This is an optimization exercise on Yosys and OpenROAD, whose aim is small area and a short achievable clock period, not a production implementation. Only simulation tests tie the RTL to the original design; equivalence was not proved. Some runs may be left out. An edit can pass the tests and still lose a function that they never use. No activity file was given, so power comes from the tool's default toggle rates.

## flow/run.sh

```bash
#!/bin/bash
# synth_recipe.tcl (not shown) runs the flow's synth.tcl, then flattens the netlist and writes it again
# the make line also repeats each setting of config.mk as NAME=value (left out here)
make -C /OpenROAD-flow-scripts/flow DESIGN_CONFIG=/design/flow/config.mk WORK_HOME=/design/flow/orfs CLKGATE_MAP_FILE= SYNTH_SCRIPT=/design/flow/synth_recipe.tcl finish
```

## flow/config.mk

```make
export PLATFORM = sky130hd
export DESIGN_NAME = cam_core
export DESIGN_NICKNAME = cam_core
export VERILOG_FILES = /design/flow/design.v
export SDC_FILE = /design/flow/constraint.sdc
export NUM_CORES = 4
export LEC_CHECK = 0
export CAP_MARGIN = 20
export CORE_MARGIN = 2
export CORE_UTILIZATION = 50
export PLACE_DENSITY = 0.65
export SLEW_MARGIN = 20
```

## flow/constraint.sdc

```tcl
create_clock -name core_clock -period 3.2 [get_ports {clk}]
set_input_delay 0.6400 -clock core_clock [delete_from_list [all_inputs] [get_ports {clk}]]
set_output_delay 0.6400 -clock core_clock [all_outputs]
set_load 0.01 [all_outputs]
```

## flow/design.v

```verilog
module cam_core #(
  parameter DATA_WIDTH = 32,
  parameter ADDR_WIDTH = 5
  ) (
  input  logic                  clk,
  input  logic                  reset,
  input  logic                  cam_we,
  input  logic [ADDR_WIDTH-1:0] cam_addr,
  input  logic [DATA_WIDTH-1:0] cam_data,
  input  logic                  cam_valid,
  input  logic [DATA_WIDTH-1:0] lookup_data,
  output logic [ADDR_WIDTH-1:0] lookup_addr,
  output logic                  lookup_hit
);
  localparam ADDR_DEPTH = 2**ADDR_WIDTH;
  logic [DATA_WIDTH-1:0] lookup_table [ADDR_DEPTH];
  logic [ADDR_DEPTH-1:0] lookup_valid;
  logic [ADDR_DEPTH-1:0] lookup_hit_onehot;
  logic [ADDR_DEPTH-1:0] lookup_hit_bin;
  always_ff @(posedge clk) begin
    if (cam_we) begin
      lookup_table[cam_addr] <= cam_data;
    end
  end
  always_ff @(posedge clk) begin
    if (reset) begin
      lookup_valid <= '0;
    end else if (cam_we) begin
      lookup_valid[cam_addr] <= cam_valid;
    end
  end
  genvar i;
  generate for (i=0; i<ADDR_DEPTH; i++) begin : lookup_gen
    assign lookup_hit_onehot[i] = {lookup_valid[i],lookup_table[i]} == {1'b1,lookup_data};
  end endgenerate
  always_comb begin
    lookup_hit_bin = 0;
    for (int j=0; j<ADDR_DEPTH; j++) begin
      if (lookup_hit_onehot[j]) begin
        lookup_hit_bin |= j[ADDR_DEPTH-1:0];
      end
    end
  end
  always_ff @(posedge clk) begin
    if (reset) begin
      lookup_addr <= '0;
      lookup_hit  <= 1'b0;
    end else begin
      lookup_addr <= lookup_hit_bin;
      lookup_hit  <= |lookup_hit_onehot;
    end
  end
endmodule
```

Figure 1. I/O nets highlighted (run 1).
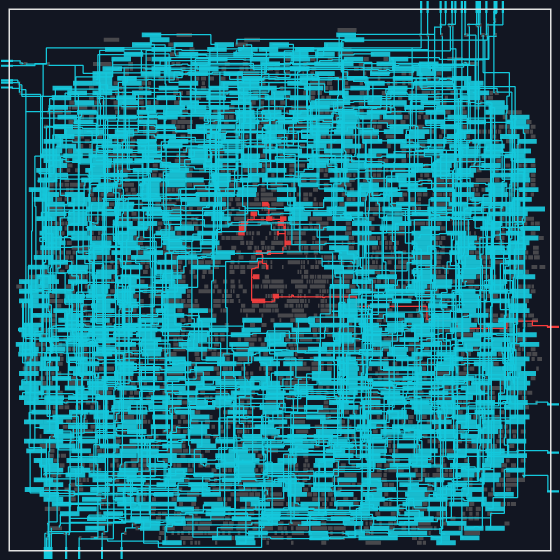
| color | port | bits | direction | end cells | buffers | wire |
|---|---|---|---|---|---|---|
| red | cam_valid | 1 | input | 18 | 2 | 331 µm |
| cyan | cam_data | 32 | input | 1,024 | 74 | 47.0 mm |
PortBufs: 78
Top Ports: 79

Figure 2. Path with the least slack (run 1).
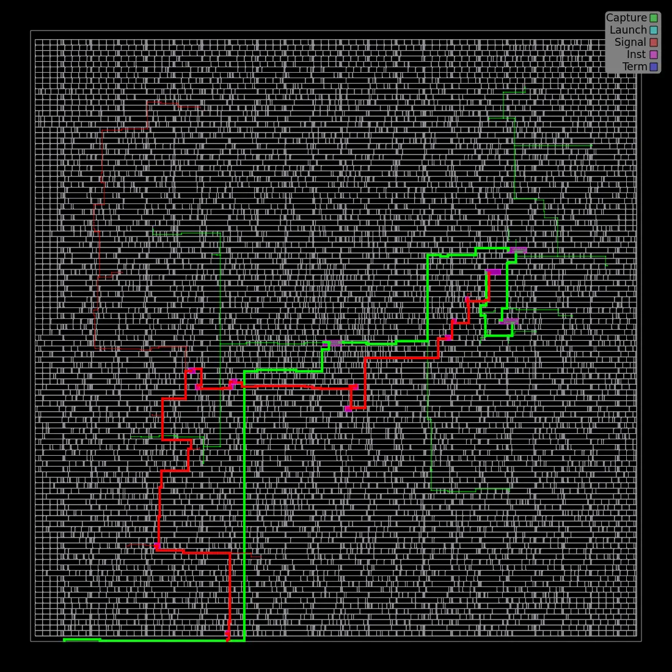
post-route setup slack: 502 ps
Non-Filler Instances: 4,377

==> run notes, run 1 <==
status=no timing/DRC/antenna violations; clk root buf=clkbuf_16; Slew @ Worst Pin=1120 ps; Finished Cell Area=52,800 µm²; Yosys reg bits=1,062; Seq/Total Area, Yosys=70.2%; Post-Synth Simple-Gate Area=6.36%; Data arrival, critical path=3280 ps; sequential cell count=1,062; Routed WL=151 mm; Multi-input comb cells=1,601; number of non-clock inverters in the layout=7; CP max-delay cell=o41ai_1; Mapped Nets=2,888; Final setup viols=0; largest cell class by area=flip-flops and latches; crit path launch type=primary input; clk cell area share=6.83%; critical path data required time=3780 ps; Die Area=92,200 µm²; final period demand of the worst path=2700 ps; Ys Warns=1; count leader, synth=edfxtp_1; Remaining DRCs=0; H-tree levels=3; vias in the first global route=25,922; CP Max Fanout=9; Max Cap Viol=0; Hold/Removal Path Class=primary input to flip-flop; Pwr per Cell Area=583 nW/µm²; WL/cell=34.5 µm; DR vias=26,850; Area after DPL=49,200 µm²; post-cts sizing count=0
Figure 3. Clock wires, drivers and flops (run 1).
The bar under the picture is 100 µm long.
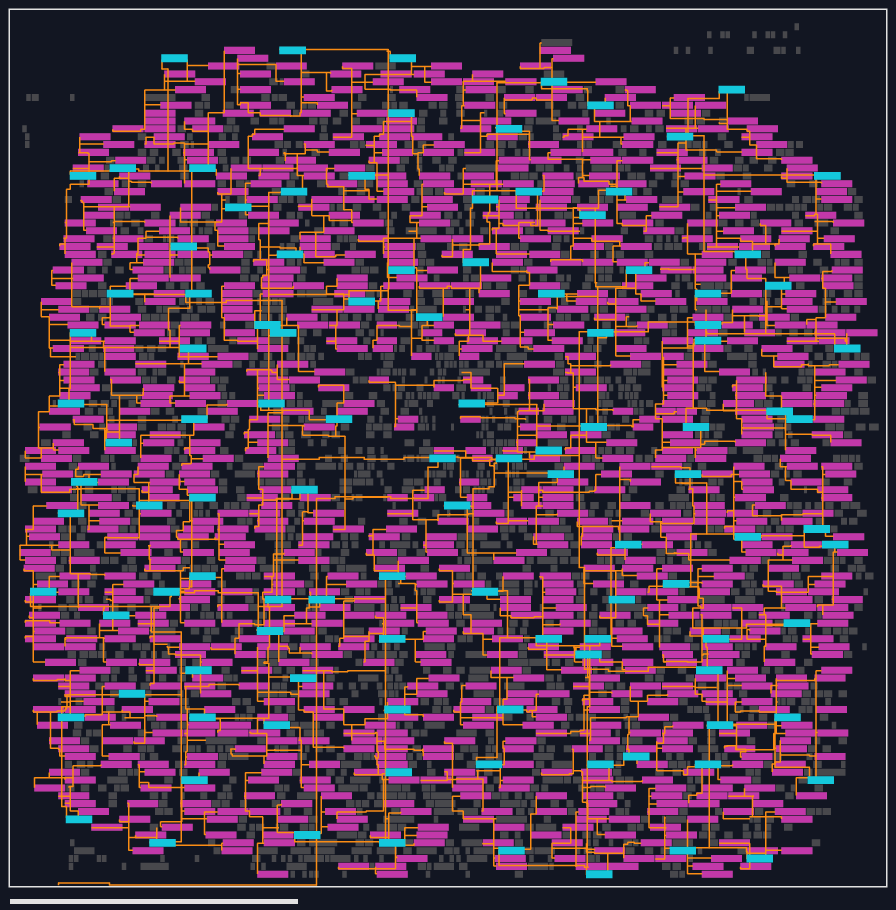
[orange] clock wires | length: 12,100 µm
[cyan] cells driving clock nets | count: 109
[magenta] flip-flops | count: 1,062
flops lie: spread over the die
Clock Latency Late Sink: 680 ps
P_clk: 12.9 mW
skew final: 21.8 ps

run 1: metrics by stage:
step	cells	setup WS, ps	utilization, %
3_5_place_dp	4169	-107	55.5
2_1_floorplan	2811	-31.8	-
3_3_place_gp	4169	-68.4	55.5
4_1_cts	4375	600	59.5
5_1_grt	4376	500	59.6
6_report	4377	502	59.6
run 1: flip-flops by register name, indices dropped and copies added, names as in the netlist:
| signal | flops |
|---|---|
| lookup_valid | 32 |
| lookup_addr | 5 |
| lookup_table | 1024 |
| lookup_hit | 1 |
run 1: placed cells by master (no fill, tap or decap), types with 37 or more instances in the layout:
master / synthesis / layout
edfxtp_1: 1024 / 1024
nand3_1: 54 / 54
clkbuf_16: 0 / 113
nor4_1: 81 / 81
dfxtp_1: 38 / 38
buf_12: 2 / 107
xor2_1: 213 / 213
nand4_1: 195 / 195
nor2_1: 83 / 51
buf_4: 23 / 150
buf_2: 75 / 64
xnor2_1: 809 / 809
nand2_1: 37 / 37
run 1: critical path: cells and delay by family:
| kind | cells | cell delay, ps |
|---|---|---|
| AOI/OAI and AO/OA | 2 | 1010 |
| xor gates and xnor gates | 1 | 170 |
| buffers and inverters | 4 | 900 |
| and+or+nand+nor | 4 | 530 |
run 1: cells by family (layout without fill, tap and decap cells):
family | count (synthesis) | after routing
AO/OA/AOI/OAI | 43 | 43
flip-flops | 1062 | 1062
multiplexers | 14 | 14
AND/OR/NAND/NOR | 516 | 516
adder cells (fa/ha/maj) | 4 | 4
other | 0 | 1
XOR/XNOR | 1024 | 1024
buffers and inverters | 148 | 548
run 1: where the power goes:
part           switching (mW)  total (mW)  internal [mW]
combinational            1.63        2.48          0.860
clock                    5.38        12.9           7.48
sequential             0.0682        15.5           15.4
total                    7.07        30.8           23.7
run 1: layer usage:
metal  vias up  GRT usage, %
li1      10872             -
met1     13878          44.5
met2      1751          52.2
met3       343          5.35
met4         6          13.7
met5         -             0
run 1: final timing paths:
kind | from | endpoint | cells after the start
worst max-delay path | lookup_data[19] | lookup_addr[3] | 11
worst min-delay path | cam_data[1] | lookup_table[19][1] | 1
worst max register to register | lookup_table[9][2] | lookup_addr[3] | 9
worst min register to register | lookup_valid[10] | lookup_valid[10] | 2
Figure 4. PDN straps and rails (run 1).
The bar under the picture is 100 µm long. Pins as bars on the die edge. Tap cells in gray.
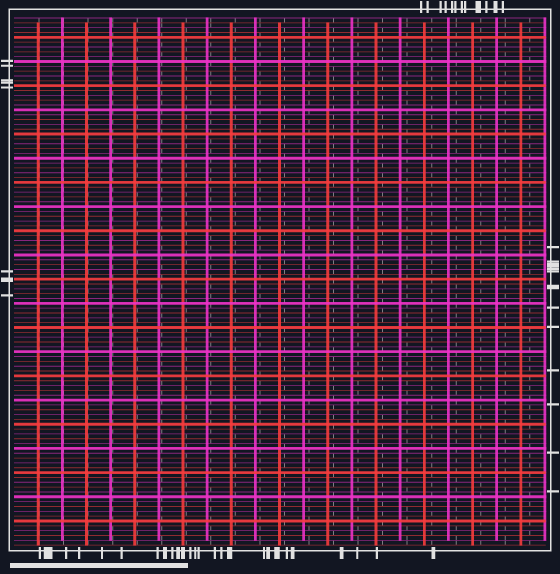

==> run 1 -> run 2 <==
--- a/flow/config.mk
+++ b/flow/config.mk
@@ -7,6 +7,7 @@
 export LEC_CHECK = 0
 export CAP_MARGIN = 20
 export CORE_MARGIN = 2
-export CORE_UTILIZATION = 50
-export PLACE_DENSITY = 0.65
+export CORE_UTILIZATION = 65
+export PLACE_DENSITY = 0.75
+export SETUP_SLACK_MARGIN = 1.3
 export SLEW_MARGIN = 20
Figure 5. PDN straps and rails (run 2).
The bar under the picture is 100 µm long. Pins as bars on the die edge. Tap cells in gray.
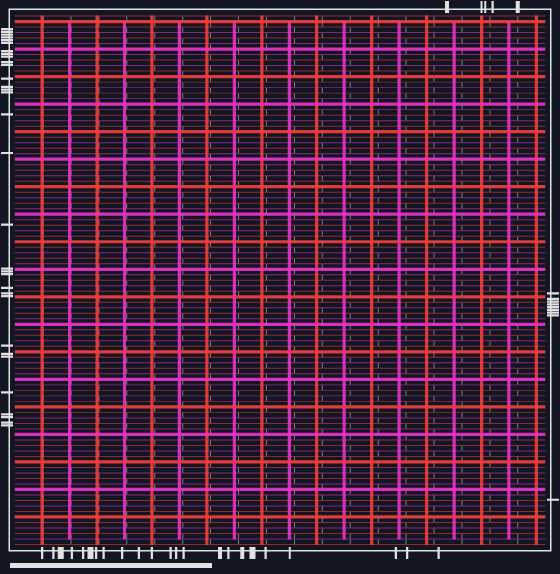
| color | net |
|---|---|
| magenta | VDD |
| red | VSS |
met1 rails: 97
tap cells: 882
rows: 96
met5 straps: 19
VDD IR max: 0.000498 V
chip width: 267 µm
Die Ht: 267 µm

==> run 2 against run 1 <==
Still clean on timing, DRC and antenna. Synthesized area unchanged. Power up 0.11%. Non-clock buffer count increased by 10. Maximum frequency increased by 14%. Synthesized cell count unchanged. Cell count down 6.4%. Combinational power increased by 2%. Register-to-register slack improved by 250 ps. Sequential power is essentially flat. Cell area increased by 0.65%. Critical path depth fell by 2. Clock-buffer cell count fell by 10. Largest power group unchanged.
==> run notes, run 2 <==
CP max-delay cell=or4_4; H-tree levels=3; final period demand of the worst path=2380 ps; biggest regs=lookup_table x1024, lookup_valid x32, lookup_addr x5; Data arrival, critical path=2960 ps; Remaining DRCs=0; CP Max Fanout=2; Die Area=71,200 µm²; worst hold path stage count=1; Max Cap Viol=0; Seq pwr share=50.2%; vias in the first global route=26,313; skew final=15.2 ps; hold path start=cam_data[31]; worst path bufs/invs=2; crit path launch type=flip-flop; Comb power frac=8.2%; Hold/Removal Path Class=primary input to flip-flop; Place WS=86.4 ps; register bank with the most flops=lookup_table; Inst Count DP=3,861; clk root buf=clkbuf_16; Clock Latency Late Sink=670 ps; CP top delay family=simple AND/OR/NAND/NOR gates; Slew @ Worst Pin=1150 ps; Hold Path End=lookup_table[22][31]; Clock Power Share=41.6%; Area after DPL=48,600 µm²; commonest non-fill, non-tap cell in the layout=edfxtp_1; Yosys top cell area share=68.5%; Largest register FFs=1,024; count leader, synth=edfxtp_1; Starting Density=65.6%; Reg-to-Reg Start=lookup_table[29][30]; Routed WL=145 mm; Seq/Total Area, Yosys=70.2%; Final Util=77.6%; WL/cell=35.3 µm; CP max stage delay=630 ps; critical path data required time=3790 ps; status=no timing/DRC/antenna violations; Mapped Nets=2,888; Pwr per Cell Area=580 nW/µm²; Yosys reg bits=1,062; switching part of the total power=22.6%
Figure 6. Path with the least slack (run 2).
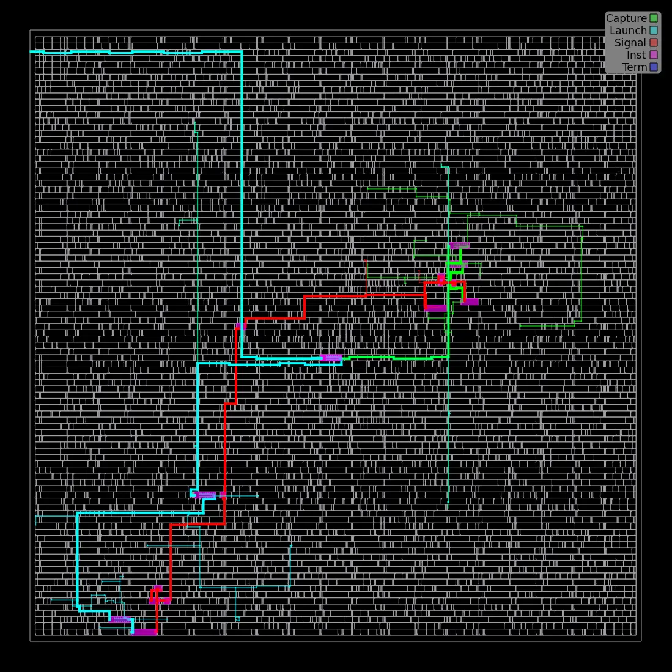
Non-Filler Instances: 4,099
post-route setup slack: 824 ps
Setup TNS: 0 ps

-- run 2: cell counts after synthesis --
Identical to the previous run, type by type.
-- run 2: per-layer routing --
layer / GRT usage, % / wire (µm) / share of wire (%) / vias up
li1: - / - / - / 10899
met5: 0 / 59 / 0.041 / -
met1: 57.1 / 50900 / 35 / 13674
met3: 8.88 / 20500 / 14 / 420
met2: 63.0 / 66000 / 46 / 2306
met4: 18.3 / 7360 / 5.1 / 8
-- run 2: worst max-delay path by stage --
stage / startpoint / endpoint / slack (ps) / cells after the start
2_1_floorplan: cam_addr[1] / lookup_valid[26] / 840 / 9
3_3_place_gp: lookup_data[13] / lookup_hit / 70 / 10
3_5_place_dp: lookup_data[22] / lookup_hit / 90 / 10
4_1_cts: lookup_table[29][4] / lookup_addr[4] / 870 / 9
5_1_grt: lookup_data[11] / lookup_addr[4] / 790 / 12
6_report: lookup_table[29][30] / lookup_addr[4] / 820 / 9
-- run 2: logic make-up after synthesis --
logic type	Yosys count	share of synthesized area (%)
compound gates	43	0.789
xor+xnor	1024	20.0
fa+ha+maj	4	0.111
buf+inv	148	2.25
flops	1062	70.2
mux	14	0.312
simple gates	516	6.36
-- run 2: cell type report --
cell class | instances | area [µm²] | share of cell area, %
Inverter | 7 | 43.8 | 0.0824
Clock inverter | 70 | 733 | 1.38
Timing Repair Buffer | 345 | 3750 | 7.06
Tap cell | 882 | 1100 | 2.08
Antenna cell | 4 | 10.0 | 0.0188
Sequential cell | 1062 | 31500 | 59.3
Multi-Input combinational cell | 1601 | 13200 | 24.8
Clock buffer | 128 | 2840 | 5.35
-- run 2: power by group through the flow --
| stage | Clock [mW] | Sequential (mW) | Combinational, mW |
|---|---|---|---|
| 6_report | 12.8 | 15.5 | 2.54 |
| 5_1_grt | 13.4 | 15.5 | 2.58 |
| 4_1_cts | 12.8 | 15.5 | 2.39 |
| 3_5_place_dp | 0 | 15.8 | 2.30 |
| 3_3_place_gp | 0 | 15.8 | 2.26 |
| 2_1_floorplan | 0 | 15.8 | 1.15 |
-- run 2: timing repair --
action | CTS | global route
gates resized for setup | 110 | 59
pin swaps | 20 | 37
cloned | 2 | 2
buffers inserted | 15 | 17
setup endpoints to repair | 1029 | 87
hold buffers | 0 | 0
==> run 2 -> run 3 <==
--- a/flow/config.mk
+++ b/flow/config.mk
@@ -8,6 +8,8 @@
 export CAP_MARGIN = 20
 export CORE_MARGIN = 2
 export CORE_UTILIZATION = 65
+export CTS_CLUSTER_DIAMETER = 80
+export CTS_CLUSTER_SIZE = 30
 export PLACE_DENSITY = 0.75
 export SETUP_SLACK_MARGIN = 1.3
 export SLEW_MARGIN = 20
Figure 7. Clock wires, drivers and flops (run 3).
The bar under the picture is 100 µm long.
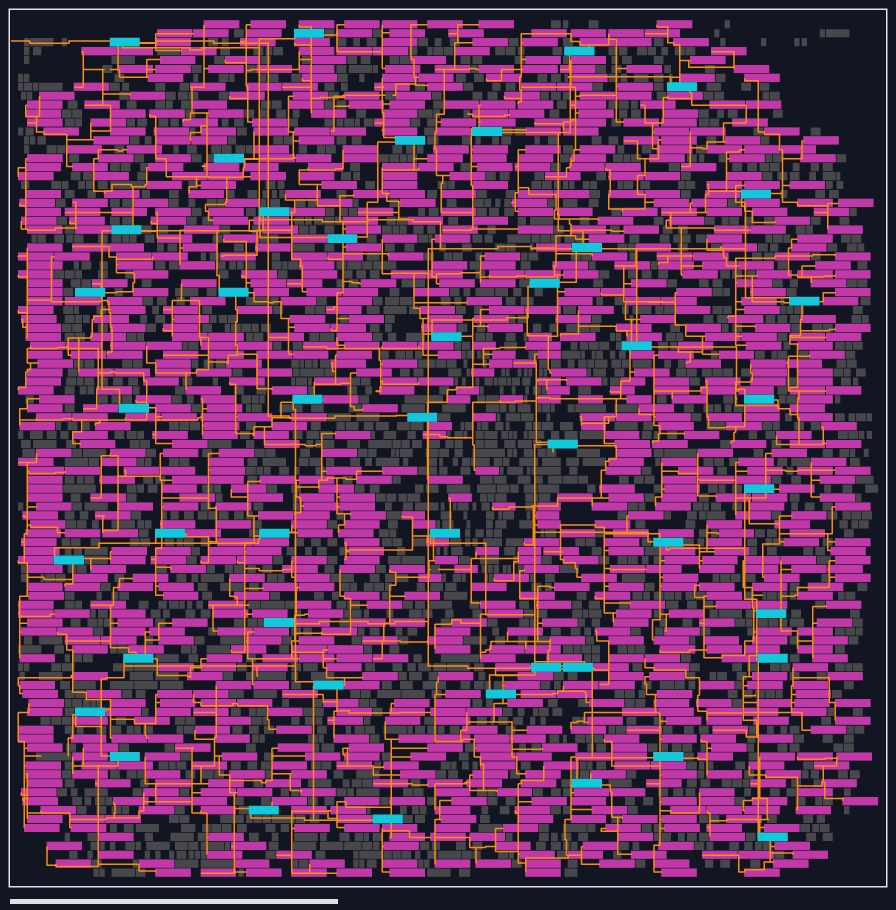
P_clk: 7.07 mW
skew final: 32.0 ps
Clock Latency Late Sink: 650 ps
Clock Power Share: 28.3%

Figure 8. Path with the least slack (run 3).
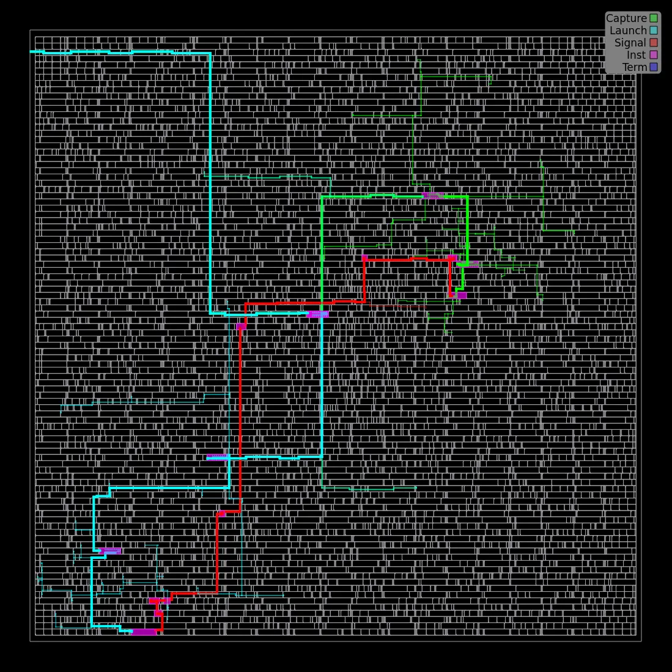
post-route setup slack: 886 ps
Final Util: 74.0%
final period demand of the worst path: 2310 ps

==> run 3 against run 2 <==
Die area is the same. Still clean. Worst setup slack gained 62 ps. Maximum frequency grew 2.7%. Register-to-register slack gained 60 ps. Clock-buffer cell count shrank 74. Critical path type unchanged.
==> run notes, run 3 <==
Area after DPL=48,600 µm²; Slew @ Worst Pin=1120 ps; PortBufs=78; Starting Density=65.6%; count leader, synth=edfxtp_1; chip width=267 µm; Die Ht=267 µm; Final setup viols=0; WL/cell=35.5 µm; Non-Filler Instances=3,953; Inst Count DP=3,861; vias in the first global route=25,235; Routed WL=140 mm; Data arrival, critical path=2890 ps; commonest non-fill, non-tap cell in the layout=edfxtp_1; VDD IR max=0.000585 V; Die Area=71,200 µm²; Top Ports=79; Place WS=86.4 ps; Setup TNS=0 ps; Max Cap Viol=0; commonest non-fill, non-tap cells in the layout=edfxtp_1 (1,024), xnor2_1 (807), xor2_1 (210); clk root buf=clkbuf_16; Pwr per Cell Area=494 nW/µm²; Finished Cell Area=50,600 µm²; status=no timing/DRC/antenna violations; crit path launch type=flip-flop; Yosys reg bits=1,062; Yosys top cell area share=68.5%; H-tree levels=2
## run 3: worst max-delay path, stage by stage, from the launching register on
cell      delay (ps)
edfxtp_1         410
xor2_1           170
nor4_2           260
buf_4            160
nand4_1          190
or4_4            640
nand4_1          180
nor3_1            60
a21oi_1          160
## run 3: final cells by class
| type | instances | area, µm² |
|---|---|---|
| fillers | 4188 | 17800 |
| diodes | 2 | 5.00 |
| clock buffers | 54 | 1160 |
| well taps | 882 | 1100 |
| inverters | 7 | 43.8 |
| multi-input cells | 1601 | 13100 |
| clock inverters | 17 | 179 |
| repair buffers | 328 | 3570 |
| flip-flops and latches | 1062 | 31500 |
## run 3: path summary, 6_finish.rpt
check                        from                  end  slack (ps)  cells past startpoint
max reg2reg  lookup_table[29][30]       lookup_addr[2]         890                      8
max          lookup_table[29][30]       lookup_addr[2]         890                      8
min                  cam_data[24]  lookup_table[5][24]         260                      1
min reg2reg       lookup_valid[9]      lookup_valid[9]         520                      2
## run 3: kinds of logic after synthesis
kind of cell             share of synthesized area (%)
multiplexers                                     0.312
adder cells (fa/ha/maj)                          0.111
AO/OA/AOI/OAI                                    0.789
flip-flops                                        70.2
AND/OR/NAND/NOR                                   6.36
buffers and inverters                             2.25
XOR/XNOR                                          20.0
## run 3: routing by layer
metal,up-vias,GRT usage (%),share of wire [%]
li1,10638,-,-
met4,4,13.8,4.4
met3,343,8.15,14
met1,13475,56.7,36
met5,-,0,0.019
met2,2059,63.1,46
## run 3: power breakdown
part	internal (mW)	total, mW	switching [mW]	leakage, nW
registers	15.4	15.4	0.0690	9.53
clock network	2.77	7.07	4.30	0.650
logic	0.861	2.48	1.62	5.40
total	19.0	25.0	5.99	15.6
## run 3: repair_timing
action / CTS / global route
setup buffers: 13 / 4
resized for setup: 105 / 44
hold buffers: 0 / 0
setup endpoints to repair: 1032 / 54
gates cloned: 2 / 0
pin swaps: 18 / 13
Figure 9. Logic cells by family (run 3).
The bar under the picture is 100 µm long.
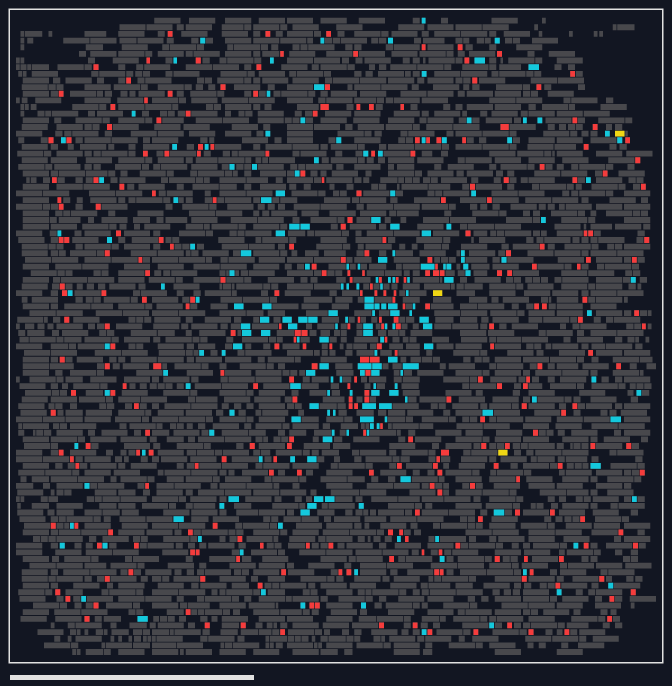

==> run 3 -> run 4 <==
==> flow/design.v (replaced) <==
module cam_xnor2 (input logic a, b, output logic y);
  assign y = ~(a ^ b);
endmodule
module cam_nand4 (input logic a, b, c, d, output logic y);
  assign y = ~(a & b & c & d);
endmodule
module cam_nor4 (input logic a, b, c, d, output logic y);
  assign y = ~(a | b | c | d);
endmodule
module cam_nand3 (input logic a, b, c, output logic y);
  assign y = ~(a & b & c);
endmodule
module cam_nor2 (input logic a, b, output logic y);
  assign y = ~(a | b);
endmodule
module cam_match (
  input  logic [31:0] entry,
  input  logic        valid,
  input  logic [31:0] key,
  output logic        miss
);
  logic [31:0] eq;
  logic [7:0]  ne4;
  logic [1:0]  eq16;
  genvar j;
  generate
    for (j=0; j<32; j++) begin : bit_gen
      cam_xnor2 u_x (.a(entry[j]), .b(key[j]), .y(eq[j]));
    end
    for (j=0; j<8; j++) begin : n4_gen
      cam_nand4 u_n (.a(eq[4*j]), .b(eq[4*j+1]), .c(eq[4*j+2]), .d(eq[4*j+3]), .y(ne4[j]));
    end
    for (j=0; j<2; j++) begin : h_gen
      cam_nor4 u_h (.a(ne4[4*j]), .b(ne4[4*j+1]), .c(ne4[4*j+2]), .d(ne4[4*j+3]), .y(eq16[j]));
    end
  endgenerate
  cam_nand3 u_m (.a(eq16[0]), .b(eq16[1]), .c(valid), .y(miss));
endmodule
module cam_or16 (
  input  logic [15:0] miss,
  input  logic        reset,
  output logic        y
);
  logic [3:0] any4;
  logic       none;
  genvar j;
  generate for (j=0; j<4; j++) begin : g_gen
    cam_nand4 u_a (.a(miss[4*j]), .b(miss[4*j+1]), .c(miss[4*j+2]), .d(miss[4*j+3]), .y(any4[j]));
  end endgenerate
  cam_nor4 u_n (.a(any4[0]), .b(any4[1]), .c(any4[2]), .d(any4[3]), .y(none));
  cam_nor2 u_r (.a(none), .b(reset), .y(y));
endmodule
module cam_or32 (
  input  logic [31:0] miss,
  input  logic        reset,
  output logic        y
);
  logic [7:0] any4;
  logic [1:0] none;
  genvar j;
  generate
    for (j=0; j<8; j++) begin : g_gen
      cam_nand4 u_a (.a(miss[4*j]), .b(miss[4*j+1]), .c(miss[4*j+2]), .d(miss[4*j+3]), .y(any4[j]));
    end
    for (j=0; j<2; j++) begin : n_gen
      cam_nor4 u_n (.a(any4[4*j]), .b(any4[4*j+1]), .c(any4[4*j+2]), .d(any4[4*j+3]), .y(none[j]));
    end
  endgenerate
  logic both_none;
  assign both_none = none[0] & none[1];
  cam_nor2 u_r (.a(both_none), .b(reset), .y(y));
endmodule
module cam_core #(
  parameter DATA_WIDTH = 32,
  parameter ADDR_WIDTH = 5
  ) (
  input  logic                  clk,
  input  logic                  reset,
  input  logic                  cam_we,
  input  logic [ADDR_WIDTH-1:0] cam_addr,
  input  logic [DATA_WIDTH-1:0] cam_data,
  input  logic                  cam_valid,
  input  logic [DATA_WIDTH-1:0] lookup_data,
  output logic [ADDR_WIDTH-1:0] lookup_addr,
  output logic                  lookup_hit
);
  localparam ADDR_DEPTH = 2**ADDR_WIDTH;
  logic [DATA_WIDTH-1:0] lookup_table [ADDR_DEPTH];
  logic [ADDR_DEPTH-1:0] lookup_valid;
  logic [ADDR_DEPTH-1:0] lookup_miss;
  logic [ADDR_WIDTH-1:0] lookup_addr_d;
  logic                  lookup_hit_d;
  always_ff @(posedge clk) begin
    if (cam_we) begin
      lookup_table[cam_addr] <= cam_data;
    end
  end
  always_ff @(posedge clk) begin
    if (reset) begin
      lookup_valid <= '0;
    end else if (cam_we) begin
      lookup_valid[cam_addr] <= cam_valid;
    end
  end
  genvar i, k;
  generate for (i=0; i<ADDR_DEPTH; i++) begin : lookup_gen
    cam_match u_match (
      .entry(lookup_table[i]), .valid(lookup_valid[i]), .key(lookup_data),
      .miss(lookup_miss[i])
    );
  end endgenerate
  generate for (k=0; k<ADDR_WIDTH; k++) begin : enc_gen
    logic [15:0] sel;
    for (i=0; i<16; i++) begin : sel_gen
      localparam int IDX = ((i >> k) << (k+1)) | (1 << k) | (i & ((1 << k) - 1));
      assign sel[i] = lookup_miss[IDX];
    end
    cam_or16 u_or (.miss(sel), .reset(reset), .y(lookup_addr_d[k]));
  end endgenerate
  cam_or32 u_hit (.miss(lookup_miss), .reset(reset), .y(lookup_hit_d));
  always_ff @(posedge clk) begin
    lookup_addr <= lookup_addr_d;
    lookup_hit  <= lookup_hit_d;
  end
endmodule
--- a/flow/config.mk
+++ b/flow/config.mk
@@ -8,8 +8,7 @@
 export CAP_MARGIN = 20
 export CORE_MARGIN = 2
 export CORE_UTILIZATION = 65
-export CTS_CLUSTER_DIAMETER = 80
-export CTS_CLUSTER_SIZE = 30
 export PLACE_DENSITY = 0.75
-export SETUP_SLACK_MARGIN = 1.3
+export SETUP_SLACK_MARGIN = 1.4
 export SLEW_MARGIN = 20
+export SYNTH_HIERARCHICAL = 1
Figure 10. Logic cells by family (run 4).
The bar under the picture is 100 µm long.
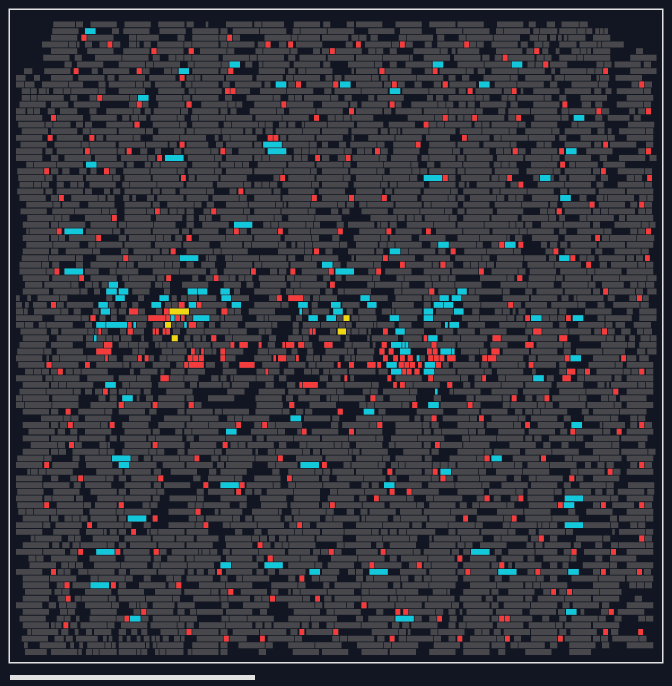
| color | family | cells |
|---|---|---|
| cyan | NOR gates | 117 |
| yellow | AND-OR and OR-AND gates | 5 |
| red | NAND gates | 350 |
Non-Filler Instances: 4,046
fraction of area in multi-input gates: 25.6%
commonest non-fill, non-tap cell in the layout: edfxtp_1

==> run 4 against run 3 <==
Still clean. Maximum frequency increased by 7.2%. Routed wire length decreased by 14%. Combinational power decreased by 6%. Cell count increased by 2.4%. Synthesized area decreased by 0.91%. Clock-buffer cell count increased by 70. Critical path depth increased by 3. First-iteration DRC count decreased by 35%. Cell area increased by 6.2%. Power increased by 20%. Hold slack improved by 230 ps. Largest cell class unchanged.
==> run notes, run 4 <==
status=no timing/DRC/antenna violations; initial antenna violation count=2; CP max-delay cell=nor4_4; Data arrival, critical path=2740 ps; Finished Cell Area=53,800 µm²; Seq pwr share=51.5%; DR vias=25,729; Remaining DRCs=0; Hold Worst Slack=491 ps; final period demand of the worst path=2160 ps; Final Util=79.6%; CP top delay family=simple AND/OR/NAND/NOR gates; PortBufs=78; total internal power=23.5 mW; crit path launch type=primary input; Clock Latency Late Sink=660 ps; Slew @ Worst Pin=1040 ps; Stages on worst setup path=11; Ys Warns=7; Clock Power Share=40.7%; reg2reg path depth=8; biggest regs=lookup_table x1024, lookup_valid x32, lookup_addr x5; Routed WL=121 mm; skew final=23.7 ps; Max Cap Viol=0; register bank with the most flops=lookup_table; commonest non-fill, non-tap cells in the layout=edfxtp_1 (1,024), xnor2_1 (1,014), nand4_1 (285); fill count=3,607; Die Area=70,600 µm²; RR Endpoint=lookup_hit; H-tree levels=3; P_sw=6.52 mW; Hold/Removal Path Class=flip-flop to flip-flop; Mapped Nets=2,744; Inst Count DP=3,766; Starting Density=65.9%; Yosys top cell area share=69.1%; worst setup path startpoint=lookup_data[20]; CP Max Fanout=7; Seq/Total Area, Yosys=70.8%; critical path data required time=3780 ps; clk root buf=clkbuf_16; worst hold path stage count=2; vias in the first global route=25,488; Top Ports=79; Setup TNS=0 ps; Reg-to-Reg Start=lookup_table[13][18]; WL/cell=29.8 µm; post-route setup slack=1040 ps; reg2reg setup slack=1140 ps; Comb power frac=7.8%; Largest register FFs=1,024; worst path bufs/invs=3; Pwr per Cell Area=558 nW/µm²; Area after DPL=48,400 µm²; Critical Path End=lookup_hit; Yosys reg bits=1,062; n_diodes=0; Final setup viols=0; crit-path cells=buf_6 > buf_12 > buf_6 > xnor2_1 > nand4_1 > nor4_4 > nand3_2 > nand4_1 > nor4_2 > and2_1 > nor2_1
Figure 11. PDN straps and rails (run 4).
The bar under the picture is 100 µm long. Pins as bars on the die edge. Tap cells in gray.
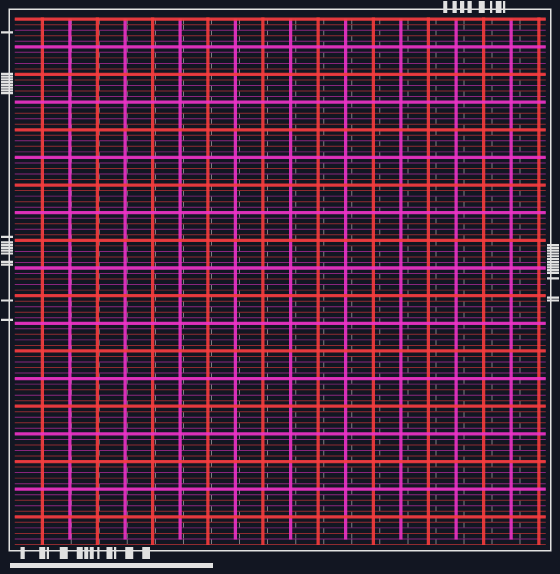
| color | net |
|---|---|
| red | VSS |
| magenta | VDD |
met4 straps: 19
met5 straps: 19
signal pins: 79
core footprint: 67,500 µm²
VDD IR max: 0.000620 V
chip width: 266 µm
Die Ht: 266 µm

run 4: cell count changes after synthesis, sizes merged, moves of 9 or more:
cell    before   now
o32ai        0     9
o311ai       0    14
xor2       213     1
nand4      195   285
a22oi       16     0
nand3       54    37
buf        132    10
nor3        33     1
xnor2      811  1025
a211oi       0    13
nor2        83    42
nand2       37    21
nor4        81    71
and3        17     0
run 4: cell families after synthesis:
group           Yosys count  share of synthesized area (%)
buf+inv                  27                          0.256
fa+ha+maj                 4                          0.112
compound gates           64                           1.11
mux                       8                          0.180
flops                  1062                           70.8
xor+xnor               1026                           20.2
simple gates            476                           7.29
run 4: area by class of cell:
type                       count  area (µm²)  share of cell area (%)
clock buffer                 124        2720                    5.06
clock inverter                66         679                    1.26
inverter                       8        51.3                  0.0954
multi-input combinational   1579       13800                    25.6
sequential                  1062       31500                    58.6
tap                          873        1090                    2.03
timing repair buffer         334        3950                    7.34
run 4: per-layer routing:
| metal | GRT usage, % | vias to the layer above | wire length, µm |
|---|---|---|---|
| met5 | 0.832 | - | 93 |
| met4 | 13.9 | 4 | 4480 |
| met3 | 8.42 | 237 | 14200 |
| met2 | 53.2 | 1465 | 56900 |
| met1 | 45.5 | 13080 | 45100 |
| li1 | - | 10943 | - |
run 4: power groups by stage:
stage               registers, mW  clock network, mW  logic [mW]
finish                       15.5               12.2        2.34
global route                 15.5               12.9        2.44
CTS                          15.5               12.3        2.20
detailed placement           15.8                  0        2.02
global placement             15.8                  0        1.95
floorplan                    15.8                  0       0.903
run 4: repair_timing:
action | in CTS | in global routing
setup buffers | 23 | 39
hold buffers | 0 | 0
pin swaps | 41 | 22
setup endpoints to repair | 1068 | 417
resized for setup | 138 | 45
cloned | 18 | 10
run 4: how the worst min path moves through the flow:
stage | from | endpoint | slack (ps)
2_1_floorplan | lookup_valid[10] | lookup_valid[10] | 430
3_3_place_gp | lookup_valid[14] | lookup_valid[14] | 450
3_5_place_dp | lookup_valid[10] | lookup_valid[10] | 450
4_1_cts | lookup_valid[10] | lookup_valid[10] | 480
5_1_grt | lookup_valid[31] | lookup_valid[31] | 510
6_report | lookup_valid[10] | lookup_valid[10] | 490
run 4: modules after synthesis (local to each module, per instance), a selection:
module / flops+latches / cells
cam_core: 1062 / 1249
cam_nand3: 0 / 1
cam_nand4: 0 / 1
cam_nor2: 0 / 1
cam_nor4: 0 / 1
cam_or32: 0 / 1
cam_xnor2: 0 / 1
Figure 12. I/O nets highlighted (run 4).
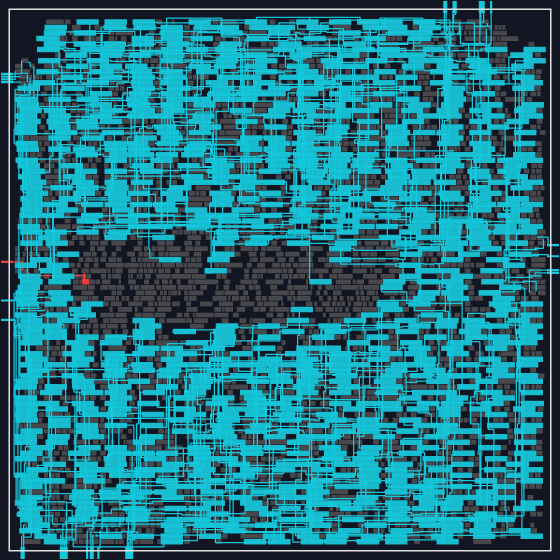

==> run 4 -> run 5 <==
--- a/flow/design.v
+++ b/flow/design.v
@@ -12,6 +12,9 @@
 endmodule
 module cam_nor2 (input logic a, b, output logic y);
   assign y = ~(a | b);
+endmodule
+module cam_hold (input logic q, d, we, we_n, output logic y);
+  assign y = (we & d) | (we_n & q);
 endmodule
 module cam_match (
   input  logic [31:0] entry,
@@ -90,11 +93,19 @@
   logic [ADDR_DEPTH-1:0] lookup_miss;
   logic [ADDR_WIDTH-1:0] lookup_addr_d;
   logic                  lookup_hit_d;
-  always_ff @(posedge clk) begin
-    if (cam_we) begin
-      lookup_table[cam_addr] <= cam_data;
+  logic [ADDR_DEPTH-1:0] wsel, wsel_n;
+  genvar i, k;
+  generate for (i=0; i<ADDR_DEPTH; i++) begin : store_gen
+    logic [DATA_WIDTH-1:0] nxt;
+    assign wsel[i]   = cam_we & (cam_addr == i);
+    assign wsel_n[i] = ~wsel[i];
+    for (k=0; k<DATA_WIDTH; k++) begin : bit_gen
+      cam_hold u_h (.q(lookup_table[i][k]), .d(cam_data[k]), .we(wsel[i]), .we_n(wsel_n[i]), .y(nxt[k]));
     end
-  end
+    always_ff @(posedge clk) begin
+      lookup_table[i] <= nxt;
+    end
+  end endgenerate
   always_ff @(posedge clk) begin
     if (reset) begin
       lookup_valid <= '0;
@@ -102,7 +113,6 @@
       lookup_valid[cam_addr] <= cam_valid;
     end
   end
-  genvar i, k;
   generate for (i=0; i<ADDR_DEPTH; i++) begin : lookup_gen
     cam_match u_match (
       .entry(lookup_table[i]), .valid(lookup_valid[i]), .key(lookup_data),
--- a/flow/config.mk
+++ b/flow/config.mk
@@ -8,6 +8,8 @@
 export CAP_MARGIN = 20
 export CORE_MARGIN = 2
 export CORE_UTILIZATION = 65
+export CTS_CLUSTER_DIAMETER = 80
+export CTS_CLUSTER_SIZE = 25
 export PLACE_DENSITY = 0.75
 export SETUP_SLACK_MARGIN = 1.4
 export SLEW_MARGIN = 20
Figure 13. I/O nets highlighted (run 5).
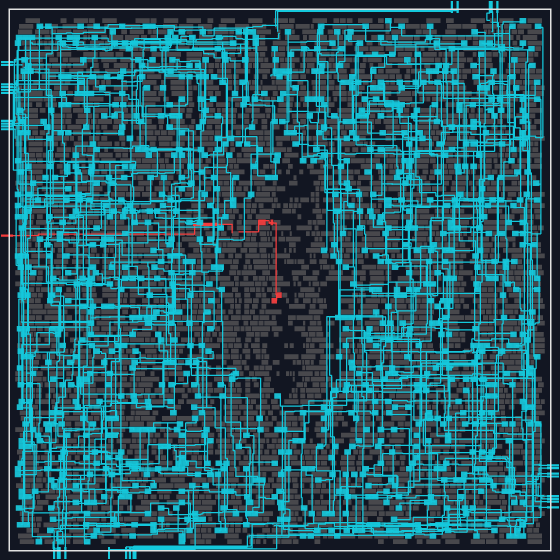
| color | port | bits | direction | end cells | buffers | wire |
|---|---|---|---|---|---|---|
| red | cam_valid | 1 | input | 4 | 1 | 183 µm |
| cyan | cam_data | 32 | input | 1,024 | 35 | 27.8 mm |

Figure 14. PDN straps and rails (run 5).
The bar under the picture is 100 µm long. Pins as bars on the die edge. Tap cells in gray.
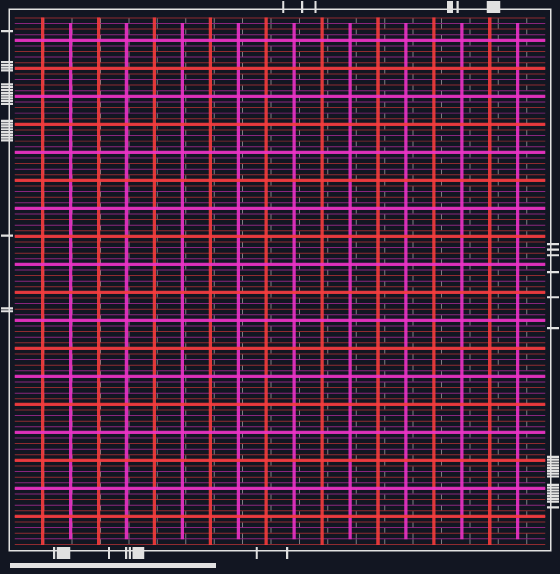
| color | net |
|---|---|
| magenta | VDD |
| red | VSS |
met1 rails: 95
rows: 94
met4 straps: 18
tap cells: 864
core footprint: 65,900 µm²
chip width: 262 µm

==> run 5 against run 4 <==
Critical endpoint unchanged. Highest routed layer unchanged. Hold slack worse by 19 ps. Synthesized cell count is 40% higher. Still clean on timing, DRC and antenna. Sequential share of layout area is 18 points lower. Die area is 2.5% lower. Clock-buffer cell count is 69 lower. Largest cell class is now multi-input gates.
==> run notes, run 5 <==
status=no timing/DRC/antenna violations; Largest register FFs=1,024; commonest non-fill, non-tap cell in the layout=dfxtp_1; biggest regs=lookup_table x1024, lookup_valid x32, lookup_addr x5; Hold/Removal Path Class=flip-flop to flip-flop; count leader, synth=dfxtp_1; CP max stage delay=240 ps; Multi-input gate area=23,200 µm²; Clock Latency Late Sink=660 ps; Setup TNS=0 ps; Ys Warns=9; initial antenna violation count=2; WL/cell=30.5 µm; worst path bufs/invs=6; Max Cap Viol=0; CP top delay family=buffers and inverters; clk root buf=clkbuf_16; Remaining DRCs=0; Starting Density=65.8%; Inst Count DP=4,875; post-route setup slack=1140 ps; CP Max Fanout=7; critical path data required time=3780 ps; Data arrival, critical path=2650 ps; commonest non-fill, non-tap cells in the layout=dfxtp_1 (1,062), a22o_1 (1,024), xnor2_1 (999); reg2reg setup slack=1160 ps; register area=21,300 µm²; CP max-delay cell=nor4_2; Slew @ Worst Pin=1230 ps; Finished Cell Area=51,900 µm²; vias in the first global route=34,805; Top Ports=79; Mapped Nets=3,808; Area after DPL=47,600 µm²; crit-path cells=buf_12 > buf_12 > buf_16 > buf_4 > xnor2_1 > nand4_1 > nor4_2 > buf_4 > nand3_1 > buf_4 > nand4_1 > nor4_2 > and2_4 > nor2_4; first-pass GRT wire length=222 mm; final period demand of the worst path=2060 ps; Place WS=66.4 ps; top_reg_cell synth=dfxtp_1; skew final=27.0 ps; Pwr per Cell Area=622 nW/µm²; n_diodes=0; crit path launch type=primary input; Final setup viols=0; Non-Filler Instances=5,082; register bank with the most flops=lookup_table
==> run 5: cell types whose count changed in the layout (fill, tap and decap cells not counted), moves of 30 or more <==
cell,change
edfxtp_1,-1024
clkbuf_16,-61
dfxtp_1,+1029
buf_4,+73
a22o_1,+1024
clkinvlp_4,+30
==> run 5: per-module statistics from Yosys (local to each module, per instance), a selection <==
module     area, µm²  cells
cam_core       22600   1287
cam_hold        8.76      1
cam_nor2        3.75      1
cam_xnor2       8.76      1
cam_nor4        12.5      1
cam_or32        6.26      1
cam_nand3       5.00      1
cam_nand4       6.26      1
==> run 5: final cells by class <==
| cell class | count | area share, % |
|---|---|---|
| well taps | 864 | 2.08 |
| multi-input cells | 2621 | 44.7 |
| repair inverters | 3 | 0.0434 |
| flip-flops and latches | 1062 | 41.0 |
| clock inverters | 7 | 0.253 |
| inverters | 36 | 0.512 |
| clock buffers | 55 | 2.49 |
| repair buffers | 434 | 8.96 |
==> run 5: where the power goes <==
part	total (mW)	internal (mW)	switching, mW
logic	7.19	4.10	3.09
clock network	7.41	3.14	4.27
registers	17.7	15.8	1.90
total	32.3	23.0	9.26
==> run 5: cells by family (layout without fill, tap and decap cells) <==
group	Yosys count	in the layout	synth area share [%]
adder cells (fa/ha/maj)	6	6	0.173
AO/OA/AOI/OAI	1052	1052	21.2
flip-flops	1062	1062	49.0
XOR/XNOR	1026	1026	20.7
multiplexers	18	18	0.459
AND/OR/NAND/NOR	511	519	7.86
buffers and inverters	54	535	0.546
==> run 5: worst paths after layout <==
check,cells after the start,start,end
worst min-delay path,2,lookup_valid[6],lookup_valid[6]
worst min register to register,2,lookup_valid[6],lookup_valid[6]
worst max register to register,8,lookup_table[20][23],lookup_hit
worst max-delay path,14,lookup_data[11],lookup_hit
==> run 5: per-stage QoR <==
step                      power (mW)  hold slack, ps  util [%]
after global placement          23.8             447      72.2
after detailed placement        24.3             460      72.2
after floorplan                 22.2             438         -
after global routing            33.3             493      78.7
after CTS                       31.8             473      77.0
final                           32.3             472      78.7
==> run 5: per-layer routing <==
layer  global-route usage, %  share of wire [%]  wire [µm]
met2                    66.2                 45      69300
met1                    55.2                 38      58900
met4                    22.9                6.4       9870
met5                       0              0.014         22
met3                    6.96                 11      17000
==> run 5: timing repair <==
action	4_1_cts	5_1_grt
endpoints found under the setup margin	1068	519
buffers inserted	62	55
pin swaps	55	91
resized for setup	208	95
hold buffers	0	0
gates cloned	17	11
Figure 15. Path with the least slack (run 5).
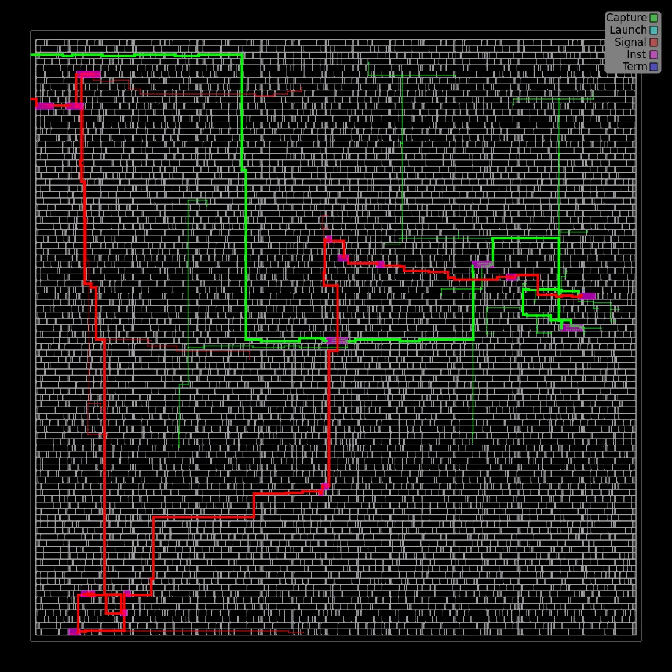

--- run 6 (changed files replaced; the others as in run 5) ---
==> flow/design.v <==
module cam_xnor2 (input logic a, b, output logic y);
  assign y = ~(a ^ b);
endmodule
module cam_nand4 (input logic a, b, c, d, output logic y);
  assign y = ~(a & b & c & d);
endmodule
module cam_nand2 (input logic a, b, output logic y);
  assign y = ~(a & b);
endmodule
module cam_nor3 (input logic a, b, c, output logic y);
  assign y = ~(a | b | c);
endmodule
module cam_nor2 (input logic a, b, output logic y);
  assign y = ~(a | b);
endmodule
module cam_or2 (input logic a, b, output logic y);
  assign y = a | b;
endmodule
module cam_hold (input logic q, d, we, we_n, output logic y);
  assign y = (we & d) | (we_n & q);
endmodule
module cam_match (
  input  logic [31:0] entry,
  input  logic        off,
  input  logic [31:0] key,
  output logic        miss
);
  logic [31:0] eq;
  logic [7:0]  ne4;
  logic [3:0]  eq8;
  genvar j;
  generate
    for (j=0; j<32; j++) begin : bit_gen
      cam_xnor2 u_x (.a(entry[j]), .b(key[j]), .y(eq[j]));
    end
    for (j=0; j<8; j++) begin : n4_gen
      cam_nand4 u_n (.a(eq[4*j]), .b(eq[4*j+1]), .c(eq[4*j+2]), .d(eq[4*j+3]), .y(ne4[j]));
    end
    for (j=1; j<4; j++) begin : e8_gen
      cam_nor2 u_e (.a(ne4[2*j]), .b(ne4[2*j+1]), .y(eq8[j]));
    end
  endgenerate
  cam_nor3 u_e0 (.a(ne4[0]), .b(ne4[1]), .c(off), .y(eq8[0]));
  cam_nand4 u_m (.a(eq8[0]), .b(eq8[1]), .c(eq8[2]), .d(eq8[3]), .y(miss));
endmodule
module cam_any16 (
  input  logic [15:0] miss,
  output logic        y
);
  logic [3:0] any4;
  logic [1:0] none8;
  genvar j;
  generate
    for (j=0; j<4; j++) begin : a_gen
      cam_nand4 u_a (.a(miss[4*j]), .b(miss[4*j+1]), .c(miss[4*j+2]), .d(miss[4*j+3]), .y(any4[j]));
    end
    for (j=0; j<2; j++) begin : n_gen
      cam_nor2 u_n (.a(any4[2*j]), .b(any4[2*j+1]), .y(none8[j]));
    end
  endgenerate
  cam_nand2 u_y (.a(none8[0]), .b(none8[1]), .y(y));
endmodule
module cam_any32 (
  input  logic [31:0] miss,
  output logic        y
);
  logic [7:0] any4;
  logic [3:0] none8;
  genvar j;
  generate
    for (j=0; j<8; j++) begin : a_gen
      cam_nand4 u_a (.a(miss[4*j]), .b(miss[4*j+1]), .c(miss[4*j+2]), .d(miss[4*j+3]), .y(any4[j]));
    end
    for (j=0; j<4; j++) begin : n_gen
      cam_nor2 u_n (.a(any4[2*j]), .b(any4[2*j+1]), .y(none8[j]));
    end
  endgenerate
  cam_nand4 u_y (.a(none8[0]), .b(none8[1]), .c(none8[2]), .d(none8[3]), .y(y));
endmodule
module cam_core #(
  parameter DATA_WIDTH = 32,
  parameter ADDR_WIDTH = 5
  ) (
  input  logic                  clk,
  input  logic                  reset,
  input  logic                  cam_we,
  input  logic [ADDR_WIDTH-1:0] cam_addr,
  input  logic [DATA_WIDTH-1:0] cam_data,
  input  logic                  cam_valid,
  input  logic [DATA_WIDTH-1:0] lookup_data,
  output logic [ADDR_WIDTH-1:0] lookup_addr,
  output logic                  lookup_hit
);
  localparam ADDR_DEPTH = 2**ADDR_WIDTH;
  logic [DATA_WIDTH-1:0] lookup_table [ADDR_DEPTH];
  logic [ADDR_DEPTH-1:0] lookup_inval;
  logic [ADDR_DEPTH-1:0] lookup_off;
  logic [ADDR_DEPTH-1:0] lookup_miss;
  logic [ADDR_WIDTH-1:0] lookup_addr_d;
  logic                  lookup_hit_d;
  logic [ADDR_DEPTH-1:0] wsel, wsel_n;
  genvar i, k;
  generate for (i=0; i<ADDR_DEPTH; i++) begin : store_gen
    logic [DATA_WIDTH-1:0] nxt;
    assign wsel[i]   = cam_we & (cam_addr == i);
    assign wsel_n[i] = ~wsel[i];
    for (k=0; k<DATA_WIDTH; k++) begin : bit_gen
      cam_hold u_h (.q(lookup_table[i][k]), .d(cam_data[k]), .we(wsel[i]), .we_n(wsel_n[i]), .y(nxt[k]));
    end
    always_ff @(posedge clk) begin
      lookup_table[i] <= nxt;
    end
  end endgenerate
  always_ff @(posedge clk) begin
    if (reset) begin
      lookup_inval <= '1;
    end else if (cam_we) begin
      lookup_inval[cam_addr] <= ~cam_valid;
    end
  end
  generate for (i=0; i<ADDR_DEPTH; i++) begin : lookup_gen
    cam_or2 u_off (.a(lookup_inval[i]), .b(reset), .y(lookup_off[i]));
    cam_match u_match (
      .entry(lookup_table[i]), .off(lookup_off[i]), .key(lookup_data),
      .miss(lookup_miss[i])
    );
  end endgenerate
  generate for (k=0; k<ADDR_WIDTH; k++) begin : enc_gen
    logic [15:0] sel;
    for (i=0; i<16; i++) begin : sel_gen
      localparam int IDX = ((i >> k) << (k+1)) | (1 << k) | (i & ((1 << k) - 1));
      assign sel[i] = lookup_miss[IDX];
    end
    cam_any16 u_or (.miss(sel), .y(lookup_addr_d[k]));
  end endgenerate
  cam_any32 u_hit (.miss(lookup_miss), .y(lookup_hit_d));
  always_ff @(posedge clk) begin
    lookup_addr <= lookup_addr_d;
    lookup_hit  <= lookup_hit_d;
  end
endmodule
Figure 16. Path with the least slack (run 6).
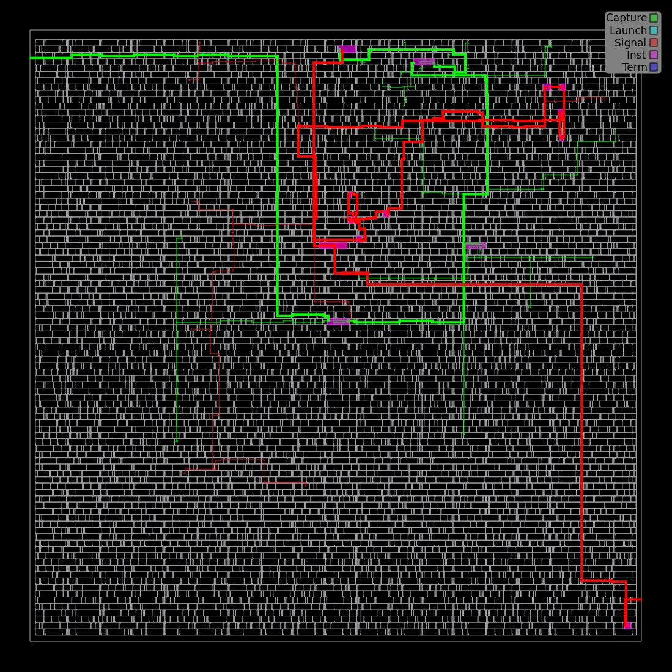
Non-Filler Instances: 5,114
post-route setup slack: 1190 ps

==> run 6 against run 5 <==
Cell count grew 0.63%. Flip-flop and latch count is the same. Clock skew down 2.8 ps. Combinational power about the same. Synthesized area is 0.26% higher. Critical path depth fell by 4. Non-clock buffer count shrank 95. Routed wire length up 8.2%. Hold slack worse by 120 ps. Sequential power hardly changed. Cell area fell by 1.4%. Die area is 0.26% higher.
==> run notes, run 6 <==
cts bufs inserted=50; biggest regs=lookup_table x1024, lookup_inval x32, lookup_addr x5; WL/cell=32.8 µm; initial antenna violation count=5; met2 track demand over resource=67.1%; Mapped Nets=3,913; Largest register FFs=1,024; GRT met3 Usage=13.6%; register bank with the most flops=lookup_table; Yosys reg bits=1,062; H-tree levels=2; Data arrival, critical path=2460 ps; commonest non-fill, non-tap cells in the layout=dfxtp_1 (1,052), a22o_1 (1,024), xnor2_1 (1,013); P_sw=9.38 mW; critical path data required time=3650 ps; crit path launch type=primary input; Max Cap Viol=0; met1 usage=59.5%; top_reg_cell synth=dfxtp_1; Final setup viols=0; final period demand of the worst path=2010 ps; Seq pwr share=54.6%; Place WS=-15.6 ps; CP Max Fanout=16; commonest non-fill, non-tap cell in the layout=dfxtp_1; Slew @ Worst Pin=1230 ps; comb pwr=7.19 mW; VDD IR max=0.000542 V; vias in the first global route=35,540; DR vias=37,013; clk root buf=clkbuf_16; Inst Count DP=4,907; PortBufs=78; largest power group=sequential cells; switching part of the total power=29.0%; Remaining DRCs=0; first-pass GRT wire length=236 mm; Starting Density=65.9%; Die Area=68,900 µm²; Seq/Total Area, Yosys=48.9%; Ys Warns=9; status=no timing/DRC/antenna violations; core footprint=66,000 µm²; Clock Power Share=23.1%; Top Ports=79
Figure 17. Clock wires, drivers and flops (run 6).
The bar under the picture is 100 µm long.
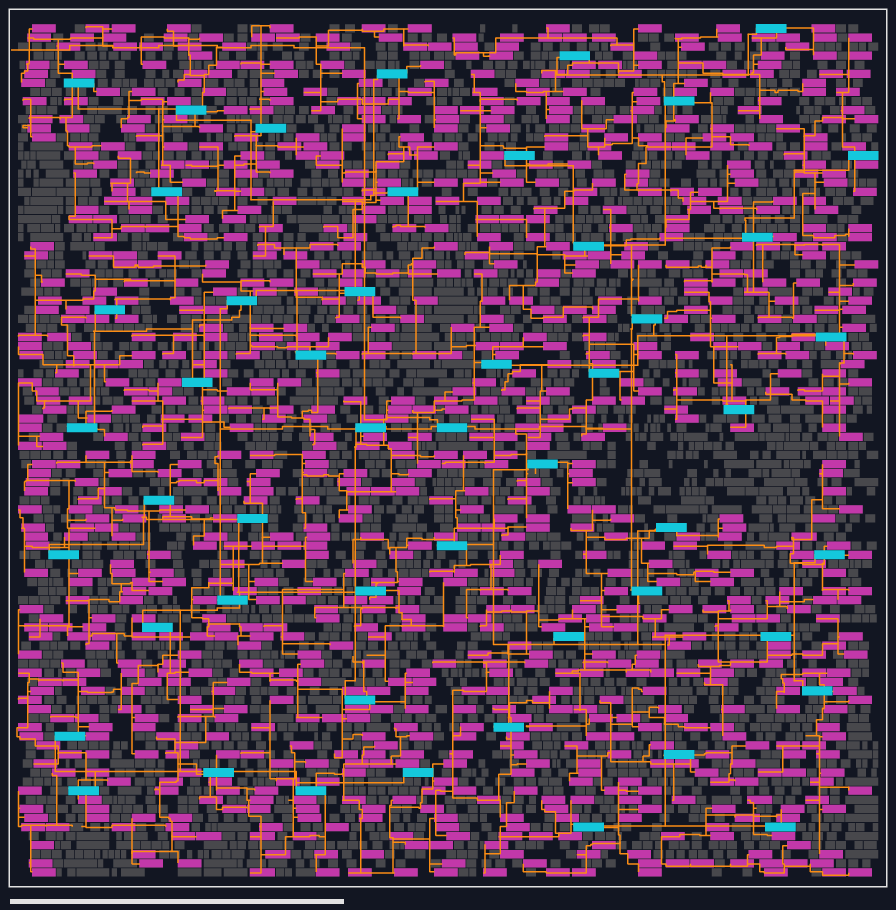
[cyan] cells driving clock nets | count: 50
[orange] clock wires | length: 10,400 µm
[magenta] flip-flops | count: 1,062
routed clock nets: 51
Clock Latency Late Sink: 660 ps
P_clk: 7.47 mW
skew final: 24.2 ps

[run 6: cell types whose count changed after synthesis, sizes merged, moves of 8 or more]
cell and change:
a211o +8, or2 +32, a32o -8, nand4 +31, nor2 +114, a221o +16
nand2 -12, mux2i -12, nor3 +44, nor4 -71, nand3 -33
[run 6: modules after synthesis (local to each module, per instance), a selection]
module,flops+latches,times used
cam_or2,0,32
cam_core,1062,1
cam_xnor2,0,1024
cam_nor3,0,32
cam_nand4,0,317
cam_nand2,0,5
cam_hold,0,1024
cam_nor2,0,110
[run 6: area by class of cell]
class,count,area [µm²]
multi-input combinational,2726,22800
inverter,35,275
timing repair inverter,20,150
clock buffer,56,1350
fill,4193,14800
clock inverter,11,105
sequential,1062,21300
tap,864,1080
timing repair buffer,339,4050
antenna,1,2.50
[run 6: metal layers]
| metal | routed length [µm] | share of wire (%) |
|---|---|---|
| met1 | 61000 | 36 |
| met2 | 70400 | 42 |
| met3 | 25000 | 15 |
| met4 | 11200 | 6.7 |
| met5 | 104 | 0.062 |
[run 6: timing repair]
action                                  CTS  global route
setup buffers                            68            23
hold buffers                              0             0
pin swaps                                51            23
setup endpoints to repair              1068           429
gates resized for setup                 160            56
endpoints found under the hold margin     0             0
gates cloned                             37            11
[run 6: per-stage QoR]
stage	cell area [µm²]	hold WS [ps]	utilization, %	setup TNS [ps]	total power [mW]
floorplan	44300	428	-	0	22.2
global placement	47200	445	71.6	0	23.9
detailed placement	47200	446	71.6	-60.6	24.3
CTS	50400	339	76.5	0	31.8
global route	51100	389	77.5	0	33.3
finish	51100	356	77.5	0	32.3
[run 6: cells by family after synthesis]
group           Yosys count  synth area share [%]
compound gates         1072                  21.6
xor+xnor               1026                  20.7
flops                  1062                  48.9
fa+ha+maj                 6                 0.173
simple gates            614                  8.05
mux                       4                0.0921
buf+inv                  50                 0.443
[run 6: worst max-delay path: stages]
cell	delay (ps)
buf_4	210
bufbuf_16	410
xnor2_1	100
nand4_1	110
nor2_1	60
buf_4	150
nand4_1	160
nand4_1	130
nor2_1	180
nand4_1	280
[run 6: worst paths after layout]
path | from | end | slack [ps] | cells past startpoint
max | lookup_data[10] | lookup_hit | 1190 | 10
min | reset | lookup_inval[8] | 360 | 2
max reg2reg | lookup_table[11][1] | lookup_hit | 1250 | 8
min reg2reg | lookup_inval[22] | lookup_inval[22] | 480 | 1
==> run 6 -> run 7 <==
--- a/flow/design.v
+++ b/flow/design.v
@@ -15,6 +15,15 @@
 endmodule
 module cam_or2 (input logic a, b, output logic y);
   assign y = a | b;
+endmodule
+module cam_and2 (input logic a, b, output logic y);
+  assign y = a & b;
+endmodule
+module cam_dec2 (input logic [1:0] a, output logic [3:0] y);
+  always_comb for (int n=0; n<4; n++) y[n] = (a == n);
+endmodule
+module cam_dec3 (input logic en, input logic [2:0] a, output logic [7:0] y);
+  always_comb for (int n=0; n<8; n++) y[n] = en & (a == n);
 endmodule
 module cam_hold (input logic q, d, we, we_n, output logic y);
   assign y = (we & d) | (we_n & q);
@@ -98,26 +107,32 @@
   logic [ADDR_DEPTH-1:0] lookup_miss;
   logic [ADDR_WIDTH-1:0] lookup_addr_d;
   logic                  lookup_hit_d;
+  logic [3:0] dec_lo;
+  logic [7:0] dec_hi;
   logic [ADDR_DEPTH-1:0] wsel, wsel_n;
+  logic cam_valid_n;
+  cam_dec2 u_dec_lo (.a(cam_addr[1:0]), .y(dec_lo));
+  cam_dec3 u_dec_hi (.en(cam_we), .a(cam_addr[4:2]), .y(dec_hi));
+  assign cam_valid_n = ~cam_valid;
   genvar i, k;
   generate for (i=0; i<ADDR_DEPTH; i++) begin : store_gen
     logic [DATA_WIDTH-1:0] nxt;
-    assign wsel[i]   = cam_we & (cam_addr == i);
-    assign wsel_n[i] = ~wsel[i];
+    logic inval_nxt;
+    cam_and2  u_ws  (.a(dec_lo[i%4]), .b(dec_hi[i/4]), .y(wsel[i]));
+    cam_nand2 u_wsn (.a(dec_lo[i%4]), .b(dec_hi[i/4]), .y(wsel_n[i]));
     for (k=0; k<DATA_WIDTH; k++) begin : bit_gen
       cam_hold u_h (.q(lookup_table[i][k]), .d(cam_data[k]), .we(wsel[i]), .we_n(wsel_n[i]), .y(nxt[k]));
     end
     always_ff @(posedge clk) begin
       lookup_table[i] <= nxt;
     end
+    logic inval_hold;
+    cam_hold u_vh (.q(lookup_inval[i]), .d(cam_valid_n), .we(wsel[i]), .we_n(wsel_n[i]), .y(inval_hold));
+    cam_or2 u_vr (.a(inval_hold), .b(reset), .y(inval_nxt));
+    always_ff @(posedge clk) begin
+      lookup_inval[i] <= inval_nxt;
+    end
   end endgenerate
-  always_ff @(posedge clk) begin
-    if (reset) begin
-      lookup_inval <= '1;
-    end else if (cam_we) begin
-      lookup_inval[cam_addr] <= ~cam_valid;
-    end
-  end
   generate for (i=0; i<ADDR_DEPTH; i++) begin : lookup_gen
     cam_or2 u_off (.a(lookup_inval[i]), .b(reset), .y(lookup_off[i]));
     cam_match u_match (
Figure 18. PDN straps and rails (run 7).
The bar under the picture is 100 µm long. Pins as bars on the die edge. Tap cells in gray.
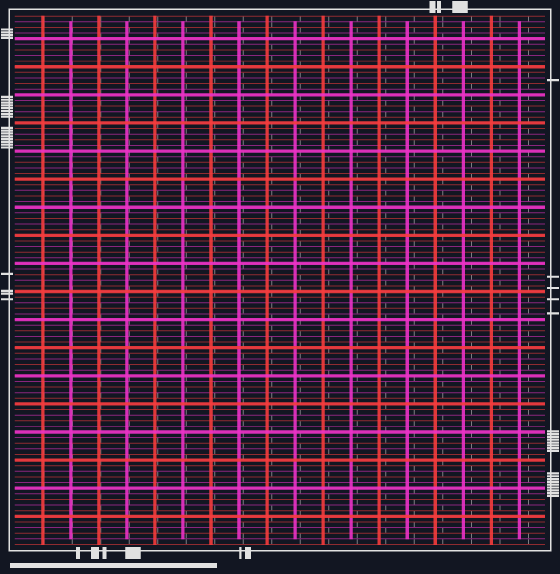
| color | net |
|---|---|
| magenta | VDD |
| red | VSS |
met4 straps: 18
met1 rails: 95
tap cells: 864
rows: 94
signal pins: 79
chip width: 261 µm
VDD IR max: 0.000537 V
Die Ht: 261 µm

Figure 19. Logic cells by family (run 7).
The bar under the picture is 100 µm long.
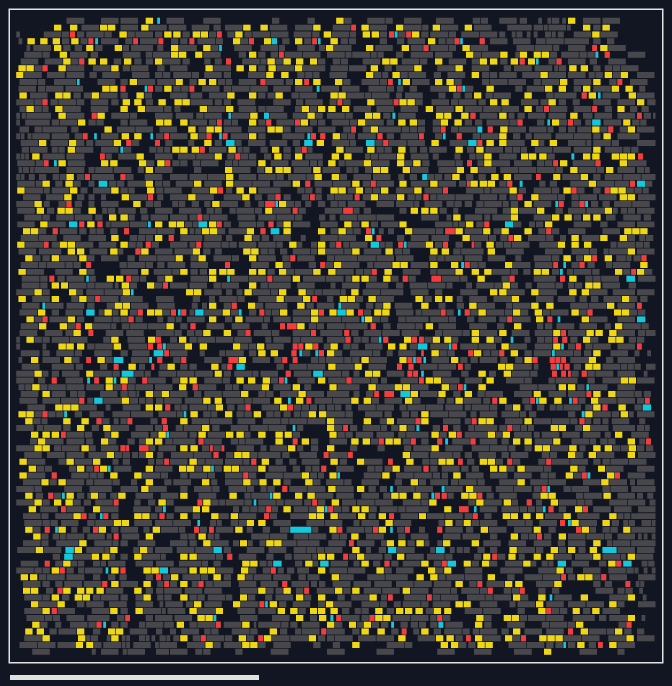
| color | family | cells | where |
|---|---|---|---|
| cyan | NOR gates | 145 | spread over the die |
| red | NAND gates | 354 | spread over the die |
| yellow | AND-OR and OR-AND gates | 1,056 | spread over the die |
Non-Filler Instances: 5,106
fraction of area in multi-input gates: 44.2%

==> run 7 against run 6 <==
Still clean. Core utilization decreased by 1.1 points. Cell area decreased by 2.0%. Worst setup slack gained 140 ps. Power fell by 1.7%. Combinational power decreased by 1%. Maximum frequency rose by 7.6%. Clock power shrank 5.8%. Global-route usage shrank 2.2 points. Critical path type unchanged. Critical endpoint unchanged.
==> run notes, run 7 <==
status=no timing/DRC/antenna violations; Setup TNS=0 ps; DR vias=36,537; Largest register FFs=1,024; WL met3=22.7 mm; Max Cap Viol=0; core footprint=65,600 µm²; largest power group=sequential cells; met1 usage=59.5%; PortBufs=78; Finished Cell Area=50,100 µm²; wire length on met1=60.8 mm; Die Area=68,300 µm²; Yosys reg bits=1,062; critical path data required time=3780 ps; Starting Density=65.6%; Data arrival, critical path=2440 ps; sequential power=17.6 mW; Remaining DRCs=0; Clock Latency Late Sink=650 ps; remaining global-route overflow=0; crit path launch type=primary input; GR peak layer=met2; switching part of the total power=28.8%; n_diodes=0; met2 WL post-DR=68.6 mm; Comb power frac=22.3%; top_reg_cell synth=dfxtp_1; CP Max Fanout=8; cts bufs inserted=48; GRT met3 Usage=8.76%; Ys Warns=11; fmax=536 MHz; Routed WL=163 mm; Final setup viols=0; Mapped Nets=3,820; P_clk=7.04 mW; Clock Power Share=22.2%; H-tree levels=2; Slew @ Worst Pin=1240 ps; Area after DPL=47,100 µm²; total internal power=22.6 mW; total power=31.7 mW; clk root buf=clkbuf_16; WL/cell=31.8 µm; Top Ports=79; Seq/Total Area, Yosys=49.4%; Yosys top cell area share=49.4%; Seq pwr share=55.5%; commonest non-fill, non-tap cells in the layout=a22o_1 (1,056), dfxtp_1 (1,056), xnor2_1 (1,016); CTS sink count=1,062; count leader, synth=dfxtp_1; CTS hold repair buffers=0; final period demand of the worst path=1860 ps; biggest regs=lookup_table x1024, lookup_inval x32, lookup_addr x5; Pwr per Cell Area=633 nW/µm²
==> run 7: changes by cell type after synthesis, moves of 8 or more <==
| cell | change |
|---|---|
| inv_1 | -34 |
| nor3_1 | -14 |
| a221o_1 | -16 |
| clkbuf_1 | -9 |
| a22o_1 | +32 |
| or2_1 | +32 |
| nor2_1 | -16 |
| a211o_1 | -8 |
| nand3_1 | -14 |
| nand2_1 | -13 |
| and2_1 | +27 |
==> run 7: per-stage QoR <==
step / setup slack [ps] / cells / hold slack [ps] / util, %
global route: 1360 / 5106 / 321 / 76.4
global placement: 360 / 4908 / 473 / 71.7
finish: 1340 / 5106 / 326 / 76.4
CTS: 1360 / 4976 / 282 / 74.0
floorplan: 1130 / 3747 / 461 / -
detailed placement: 310 / 4908 / 474 / 71.7
==> run 7: Yosys stat by module (local to each module, per instance), a selection <==
module | cells | cell area (µm²)
cam_or2 | 1 | 6.26
cam_xnor2 | 1 | 8.76
cam_hold | 1 | 8.76
cam_nor2 | 1 | 3.75
cam_core | 1063 | 21300
cam_and2 | 1 | 6.26
cam_dec3 | 8 | 96.3
cam_nand4 | 1 | 6.26
cam_nor3 | 1 | 10.0
cam_dec2 | 4 | 26.3
==> run 7: cells by family after synthesis <==
logic type                synth area share [%]
DFF                                       49.4
xor gates and xnor gates                  20.8
and+or+nand+nor                           8.31
AOI/OAI and AO/OA                         21.5
buffers and inverters                  0.00871
==> run 7: timing repair <==
item                       4_1_cts  5_1_grt
pin swaps                       15       42
setup buffers                   11      119
gates cloned                     1       11
setup endpoints to repair     1047       80
gates resized for setup         82       57
==> run 7: critical path: stages <==
cell and delay, ps:
clkbuf_4 230, buf_16 210, buf_4 170, xnor2_1 110, nand4_1 130, nor2_1 250
nand4_1 160, buf_4 190, nand4_1 150, nor2_4 90, nand4_1 100
==> run 7: final timing paths <==
| kind | slack [ps] | cells past startpoint | endpoint | from |
|---|---|---|---|---|
| hold reg to reg | 490 | 1 | lookup_table[26][7] | lookup_table[26][7] |
| setup reg to reg | 1420 | 7 | lookup_addr[1] | lookup_table[26][4] |
| setup / recovery | 1340 | 11 | lookup_hit | lookup_data[18] |
| hold / removal | 330 | 2 | lookup_table[24][1] | cam_data[1] |
==> run 7: cell type report <==
cell class	count	area (µm²)
repair buffers	438	4360
flip-flops and latches	1062	21300
fillers	4327	15500
well taps	864	1080
inverters	1	3.75
multi-input cells	2685	22100
clock inverters	2	10.0
clock buffers	54	1260
==> run 7 -> run 8 <==
--- a/flow/config.mk
+++ b/flow/config.mk
@@ -11,6 +11,6 @@
 export CTS_CLUSTER_DIAMETER = 80
 export CTS_CLUSTER_SIZE = 25
 export PLACE_DENSITY = 0.75
-export SETUP_SLACK_MARGIN = 1.4
+export SETUP_SLACK_MARGIN = 1.8
 export SLEW_MARGIN = 20
 export SYNTH_HIERARCHICAL = 1
Figure 20. Path with the least slack (run 8).
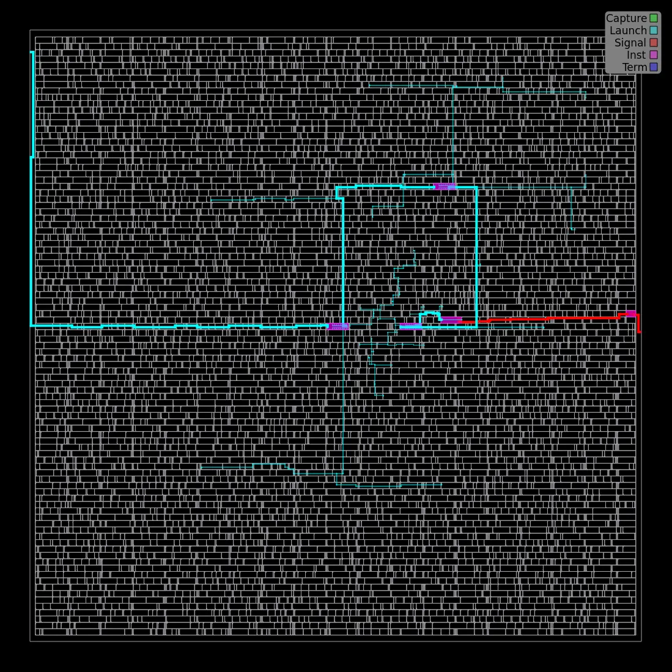
Final Util: 80.9%
post-route setup slack: 1400 ps
Non-Filler Instances: 5,199

Figure 21. I/O nets highlighted (run 8).
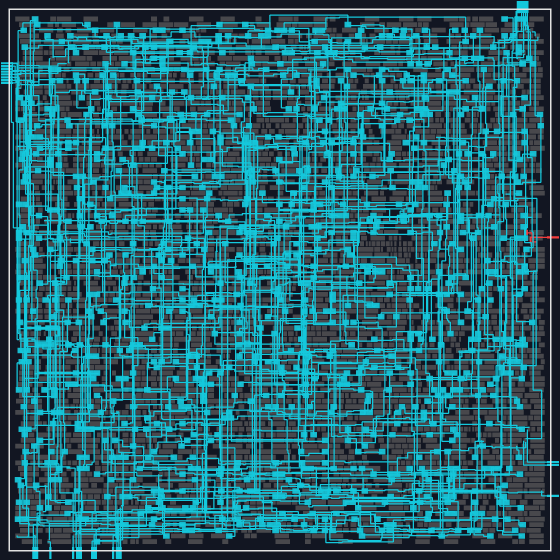
| color | port | bits | direction | end cells | buffers | wire |
|---|---|---|---|---|---|---|
| cyan | cam_data | 32 | input | 1,024 | 79 | 38.2 mm |
| red | cam_valid | 1 | input | 1 | 1 | 22.1 µm |

==> run 8 against run 7 <==
Register-to-register slack better by 60 ps. Global-route usage rose by 6.8 points. Flip-flop and latch count stayed put. Largest power group unchanged. First-iteration DRC count grew 9.4%. Non-clock buffer count grew 69. Worst setup slack gained 62 ps. Largest cell class unchanged.
==> run notes, run 8 <==
Routed WL=179 mm; Final setup viols=0; CP max-delay cell=dfxtp_4; Place WS=368 ps; count leader, synth=dfxtp_1; CP top delay family=flip-flops; clk root buf=clkbuf_16; vias in the first global route=36,269; worst path bufs/invs=1; switching part of the total power=29.4%; Ys Warns=11; Yosys reg bits=1,062; Largest register FFs=1,024; Remaining DRCs=0; top_reg_cell synth=dfxtp_1; total internal power=22.9 mW; critical path data required time=2560 ps; first-pass GRT wire length=248 mm; VDD IR max=0.000480 V; commonest non-fill, non-tap cells in the layout=a22o_1 (1,056), dfxtp_1 (1,052), xnor2_1 (960); Hold Worst Slack=482 ps; Yosys top cell area share=49.4%; chip width=261 µm; DR vias=38,145; Die Ht=261 µm; Mapped Nets=3,820; register area=21,300 µm²; CP Max Fanout=1; Pwr per Cell Area=611 nW/µm²; fmax=555 MHz; remaining global-route overflow=0; Clock Latency Late Sink=660 ps; WL/cell=34.5 µm; cts bufs inserted=48; skew final=32.0 ps; Setup TNS=0 ps; Clock Power Share=21.8%; CTS hold repair buffers=0; fill count=3,787; final period demand of the worst path=1800 ps; H-tree levels=2; Die Area=68,300 µm²; register bank with the most flops=lookup_table; status=no timing/DRC/antenna violations; Starting Density=65.6%; P_sw=9.52 mW; Seq pwr share=54.5%; PortBufs=78; crit-path cells=buf_6; core footprint=65,600 µm²
## run 8: routing by layer
metal / routed length, µm / GRT usage [%] / vias to the layer above
li1: - / - / 15380
met5: 26 / 0 / -
met2: 72400 / 71.1 / 3226
met1: 62100 / 62.4 / 18609
met4: 17500 / 40.2 / 4
met3: 27400 / 16.8 / 926
## run 8: power by group through the flow
stage | Sequential [mW] | Combinational [mW] | Clock, mW
after floorplan | 17.4 | 4.72 | 0
after global placement | 17.7 | 6.25 | 0
after detailed placement | 17.9 | 6.54 | 0
after CTS | 17.6 | 7.22 | 6.97
after global routing | 17.9 | 7.96 | 7.40
final | 17.7 | 7.67 | 7.08
## run 8: area by class of cell
| type | instances | area share, % |
|---|---|---|
| timing repair buffer | 507 | 12.3 |
| antenna | 4 | 0.0189 |
| clock inverter | 1 | 0.0141 |
| clock buffer | 55 | 2.39 |
| multi-input combinational | 2705 | 43.1 |
| inverter | 1 | 0.00707 |
| sequential | 1062 | 40.1 |
| tap | 864 | 2.04 |
## run 8: stage by stage
step / area, µm² / utilization [%] / instances
finish: 53100 / 80.9 / 5199
global route: 53100 / 80.9 / 5195
CTS: 52400 / 79.8 / 5167
detailed placement: 47100 / 71.7 / 4865
global placement: 47100 / 71.7 / 4865
floorplan: 43500 / - / 3747
## run 8: path summary, 6_finish.rpt
path                                         start  slack, ps              endpoint  depth (start not counted)
worst max-delay path                lookup_addr[2]       1400        lookup_addr[2]                          1
worst min-delay path                  cam_data[16]        480  lookup_table[13][16]                          2
worst max register to register  lookup_table[5][5]       1480        lookup_addr[2]                          7
worst min register to register  lookup_table[5][4]        500    lookup_table[5][4]                          1
## run 8: cell families (layout without fill, tap and decap cells)
group,Yosys count,count (layout),share of synthesized area (%)
flops,1062,1062,49.4
other cells,0,4,0
simple gates,604,625,8.31
xor+xnor,1024,1024,20.8
compound gates,1056,1056,21.5
buf+inv,1,564,0.00871
## run 8: what timing repair did
action	CTS	global route
resized for setup	276	52
pin swaps	108	53
buffers inserted	193	20
setup endpoints to repair	1068	476
cloned	53	8
==> run 8 -> run 9 <==
--- a/flow/config.mk
+++ b/flow/config.mk
@@ -11,6 +11,7 @@
 export CTS_CLUSTER_DIAMETER = 80
 export CTS_CLUSTER_SIZE = 25
 export PLACE_DENSITY = 0.75
-export SETUP_SLACK_MARGIN = 1.8
+export SETUP_SLACK_MARGIN = 1.5
 export SLEW_MARGIN = 20
 export SYNTH_HIERARCHICAL = 1
+export TNS_END_PERCENT = 5
==> run 9 against run 8 <==
Critical path type is now primary input to flip-flop. Register-to-register slack got worse by 160 ps. Clock-buffer cell count fell by 3. Sequential share of layout area rose by 1.8 points. Global-route usage fell by 4.1 points. Synthesized cell count did not move.
==> run notes, run 9 <==
status=no timing/DRC/antenna violations; CTS hold repair buffers=0; met1 usage=60.5%; layout clock buffer count=52; crit path launch type=primary input; CP max stage delay=370 ps; Pwr per Cell Area=633 nW/µm²; DR vias=36,467; crit-path cells=buf_4 > bufbuf_16 > xnor2_1 > nand4_1 > nor2_1 > nand4_1 > nand4_1 > nor2_1 > nand2_2; Yosys reg bits=1,062; non-clk buf share=9.52%; cts bufs inserted=49; comb pwr=7.28 mW; clk root buf=clkbuf_16; Final setup viols=0; met2 track demand over resource=66.4%; Yosys top cell area share=49.4%; top_reg_cell synth=dfxtp_1; P_sw=9.36 mW; Non-Clock Buffer Count=416; CTS sink count=1,062; number of non-clock inverters in the layout=1; largest power group=sequential cells; critical path data required time=3770 ps; register area=21,300 µm²; Seq pwr share=54.9%; CP top delay family=simple AND/OR/NAND/NOR gates; Starting Density=65.6%; CP max-delay cell=bufbuf_16; Mapped Nets=3,820; n_diodes=3; CP Max Fanout=6; chip width=261 µm; Slew @ Worst Pin=899 ps; fmax=531 MHz; initial antenna violation count=2; sequential cell count=1,062; Multi-input gate area=22,300 µm²; Clock Power Share=22.4%; switching part of the total power=29.1%; sequential power=17.7 mW; P_clk=7.21 mW; Die Ht=261 µm; WL/cell=33.1 µm; Routed WL=168 mm; Seq/Total Area, Yosys=49.4%; Remaining DRCs=0
[run 9: logic make-up after synthesis]
group	share of synthesized area (%)
xor gates and xnor gates	20.8
DFF	49.4
and+or+nand+nor	8.31
AOI/OAI and AO/OA	21.5
buffers and inverters	0.00871
[run 9: timing repair]
| item | 4_1_cts | 5_1_grt |
|---|---|---|
| gates cloned | 17 | 7 |
| pin swaps | 41 | 54 |
| resized for setup | 114 | 94 |
| endpoints found under the setup margin | 1065 | 275 |
| buffers inserted | 48 | 61 |
| hold endpoints to repair | 0 | 0 |
[run 9: Yosys stat by module, one instance, submodules excluded, excerpt]
module	flip-flops and latches	cells inside	copies in the design	cell area [µm²]
cam_nand4	0	1	317	6.26
cam_dec2	0	4	1	26.3
cam_xnor2	0	1	1024	8.76
cam_hold	0	1	1056	8.76
cam_dec3	0	8	1	96.3
cam_nor3	0	1	32	10.0
[run 9: path summary, 6_finish.rpt]
kind	start	to	slack [ps]	cells past startpoint
hold / removal	reset	lookup_inval[27]	480	3
setup / recovery	lookup_data[16]	lookup_addr[0]	1320	9
hold reg to reg	lookup_table[29][6]	lookup_table[29][6]	490	1
setup reg to reg	lookup_table[7][3]	lookup_addr[0]	1320	8
[run 9: metrics by stage]
step | instances | setup slack, ps | hold slack [ps] | instance area [µm²] | power (mW)
2_1_floorplan | 3747 | 1130 | 461 | 43200 | 22.1
4_1_cts | 5017 | 1380 | 464 | 49700 | 31.6
3_3_place_gp | 4894 | 415 | 473 | 47100 | 23.9
6_report | 5088 | 1320 | 482 | 50800 | 32.2
5_1_grt | 5085 | 1320 | 481 | 50800 | 33.1
3_5_place_dp | 4894 | 326 | 474 | 47100 | 24.4
[run 9: metal layers]
| metal | share of wire [%] | wire length [µm] |
|---|---|---|
| met5 | 0.0048 | 8 |
| met4 | 8.1 | 13500 |
| met3 | 14 | 24200 |
| met2 | 41 | 69200 |
| met1 | 36 | 61300 |
[run 9: worst register-to-register path, delay by kind of cell (launching register included)]
| family | cells | cell delay [ps] |
|---|---|---|
| XOR/XNOR | 1 | 280 |
| AND/OR/NAND/NOR | 6 | 970 |
| flip-flops | 1 | 400 |
| buffers and inverters | 1 | 160 |
Figure 22. Logic cells by family (run 9).
The bar under the picture is 100 µm long.
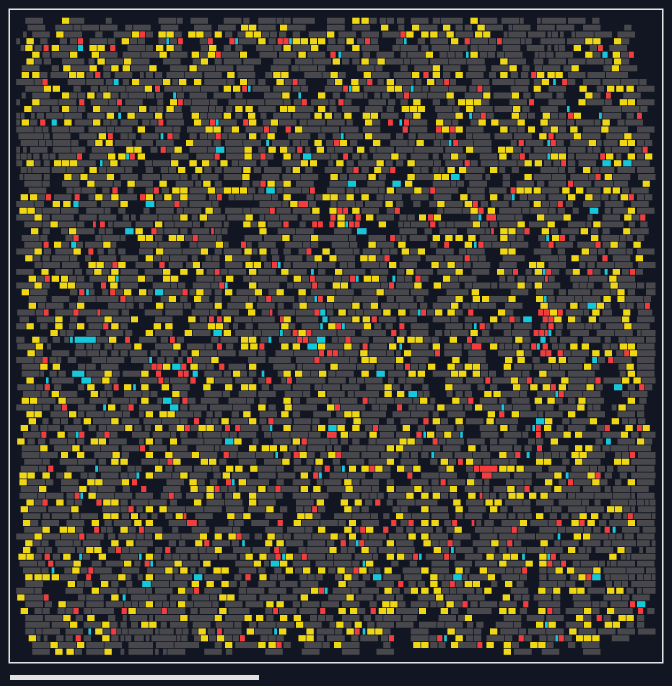
| color | family | cells | where |
|---|---|---|---|
| cyan | NOR gates | 145 | spread over the die |
| red | NAND gates | 354 | spread over the die |
| yellow | AND-OR and OR-AND gates | 1,056 | spread over the die |
fraction of area in multi-input gates: 43.9%
commonest non-fill, non-tap cell in the layout: a22o_1
Non-Filler Instances: 5,088

Figure 23. PDN straps and rails (run 9).
The bar under the picture is 100 µm long. Pins as bars on the die edge. Tap cells in gray.
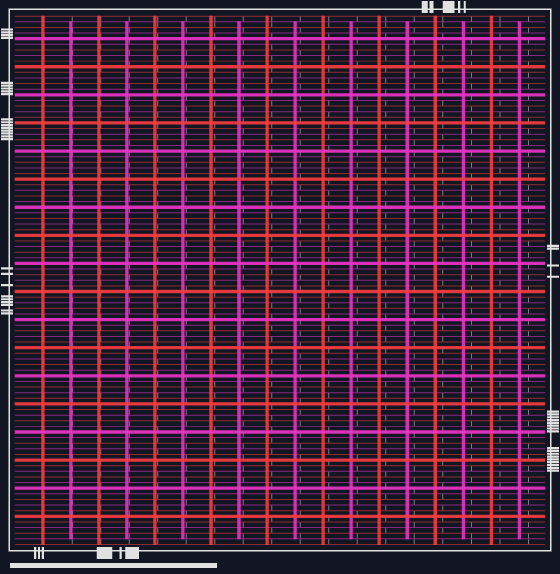
core footprint: 65,600 µm²
VDD IR max: 0.000511 V

==> run 9 -> run 10 <==
--- a/flow/config.mk
+++ b/flow/config.mk
@@ -11,7 +11,6 @@
 export CTS_CLUSTER_DIAMETER = 80
 export CTS_CLUSTER_SIZE = 25
 export PLACE_DENSITY = 0.75
-export SETUP_SLACK_MARGIN = 1.5
+export SETUP_SLACK_MARGIN = 1.6
 export SLEW_MARGIN = 20
 export SYNTH_HIERARCHICAL = 1
-export TNS_END_PERCENT = 5
==> run 10 against run 9 <==
Largest cell class unchanged. First-iteration DRC count grew 5.2%. Die area unchanged. Still clean on timing, DRC and antenna. Power up 1.5%. Register-to-register slack better by 70 ps.
==> run notes, run 10 <==
GR peak layer=met2; biggest regs=lookup_table x1024, lookup_inval x32, lookup_addr x5; GRT met3 Usage=13.3%; Starting Density=65.6%; CP Max Fanout=2; cts bufs inserted=49; Max Cap Viol=0; Top Ports=79; met2 track demand over resource=67.5%; Final setup viols=0; total power=32.6 mW; Yosys top cell area share=49.4%; most used cell, CP=nand4_1; CTS sink count=1,062; clk root buf=clkbuf_16; crit-path cells=xnor2_1 > nand4_1 > nor3_4 > nand4_1 > nand4_1 > nor2_4 > nand4_1; Die Area=68,300 µm²; commonest non-fill, non-tap cells in the layout=a22o_1 (1,056), dfxtp_1 (1,038), xnor2_1 (977); Largest register FFs=1,024; PortBufs=78; critical path data required time=3780 ps; CP max-delay cell=dfxtp_2; Inst Count DP=4,880; Hold/Removal Path Class=primary input to flip-flop; Seq/Total Area, Yosys=49.4%; Routed WL=172 mm; Clock Latency Late Sink=660 ps; Data arrival, critical path=2400 ps; reg2reg setup slack=1380 ps; chip width=261 µm; crit path launch type=flip-flop; VDD IR max=0.000508 V; n_diodes=0; Die Ht=261 µm; top_reg_cell synth=dfxtp_1; skew final=23.9 ps; Synth area leaders=dfxtp_1 (49%), a22o_1 (21%), xnor2_1 (21%); status=no timing/DRC/antenna violations; fill count=4,040; Remaining DRCs=0; Yosys reg bits=1,062; commonest non-fill, non-tap cell in the layout=a22o_1; CP max stage delay=340 ps; post-synthesis cell type count=17; core footprint=65,600 µm²; initial antenna violation count=5; Slew @ Worst Pin=946 ps; vias in the first global route=35,209; Setup TNS=0 ps; met1 usage=60.7%; Area after DPL=47,000 µm²; DR vias=37,305; remaining global-route overflow=0; register bank with the most flops=lookup_table; fmax=550 MHz; first-pass GRT wire length=235 mm; Ys Warns=11; Critical Path Sink Type=flip-flop; Mapped Nets=3,820; count leader, synth=dfxtp_1
## run 10: cell counts after synthesis
No cell type changed its count.
## run 10: final timing paths
kind,start,endpoint,depth (start not counted)
max reg2reg,lookup_table[0][1],lookup_hit,7
min,cam_data[16],lookup_table[3][16],2
max,lookup_table[0][1],lookup_hit,7
min reg2reg,lookup_table[10][4],lookup_table[10][4],1
## run 10: modules after synthesis (local to each module, per instance), excerpt
module     copies in the design  cells  flops+latches
cam_and2                     32      1              0
cam_core                      1   1063           1062
cam_dec2                      1      4              0
cam_dec3                      1      8              0
cam_hold                   1056      1              0
cam_nand2                    37      1              0
cam_nand4                   317      1              0
cam_nor2                    110      1              0
cam_nor3                     32      1              0
cam_or2                      64      1              0
cam_xnor2                  1024      1              0
## run 10: stage by stage
stage,setup WS [ps],hold WS (ps)
4_1_cts,1410,240
3_5_place_dp,354,474
6_report,1380,266
3_3_place_gp,347,473
5_1_grt,1390,284
2_1_floorplan,1130,461
## run 10: critical path: cells and delay by family (launching register included)
family	cells	cell delay [ps]
flops	1	340
simple gates	6	1200
xor+xnor	1	180
## run 10: layer usage
metal	vias up	wire length, µm
li1	15264	-
met2	2960	70800
met1	18315	61700
met5	-	54
met4	8	13900
met3	758	25700
## run 10: report_power, final
part | internal [mW] | switching (mW)
clock | 3.07 | 4.32
combinational | 4.29 | 3.26
sequential | 15.8 | 1.92
total | 23.1 | 9.50
## run 10: kinds of logic (layout without fill, tap and decap cells)
| family | count (synthesis) | in the layout | synth area share, % |
|---|---|---|---|
| buffers and inverters | 1 | 537 | 0.00871 |
| AOI/OAI and AO/OA | 1056 | 1056 | 21.5 |
| xor gates and xnor gates | 1024 | 1024 | 20.8 |
| and+or+nand+nor | 604 | 607 | 8.31 |
| DFF | 1062 | 1062 | 49.4 |
## run 10: layout make-up
| type | instances | area share, % |
|---|---|---|
| multi-input cells | 2687 | 43.3 |
| clock buffers | 52 | 2.41 |
| inverters | 1 | 0.0120 |
| clock inverters | 7 | 0.230 |
| repair buffers | 477 | 11.2 |
| flip-flops and latches | 1062 | 40.8 |
| well taps | 864 | 2.07 |
## run 10: timing repair
| item | 4_1_cts | 5_1_grt |
|---|---|---|
| setup endpoints to repair | 1068 | 14 |
| pin swaps | 80 | 86 |
| resized for setup | 219 | 110 |
| cloned | 29 | 10 |
| setup buffers | 103 | 69 |
| hold buffers | 0 | 0 |
Figure 24. Path with the least slack (run 10).
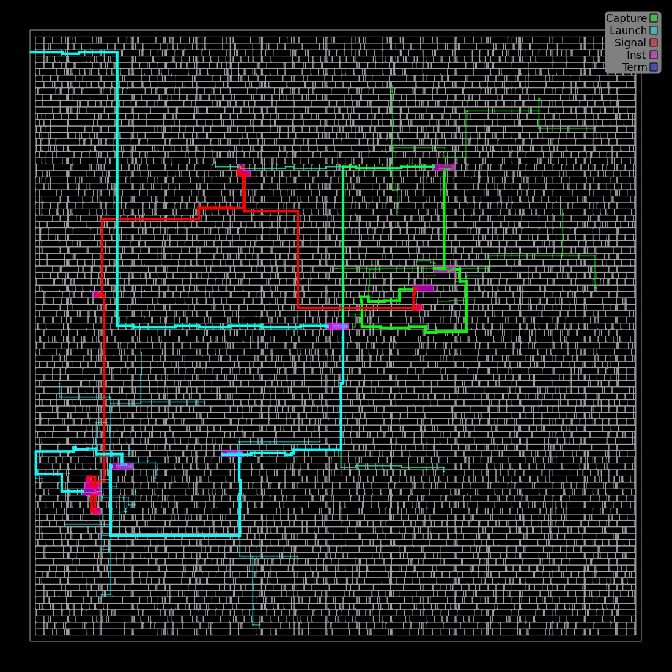
Final Util: 79.5%
post-route setup slack: 1380 ps
final period demand of the worst path: 1820 ps
Non-Filler Instances: 5,150

Figure 25. Logic cells by family (run 10).
The bar under the picture is 100 µm long.
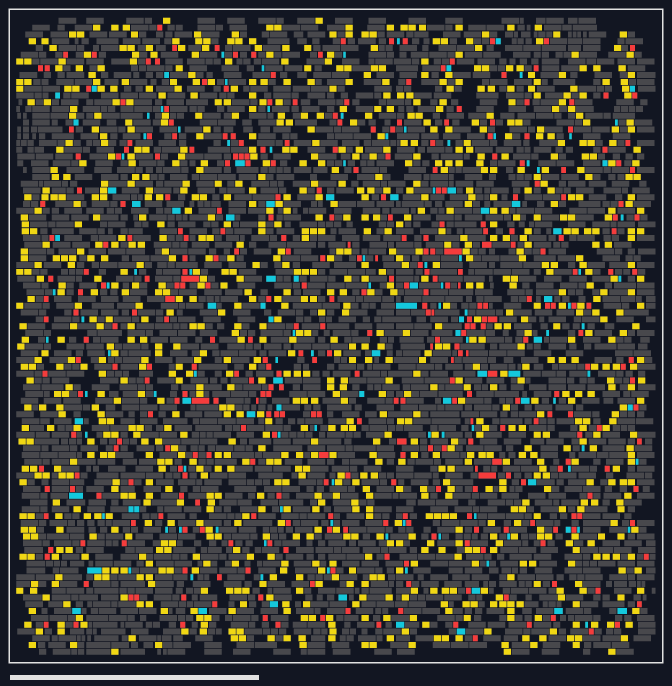
| color | family | cells | where |
|---|---|---|---|
| cyan | NOR gates | 145 | spread over the die |
| red | NAND gates | 354 | spread over the die |
| yellow | AND-OR and OR-AND gates | 1,056 | spread over the die |
fraction of area in multi-input gates: 43.3%

==> run 10 -> run 11 <==
--- a/flow/config.mk
+++ b/flow/config.mk
@@ -11,6 +11,6 @@
 export CTS_CLUSTER_DIAMETER = 80
 export CTS_CLUSTER_SIZE = 25
 export PLACE_DENSITY = 0.75
-export SETUP_SLACK_MARGIN = 1.6
+export SETUP_SLACK_MARGIN = 1.3
 export SLEW_MARGIN = 20
 export SYNTH_HIERARCHICAL = 1
==> run 11 against run 10 <==
Still clean. Clock-buffer cell count is 1 higher. Register-to-register slack gained 50 ps. Non-clock buffer count down 128. First-iteration DRC count shrank 18%. Hold slack improved by 61 ps. Combinational power is 9.9% lower. Cell count fell by 2.5%. Maximum frequency down 5.1%. Sequential power hardly changed. Via count fell by 5.5%. Core utilization fell by 4.5 points. Synthesized area unchanged. Largest cell class unchanged. Highest routed layer is now met4.
==> run notes, run 11 <==
Multi-input gate area=22,000 µm²; chip width=261 µm; biggest regs=lookup_table x1024, lookup_inval x32, lookup_addr x5; Remaining DRCs=0; Inst Count DP=4,879; Final setup viols=0; CP Max Fanout=8; initial antenna violation count=1; status=no timing/DRC/antenna violations; Routed WL=152 mm; Pwr per Cell Area=640 nW/µm²; Final Util=75.0%; Starting Density=65.6%; CP top delay family=simple AND/OR/NAND/NOR gates; Largest register FFs=1,024; Setup TNS=0 ps; Post-Synth Simple-Gate Area=8.31%; first-pass GRT wire length=213 mm; post-synthesis cell type count=17; Adder-Cell Fraction of Synth Area=0%; crit path launch type=primary input; core footprint=65,600 µm²; critical path data required time=3780 ps; skew final=21.3 ps; Top Ports=79; fmax=522 MHz; CTS hold repair buffers=0; most used cell, CP=nand4_1; CP max stage delay=320 ps; n_diodes=0; top_reg_cell synth=dfxtp_1; CTS sink count=1,062; mux contribution to synthesized area=0%; final period demand of the worst path=1920 ps; Yosys reg bits=1,062; Place WS=403 ps; Seq/Total Area, Yosys=49.4%; WL/cell=30.3 µm; DR vias=35,268; vias in the first global route=33,687; Hold/Removal Path Class=primary input to flip-flop; largest family of logic cells by synthesized area=compound AO/OA/AOI/OAI gates; Max Cap Viol=0; commonest non-fill, non-tap cell in the layout=dfxtp_1; Synth Area in XOR/XNOR=20.8%; Yosys top cell area share=49.4%; worst path bufs/invs=3; Ys Warns=11; clk root buf=clkbuf_16; register area=21,300 µm²; register bank with the most flops=lookup_table
==> run 11: cells by family after synthesis <==
| group | count (synthesis) |
|---|---|
| flops | 1062 |
| simple gates | 604 |
| xor+xnor | 1024 |
| buf+inv | 1 |
| compound gates | 1056 |
==> run 11: per-layer routing <==
layer | vias to the layer above | wire length [µm] | GRT usage (%)
li1 | 14972 | - | -
met1 | 17454 | 58500 | 56.3
met2 | 2343 | 65600 | 63.9
met3 | 499 | 19000 | 8.54
met4 | 0 | 8800 | 21.0
met5 | - | 0 | 0
==> run 11: stage by stage <==
stage | cell area, µm² | hold slack [ps]
after floorplan | 43200 | 461
after global placement | 46900 | 473
after detailed placement | 46900 | 474
after CTS | 48400 | 315
after global routing | 49200 | 338
final | 49200 | 327
==> run 11: path summary, 6_finish.rpt <==
| path | slack [ps] | cells after the start | to | start |
|---|---|---|---|---|
| max | 1280 | 10 | lookup_addr[0] | lookup_data[5] |
| min | 330 | 2 | lookup_table[24][5] | cam_data[5] |
| max reg2reg | 1430 | 7 | lookup_addr[0] | lookup_table[5][18] |
| min reg2reg | 500 | 1 | lookup_table[10][30] | lookup_table[10][30] |
==> run 11: repair_timing <==
item / 4_1_cts / 5_1_grt
gates cloned: 0 / 5
setup endpoints to repair: 725 / 614
buffers inserted: 18 / 58
resized for setup: 46 / 41
pin swaps: 3 / 39
==> run 11: cell type report <==
cell class,instances,share of cell area [%]
repair buffers,349,7.19
clock inverters,6,0.0915
inverters,1,0.00763
clock buffers,53,2.56
flip-flops and latches,1062,43.2
multi-input cells,2684,44.7
well taps,864,2.20
==> run 11: power by group <==
| group | switching, mW | total [mW] | internal [mW] |
|---|---|---|---|
| combinational | 2.91 | 6.80 | 3.89 |
| sequential | 1.84 | 17.6 | 15.8 |
| clock | 4.23 | 7.07 | 2.84 |
| total | 8.98 | 31.5 | 22.5 |
==> run 11: modules after synthesis, one instance, submodules excluded, a selection <==
module     cells  area (µm²)
cam_and2       1        6.26
cam_core    1063       21300
cam_dec2       4        26.3
cam_dec3       8        96.3
cam_hold       1        8.76
cam_nand2      1        3.75
cam_nand4      1        6.26
cam_nor2       1        3.75
cam_nor3       1        10.0
cam_or2        1        6.26
cam_xnor2      1        8.76
Figure 26. PDN straps and rails (run 11).
The bar under the picture is 100 µm long. Pins as bars on the die edge. Tap cells in gray.
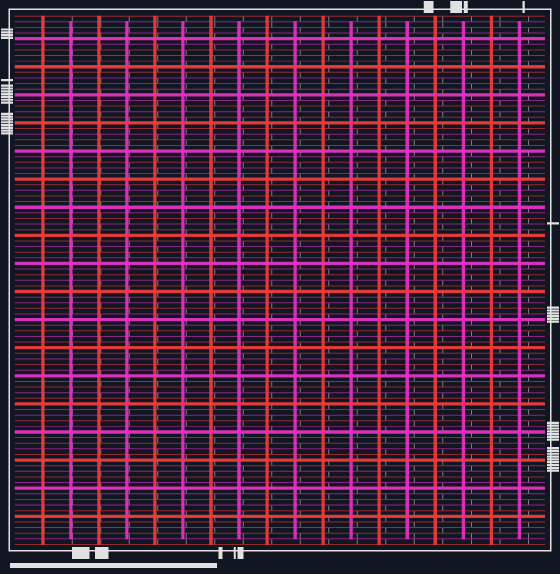
| color | net |
|---|---|
| magenta | VDD |
| red | VSS |
met5 straps: 18
rows: 94
met4 straps: 18
met1 rails: 95
VDD IR max: 0.000549 V

Figure 27. Clock wires, drivers and flops (run 11).
The bar under the picture is 100 µm long.
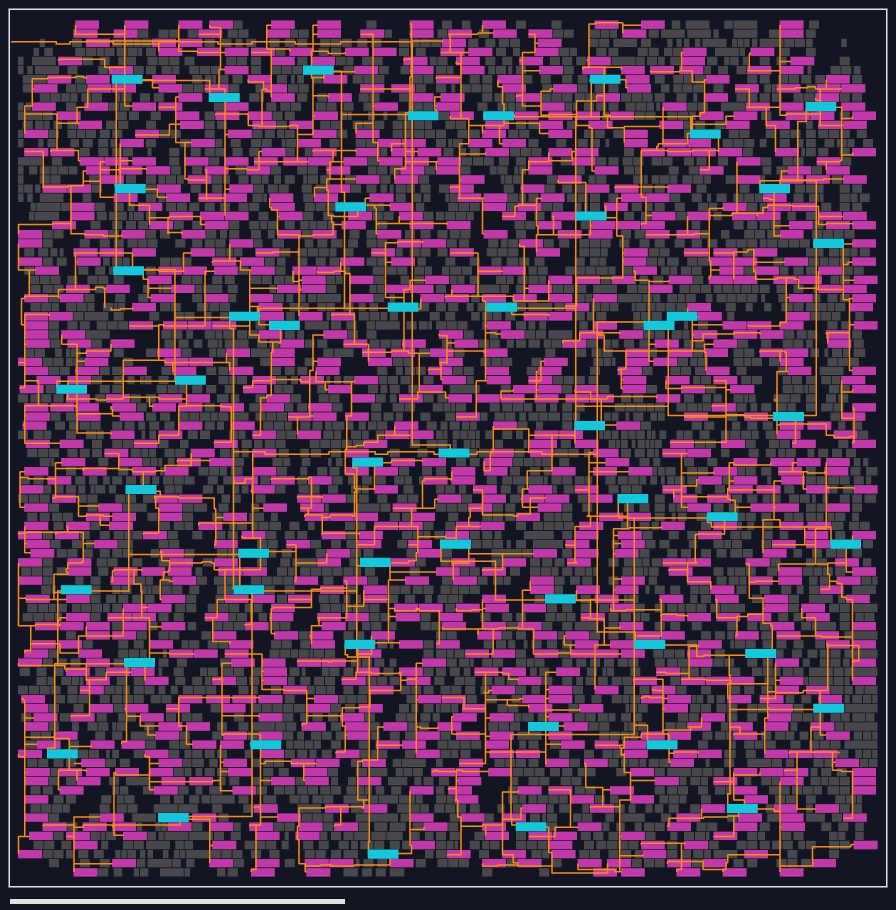
[cyan] cells driving clock nets | count: 49
[magenta] flip-flops | count: 1,062
[orange] clock wires | length: 10,300 µm
routed clock nets: 50
flops lie: spread over the die
Clock Latency Late Sink: 640 ps
Clock Power Share: 22.5%
P_clk: 7.07 mW

==> run 11 -> run 12 <==
--- a/flow/config.mk
+++ b/flow/config.mk
@@ -7,10 +7,10 @@
 export LEC_CHECK = 0
 export CAP_MARGIN = 20
 export CORE_MARGIN = 2
-export CORE_UTILIZATION = 65
+export CORE_UTILIZATION = 75
 export CTS_CLUSTER_DIAMETER = 80
 export CTS_CLUSTER_SIZE = 25
-export PLACE_DENSITY = 0.75
-export SETUP_SLACK_MARGIN = 1.3
+export PLACE_DENSITY = 0.85
+export SETUP_SLACK_MARGIN = 1.4
 export SLEW_MARGIN = 20
 export SYNTH_HIERARCHICAL = 1
Figure 28. I/O nets highlighted (run 12).
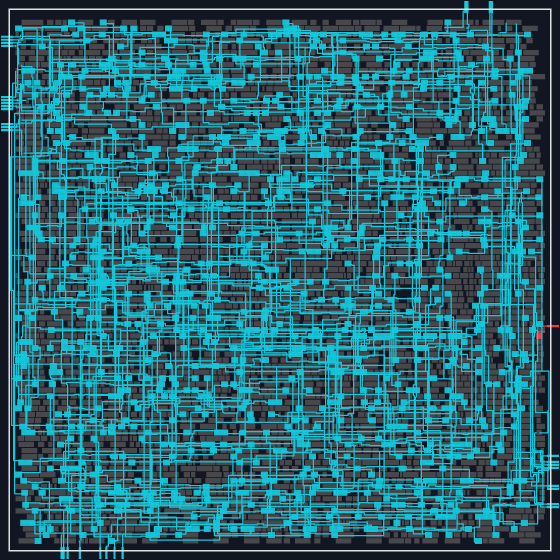
| color | port | bits | direction | end cells | buffers | wire |
|---|---|---|---|---|---|---|
| cyan | cam_data | 32 | input | 1,024 | 53 | 33.6 mm |
| red | cam_valid | 1 | input | 1 | 1 | 12.9 µm |

==> run 12 against run 11 <==
Power rose by 1.3%. Routed wire length rose by 5.9%. Synthesized cell count did not move. Core utilization rose by 12 points. Critical path type unchanged. Critical endpoint is now lookup_addr[1].
==> run notes, run 12 <==
Clock Latency Late Sink=640 ps; skew final=14.8 ps; Critical Path Sink Type=flip-flop; layout clock buffer count=50; reg2reg setup slack=1330 ps; Routed WL=161 mm; Largest register FFs=1,024; Seq area share=43.1%; Yosys reg bits=1,062; CTS sink count=1,062; total internal power=22.6 mW; top_reg_cell synth=dfxtp_1; Hold/Removal Path Class=primary input to flip-flop; status=no timing/DRC/antenna violations; Max Cap Viol=0; Ys Warns=11; P_sw=9.33 mW; Clock Power Share=22.0%; count leader, synth=dfxtp_1; worst hold path stage count=2; Final setup viols=0; biggest regs=lookup_table x1024, lookup_inval x32, lookup_addr x5; vias in the first global route=36,028; CP Max Fanout=15; Starting Density=76.1%
Figure 29. PDN straps and rails (run 12).
The bar under the picture is 50 µm long. Pins as bars on the die edge. Tap cells in gray.
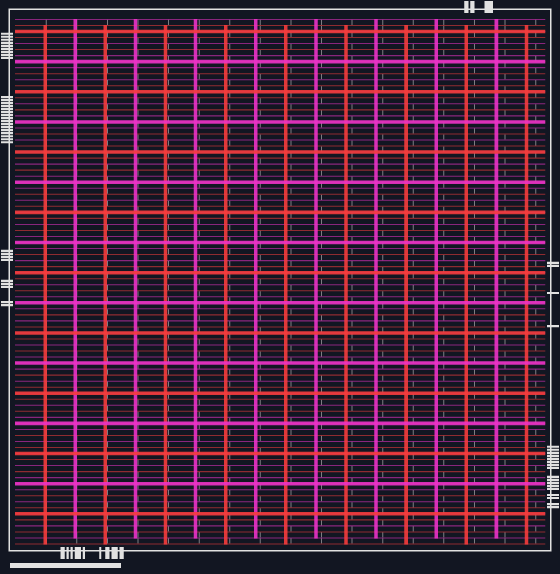
core footprint: 56,600 µm²
chip width: 244 µm
VDD IR max: 0.000556 V
Die Ht: 244 µm

run 12: power by group through the flow:
stage / Sequential [mW] / Clock [mW] / Combinational, mW
floorplan: 17.4 / 0 / 4.66
global placement: 17.6 / 0 / 6.02
detailed placement: 17.9 / 0 / 6.41
CTS: 17.6 / 6.89 / 6.58
global route: 17.9 / 7.38 / 7.42
finish: 17.7 / 7.02 / 7.15
run 12: worst max-delay path by stage:
stage	startpoint	endpoint	slack (ps)	cells after the start
floorplan	cam_addr[3]	lookup_inval[1]	1130	4
CTS	lookup_addr[2]	lookup_addr[2]	1290	1
global route	lookup_data[3]	lookup_addr[0]	1240	11
finish	lookup_data[27]	lookup_addr[1]	1230	10
global placement	cam_addr[3]	lookup_table[3][2]	340	5
detailed placement	cam_addr[3]	lookup_table[3][4]	240	5
run 12: cell families after synthesis:
logic type,share of synthesized area [%]
flops,49.4
compound gates,21.5
xor+xnor,20.8
simple gates,8.31
buf+inv,0.00871
run 12: repair_timing:
| item | CTS | global route |
|---|---|---|
| gates resized for setup | 70 | 74 |
| endpoints found under the setup margin | 986 | 107 |
| buffers inserted | 29 | 73 |
| pin swaps | 14 | 55 |
| gates cloned | 6 | 13 |
run 12: modules after synthesis (local to each module, per instance), a selection:
module,cells inside,area [µm²],flops+latches,times used
cam_dec2,4,26.3,0,1
cam_nor3,1,10.0,0,32
cam_nand4,1,6.26,0,317
cam_core,1063,21300,1062,1
cam_or2,1,6.26,0,64
cam_nor2,1,3.75,0,110
cam_and2,1,6.26,0,32
run 12: critical path: stages:
cell and delay [ps]:
clkbuf_4 190, buf_16 220, buf_12 160, xnor2_1 180
nand4_1 130, nor2_1 130, nand4_1 320, nand4_1 380
nor2_4 110, nand2_1 70
run 12: routing by layer:
| metal | up-vias | routed length, µm | GRT usage (%) |
|---|---|---|---|
| li1 | 14983 | - | - |
| met1 | 18041 | 54900 | 62.6 |
| met2 | 3443 | 65800 | 71.3 |
| met3 | 943 | 27400 | 15.6 |
| met4 | 2 | 12700 | 29.4 |
| met5 | - | 28 | 0.899 |
run 12: stage by stage:
stage | instances | util (%) | setup slack, ps | cell area, µm²
final | 4913 | 87.3 | 1230 | 49400
after global routing | 4911 | 87.3 | 1240 | 49400
after floorplan | 3747 | - | 1130 | 43200
after detailed placement | 4737 | 81.9 | 240 | 46400
after global placement | 4737 | 81.9 | 341 | 46400
after CTS | 4824 | 85.1 | 1290 | 48200
==> run 12 -> run 13 <==
==> flow/config.mk (replaced) <==
export PLATFORM = sky130hd
export DESIGN_NAME = cam_core
export DESIGN_NICKNAME = cam_core
export VERILOG_FILES = /design/flow/design.v
export SDC_FILE = /design/flow/constraint.sdc
export NUM_CORES = 4
export LEC_CHECK = 0
export CAP_MARGIN = 5
export CORE_MARGIN = 2
export CORE_UTILIZATION = 65
export CTS_CLUSTER_DIAMETER = 80
export CTS_CLUSTER_SIZE = 25
export PLACE_DENSITY = 0.75
export SETUP_SLACK_MARGIN = 1.4
export SLEW_MARGIN = 5
export SYNTH_HIERARCHICAL = 1
Figure 30. Path with the least slack (run 13).
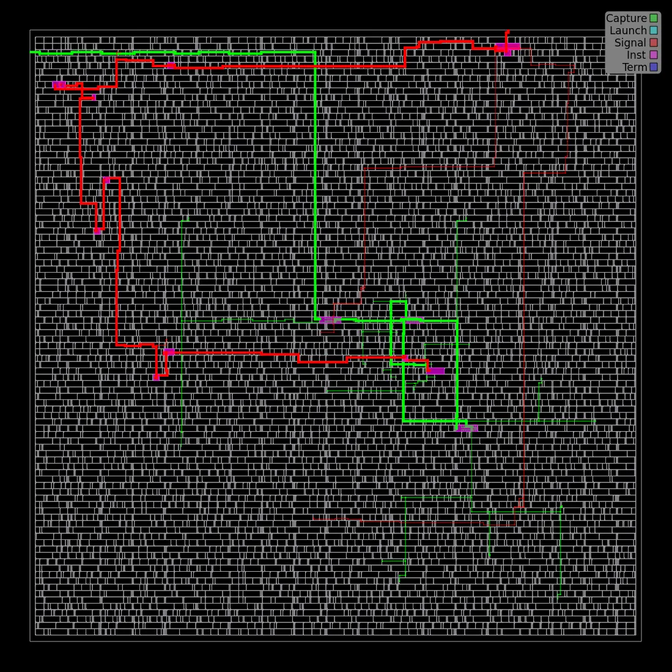
Final Util: 76.4%
Non-Filler Instances: 5,106

Figure 31. Clock wires, drivers and flops (run 13).
The bar under the picture is 100 µm long.
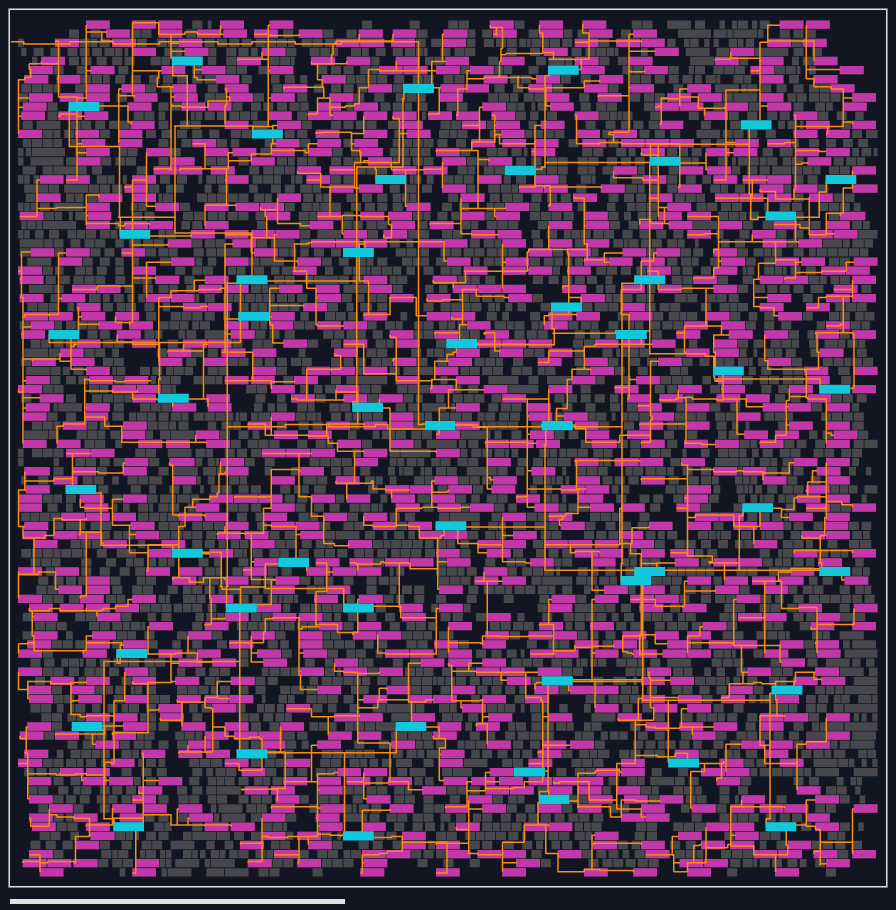
[orange] clock wires | length: 10,300 µm
[cyan] cells driving clock nets | count: 48
[magenta] flip-flops | count: 1,062
routed clock nets: 49
Clock Power Share: 22.2%
P_clk: 7.04 mW

==> run 13 against run 12 <==
Clock power barely moved. Via count is 2.3% lower. Synthesized cell count is the same. Clock-buffer cell count rose by 4. Critical path depth grew 1. Maximum frequency up 5.7%. Highest routed layer unchanged.
==> run notes, run 13 <==
status=no timing/DRC/antenna violations; Seq/Total Area, Yosys=49.4%; critical path data required time=3780 ps; clk root buf=clkbuf_16; Slew @ Worst Pin=1240 ps; cts bufs inserted=48; Ys Warns=11; PortBufs=78; skew final=15.2 ps; Data arrival, critical path=2440 ps; Pwr per Cell Area=633 nW/µm²; CP Max Fanout=8; CP max-delay cell=nor2_1; H-tree levels=2; switching part of the total power=28.8%; Mapped Nets=3,820; post-synthesis cell type count=17; Reg-to-Reg Start=lookup_table[26][4]; Synth area leaders=dfxtp_1 (49%), a22o_1 (21%), xnor2_1 (21%); Seq pwr share=55.5%; final period demand of the worst path=1860 ps; Yosys reg bits=1,062; worst path bufs/invs=4; Remaining DRCs=0; Die Area=68,300 µm²; crit path launch type=primary input; reg2reg path depth=7; remaining global-route overflow=0; CP max stage delay=250 ps; Routed WL=163 mm
run 13: cell counts after synthesis:
No cell type changed its count.
run 13: Yosys stat by module, one instance, submodules excluded, a selection:
module	cell area (µm²)	cells	flops+latches
cam_nand2	3.75	1	0
cam_and2	6.26	1	0
cam_hold	8.76	1	0
cam_nor2	3.75	1	0
cam_or2	6.26	1	0
cam_nor3	10.0	1	0
cam_core	21300	1063	1062
cam_dec3	96.3	8	0
cam_xnor2	8.76	1	0
cam_nand4	6.26	1	0
cam_dec2	26.3	4	0
run 13: per-layer routing:
| layer | up-vias | track usage [%] | share of wire [%] |
|---|---|---|---|
| met5 | - | 0 | 0.0080 |
| met4 | 2 | 23.7 | 6.5 |
| met3 | 568 | 8.76 | 14 |
| met2 | 2650 | 64.4 | 42 |
| met1 | 18174 | 59.5 | 37 |
| li1 | 15143 | - | - |
run 13: cell families after synthesis:
family	synth area share [%]
buffers and inverters	0.00871
and+or+nand+nor	8.31
AOI/OAI and AO/OA	21.5
DFF	49.4
xor gates and xnor gates	20.8
run 13: cell type report:
cell class | count | area (µm²) | area share (%)
Clock buffer | 54 | 1260 | 2.52
Clock inverter | 2 | 10.0 | 0.0200
Inverter | 1 | 3.75 | 0.00749
Multi-Input combinational cell | 2685 | 22100 | 44.2
Sequential cell | 1062 | 21300 | 42.4
Tap cell | 864 | 1080 | 2.16
Timing Repair Buffer | 438 | 4360 | 8.69
run 13: stage by stage:
step	instances	hold WS [ps]	instance area, µm²	worst slack, ps
after floorplan	3747	461	43200	1130
after global placement	4908	473	47100	360
after detailed placement	4908	474	47100	310
after CTS	4976	282	48600	1360
after global routing	5106	321	50100	1360
final	5106	326	50100	1340
run 13: power by group through the flow:
| stage | sequential, mW | combinational [mW] | clock, mW |
|---|---|---|---|
| detailed placement | 17.8 | 6.52 | 0 |
| CTS | 17.6 | 6.60 | 6.98 |
| finish | 17.6 | 7.09 | 7.04 |
| floorplan | 17.4 | 4.66 | 0 |
| global route | 17.9 | 7.44 | 7.41 |
| global placement | 17.7 | 6.20 | 0 |
run 13: what timing repair did:
| action | in CTS | in global routing |
|---|---|---|
| hold buffers | 0 | 0 |
| pin swaps | 15 | 42 |
| buffers inserted | 11 | 119 |
| endpoints found under the setup margin | 1047 | 80 |
| gates cloned | 1 | 11 |
| hold endpoints to repair | 0 | 0 |
| resized for setup | 82 | 57 |

[port drivers added, routing unchanged]
The results above use ideal ports. As a check the final layouts listed here were re-extracted and re-timed, cells and wires unchanged.
Step 1: set_driving_cell puts a clkbuf_16 on clk and a buf_2 on each other input, an assumption about the parent block.
Step 2 times the ports against the registers' clock, not the clock port: input delays grow and output delays shrink by t, the midpoint of the rising clock arrivals with the driver on.
a / b / c = ideal ports / drivers / drivers and shift; a / b = the first two.
| run | shift t [ns] | setup slack, ns | worst setup path at the end | clock arrival spread, ns | slew at the worst register clock pin (ns) |
|---|---|---|---|---|---|
| run 1 | 0.738 | 0.502 / 0.544 / -0.194 | input to register | 0.027 / 0.027 | 0.07 / 0.07 |
| run 2 | 0.725 | 0.824 / 0.824 / 0.220 | input to register | 0.022 / 0.022 | 0.07 / 0.07 |
| run 3 | 0.702 | 0.886 / 0.886 / 0.232 | input to register | 0.035 / 0.035 | 0.12 / 0.12 |
| run 4 | 0.717 | 1.041 / 1.066 / 0.349 | input to register | 0.030 / 0.030 | 0.07 / 0.07 |
| run 5 | 0.714 | 1.136 / 1.136 / 0.422 | input to register | 0.037 / 0.038 | 0.10 / 0.10 |
| run 6 | 0.718 | 1.195 / 1.228 / 0.509 | input to register | 0.029 / 0.029 | 0.10 / 0.10 |
| run 7 | 0.704 | 1.336 / 1.334 / 0.669 | input to register | 0.019 / 0.019 | 0.10 / 0.10 |
| run 8 | 0.716 | 1.398 / 1.329 / 0.664 | input to register | 0.034 / 0.035 | 0.11 / 0.11 |
| run 9 | 0.722 | 1.317 / 1.323 / 0.633 | input to register | 0.016 / 0.016 | 0.11 / 0.11 |
| run 10 | 0.714 | 1.382 / 1.346 / 0.676 | input to register | 0.027 / 0.027 | 0.11 / 0.11 |
| run 11 | 0.702 | 1.284 / 1.256 / 0.621 | input to register | 0.024 / 0.024 | 0.10 / 0.10 |
| run 12 | 0.707 | 1.230 / 1.271 / 0.564 | input to register | 0.024 / 0.024 | 0.11 / 0.11 |
| run 13 | 0.704 | 1.336 / 1.334 / 0.669 | input to register | 0.019 / 0.019 | 0.10 / 0.10 |
Met with ideal ports but missed after step 2: setup timing in run 1. The setup slack of run 8, which loses most, moves by -0.069 ns with the drivers and by -0.734 ns with both steps.
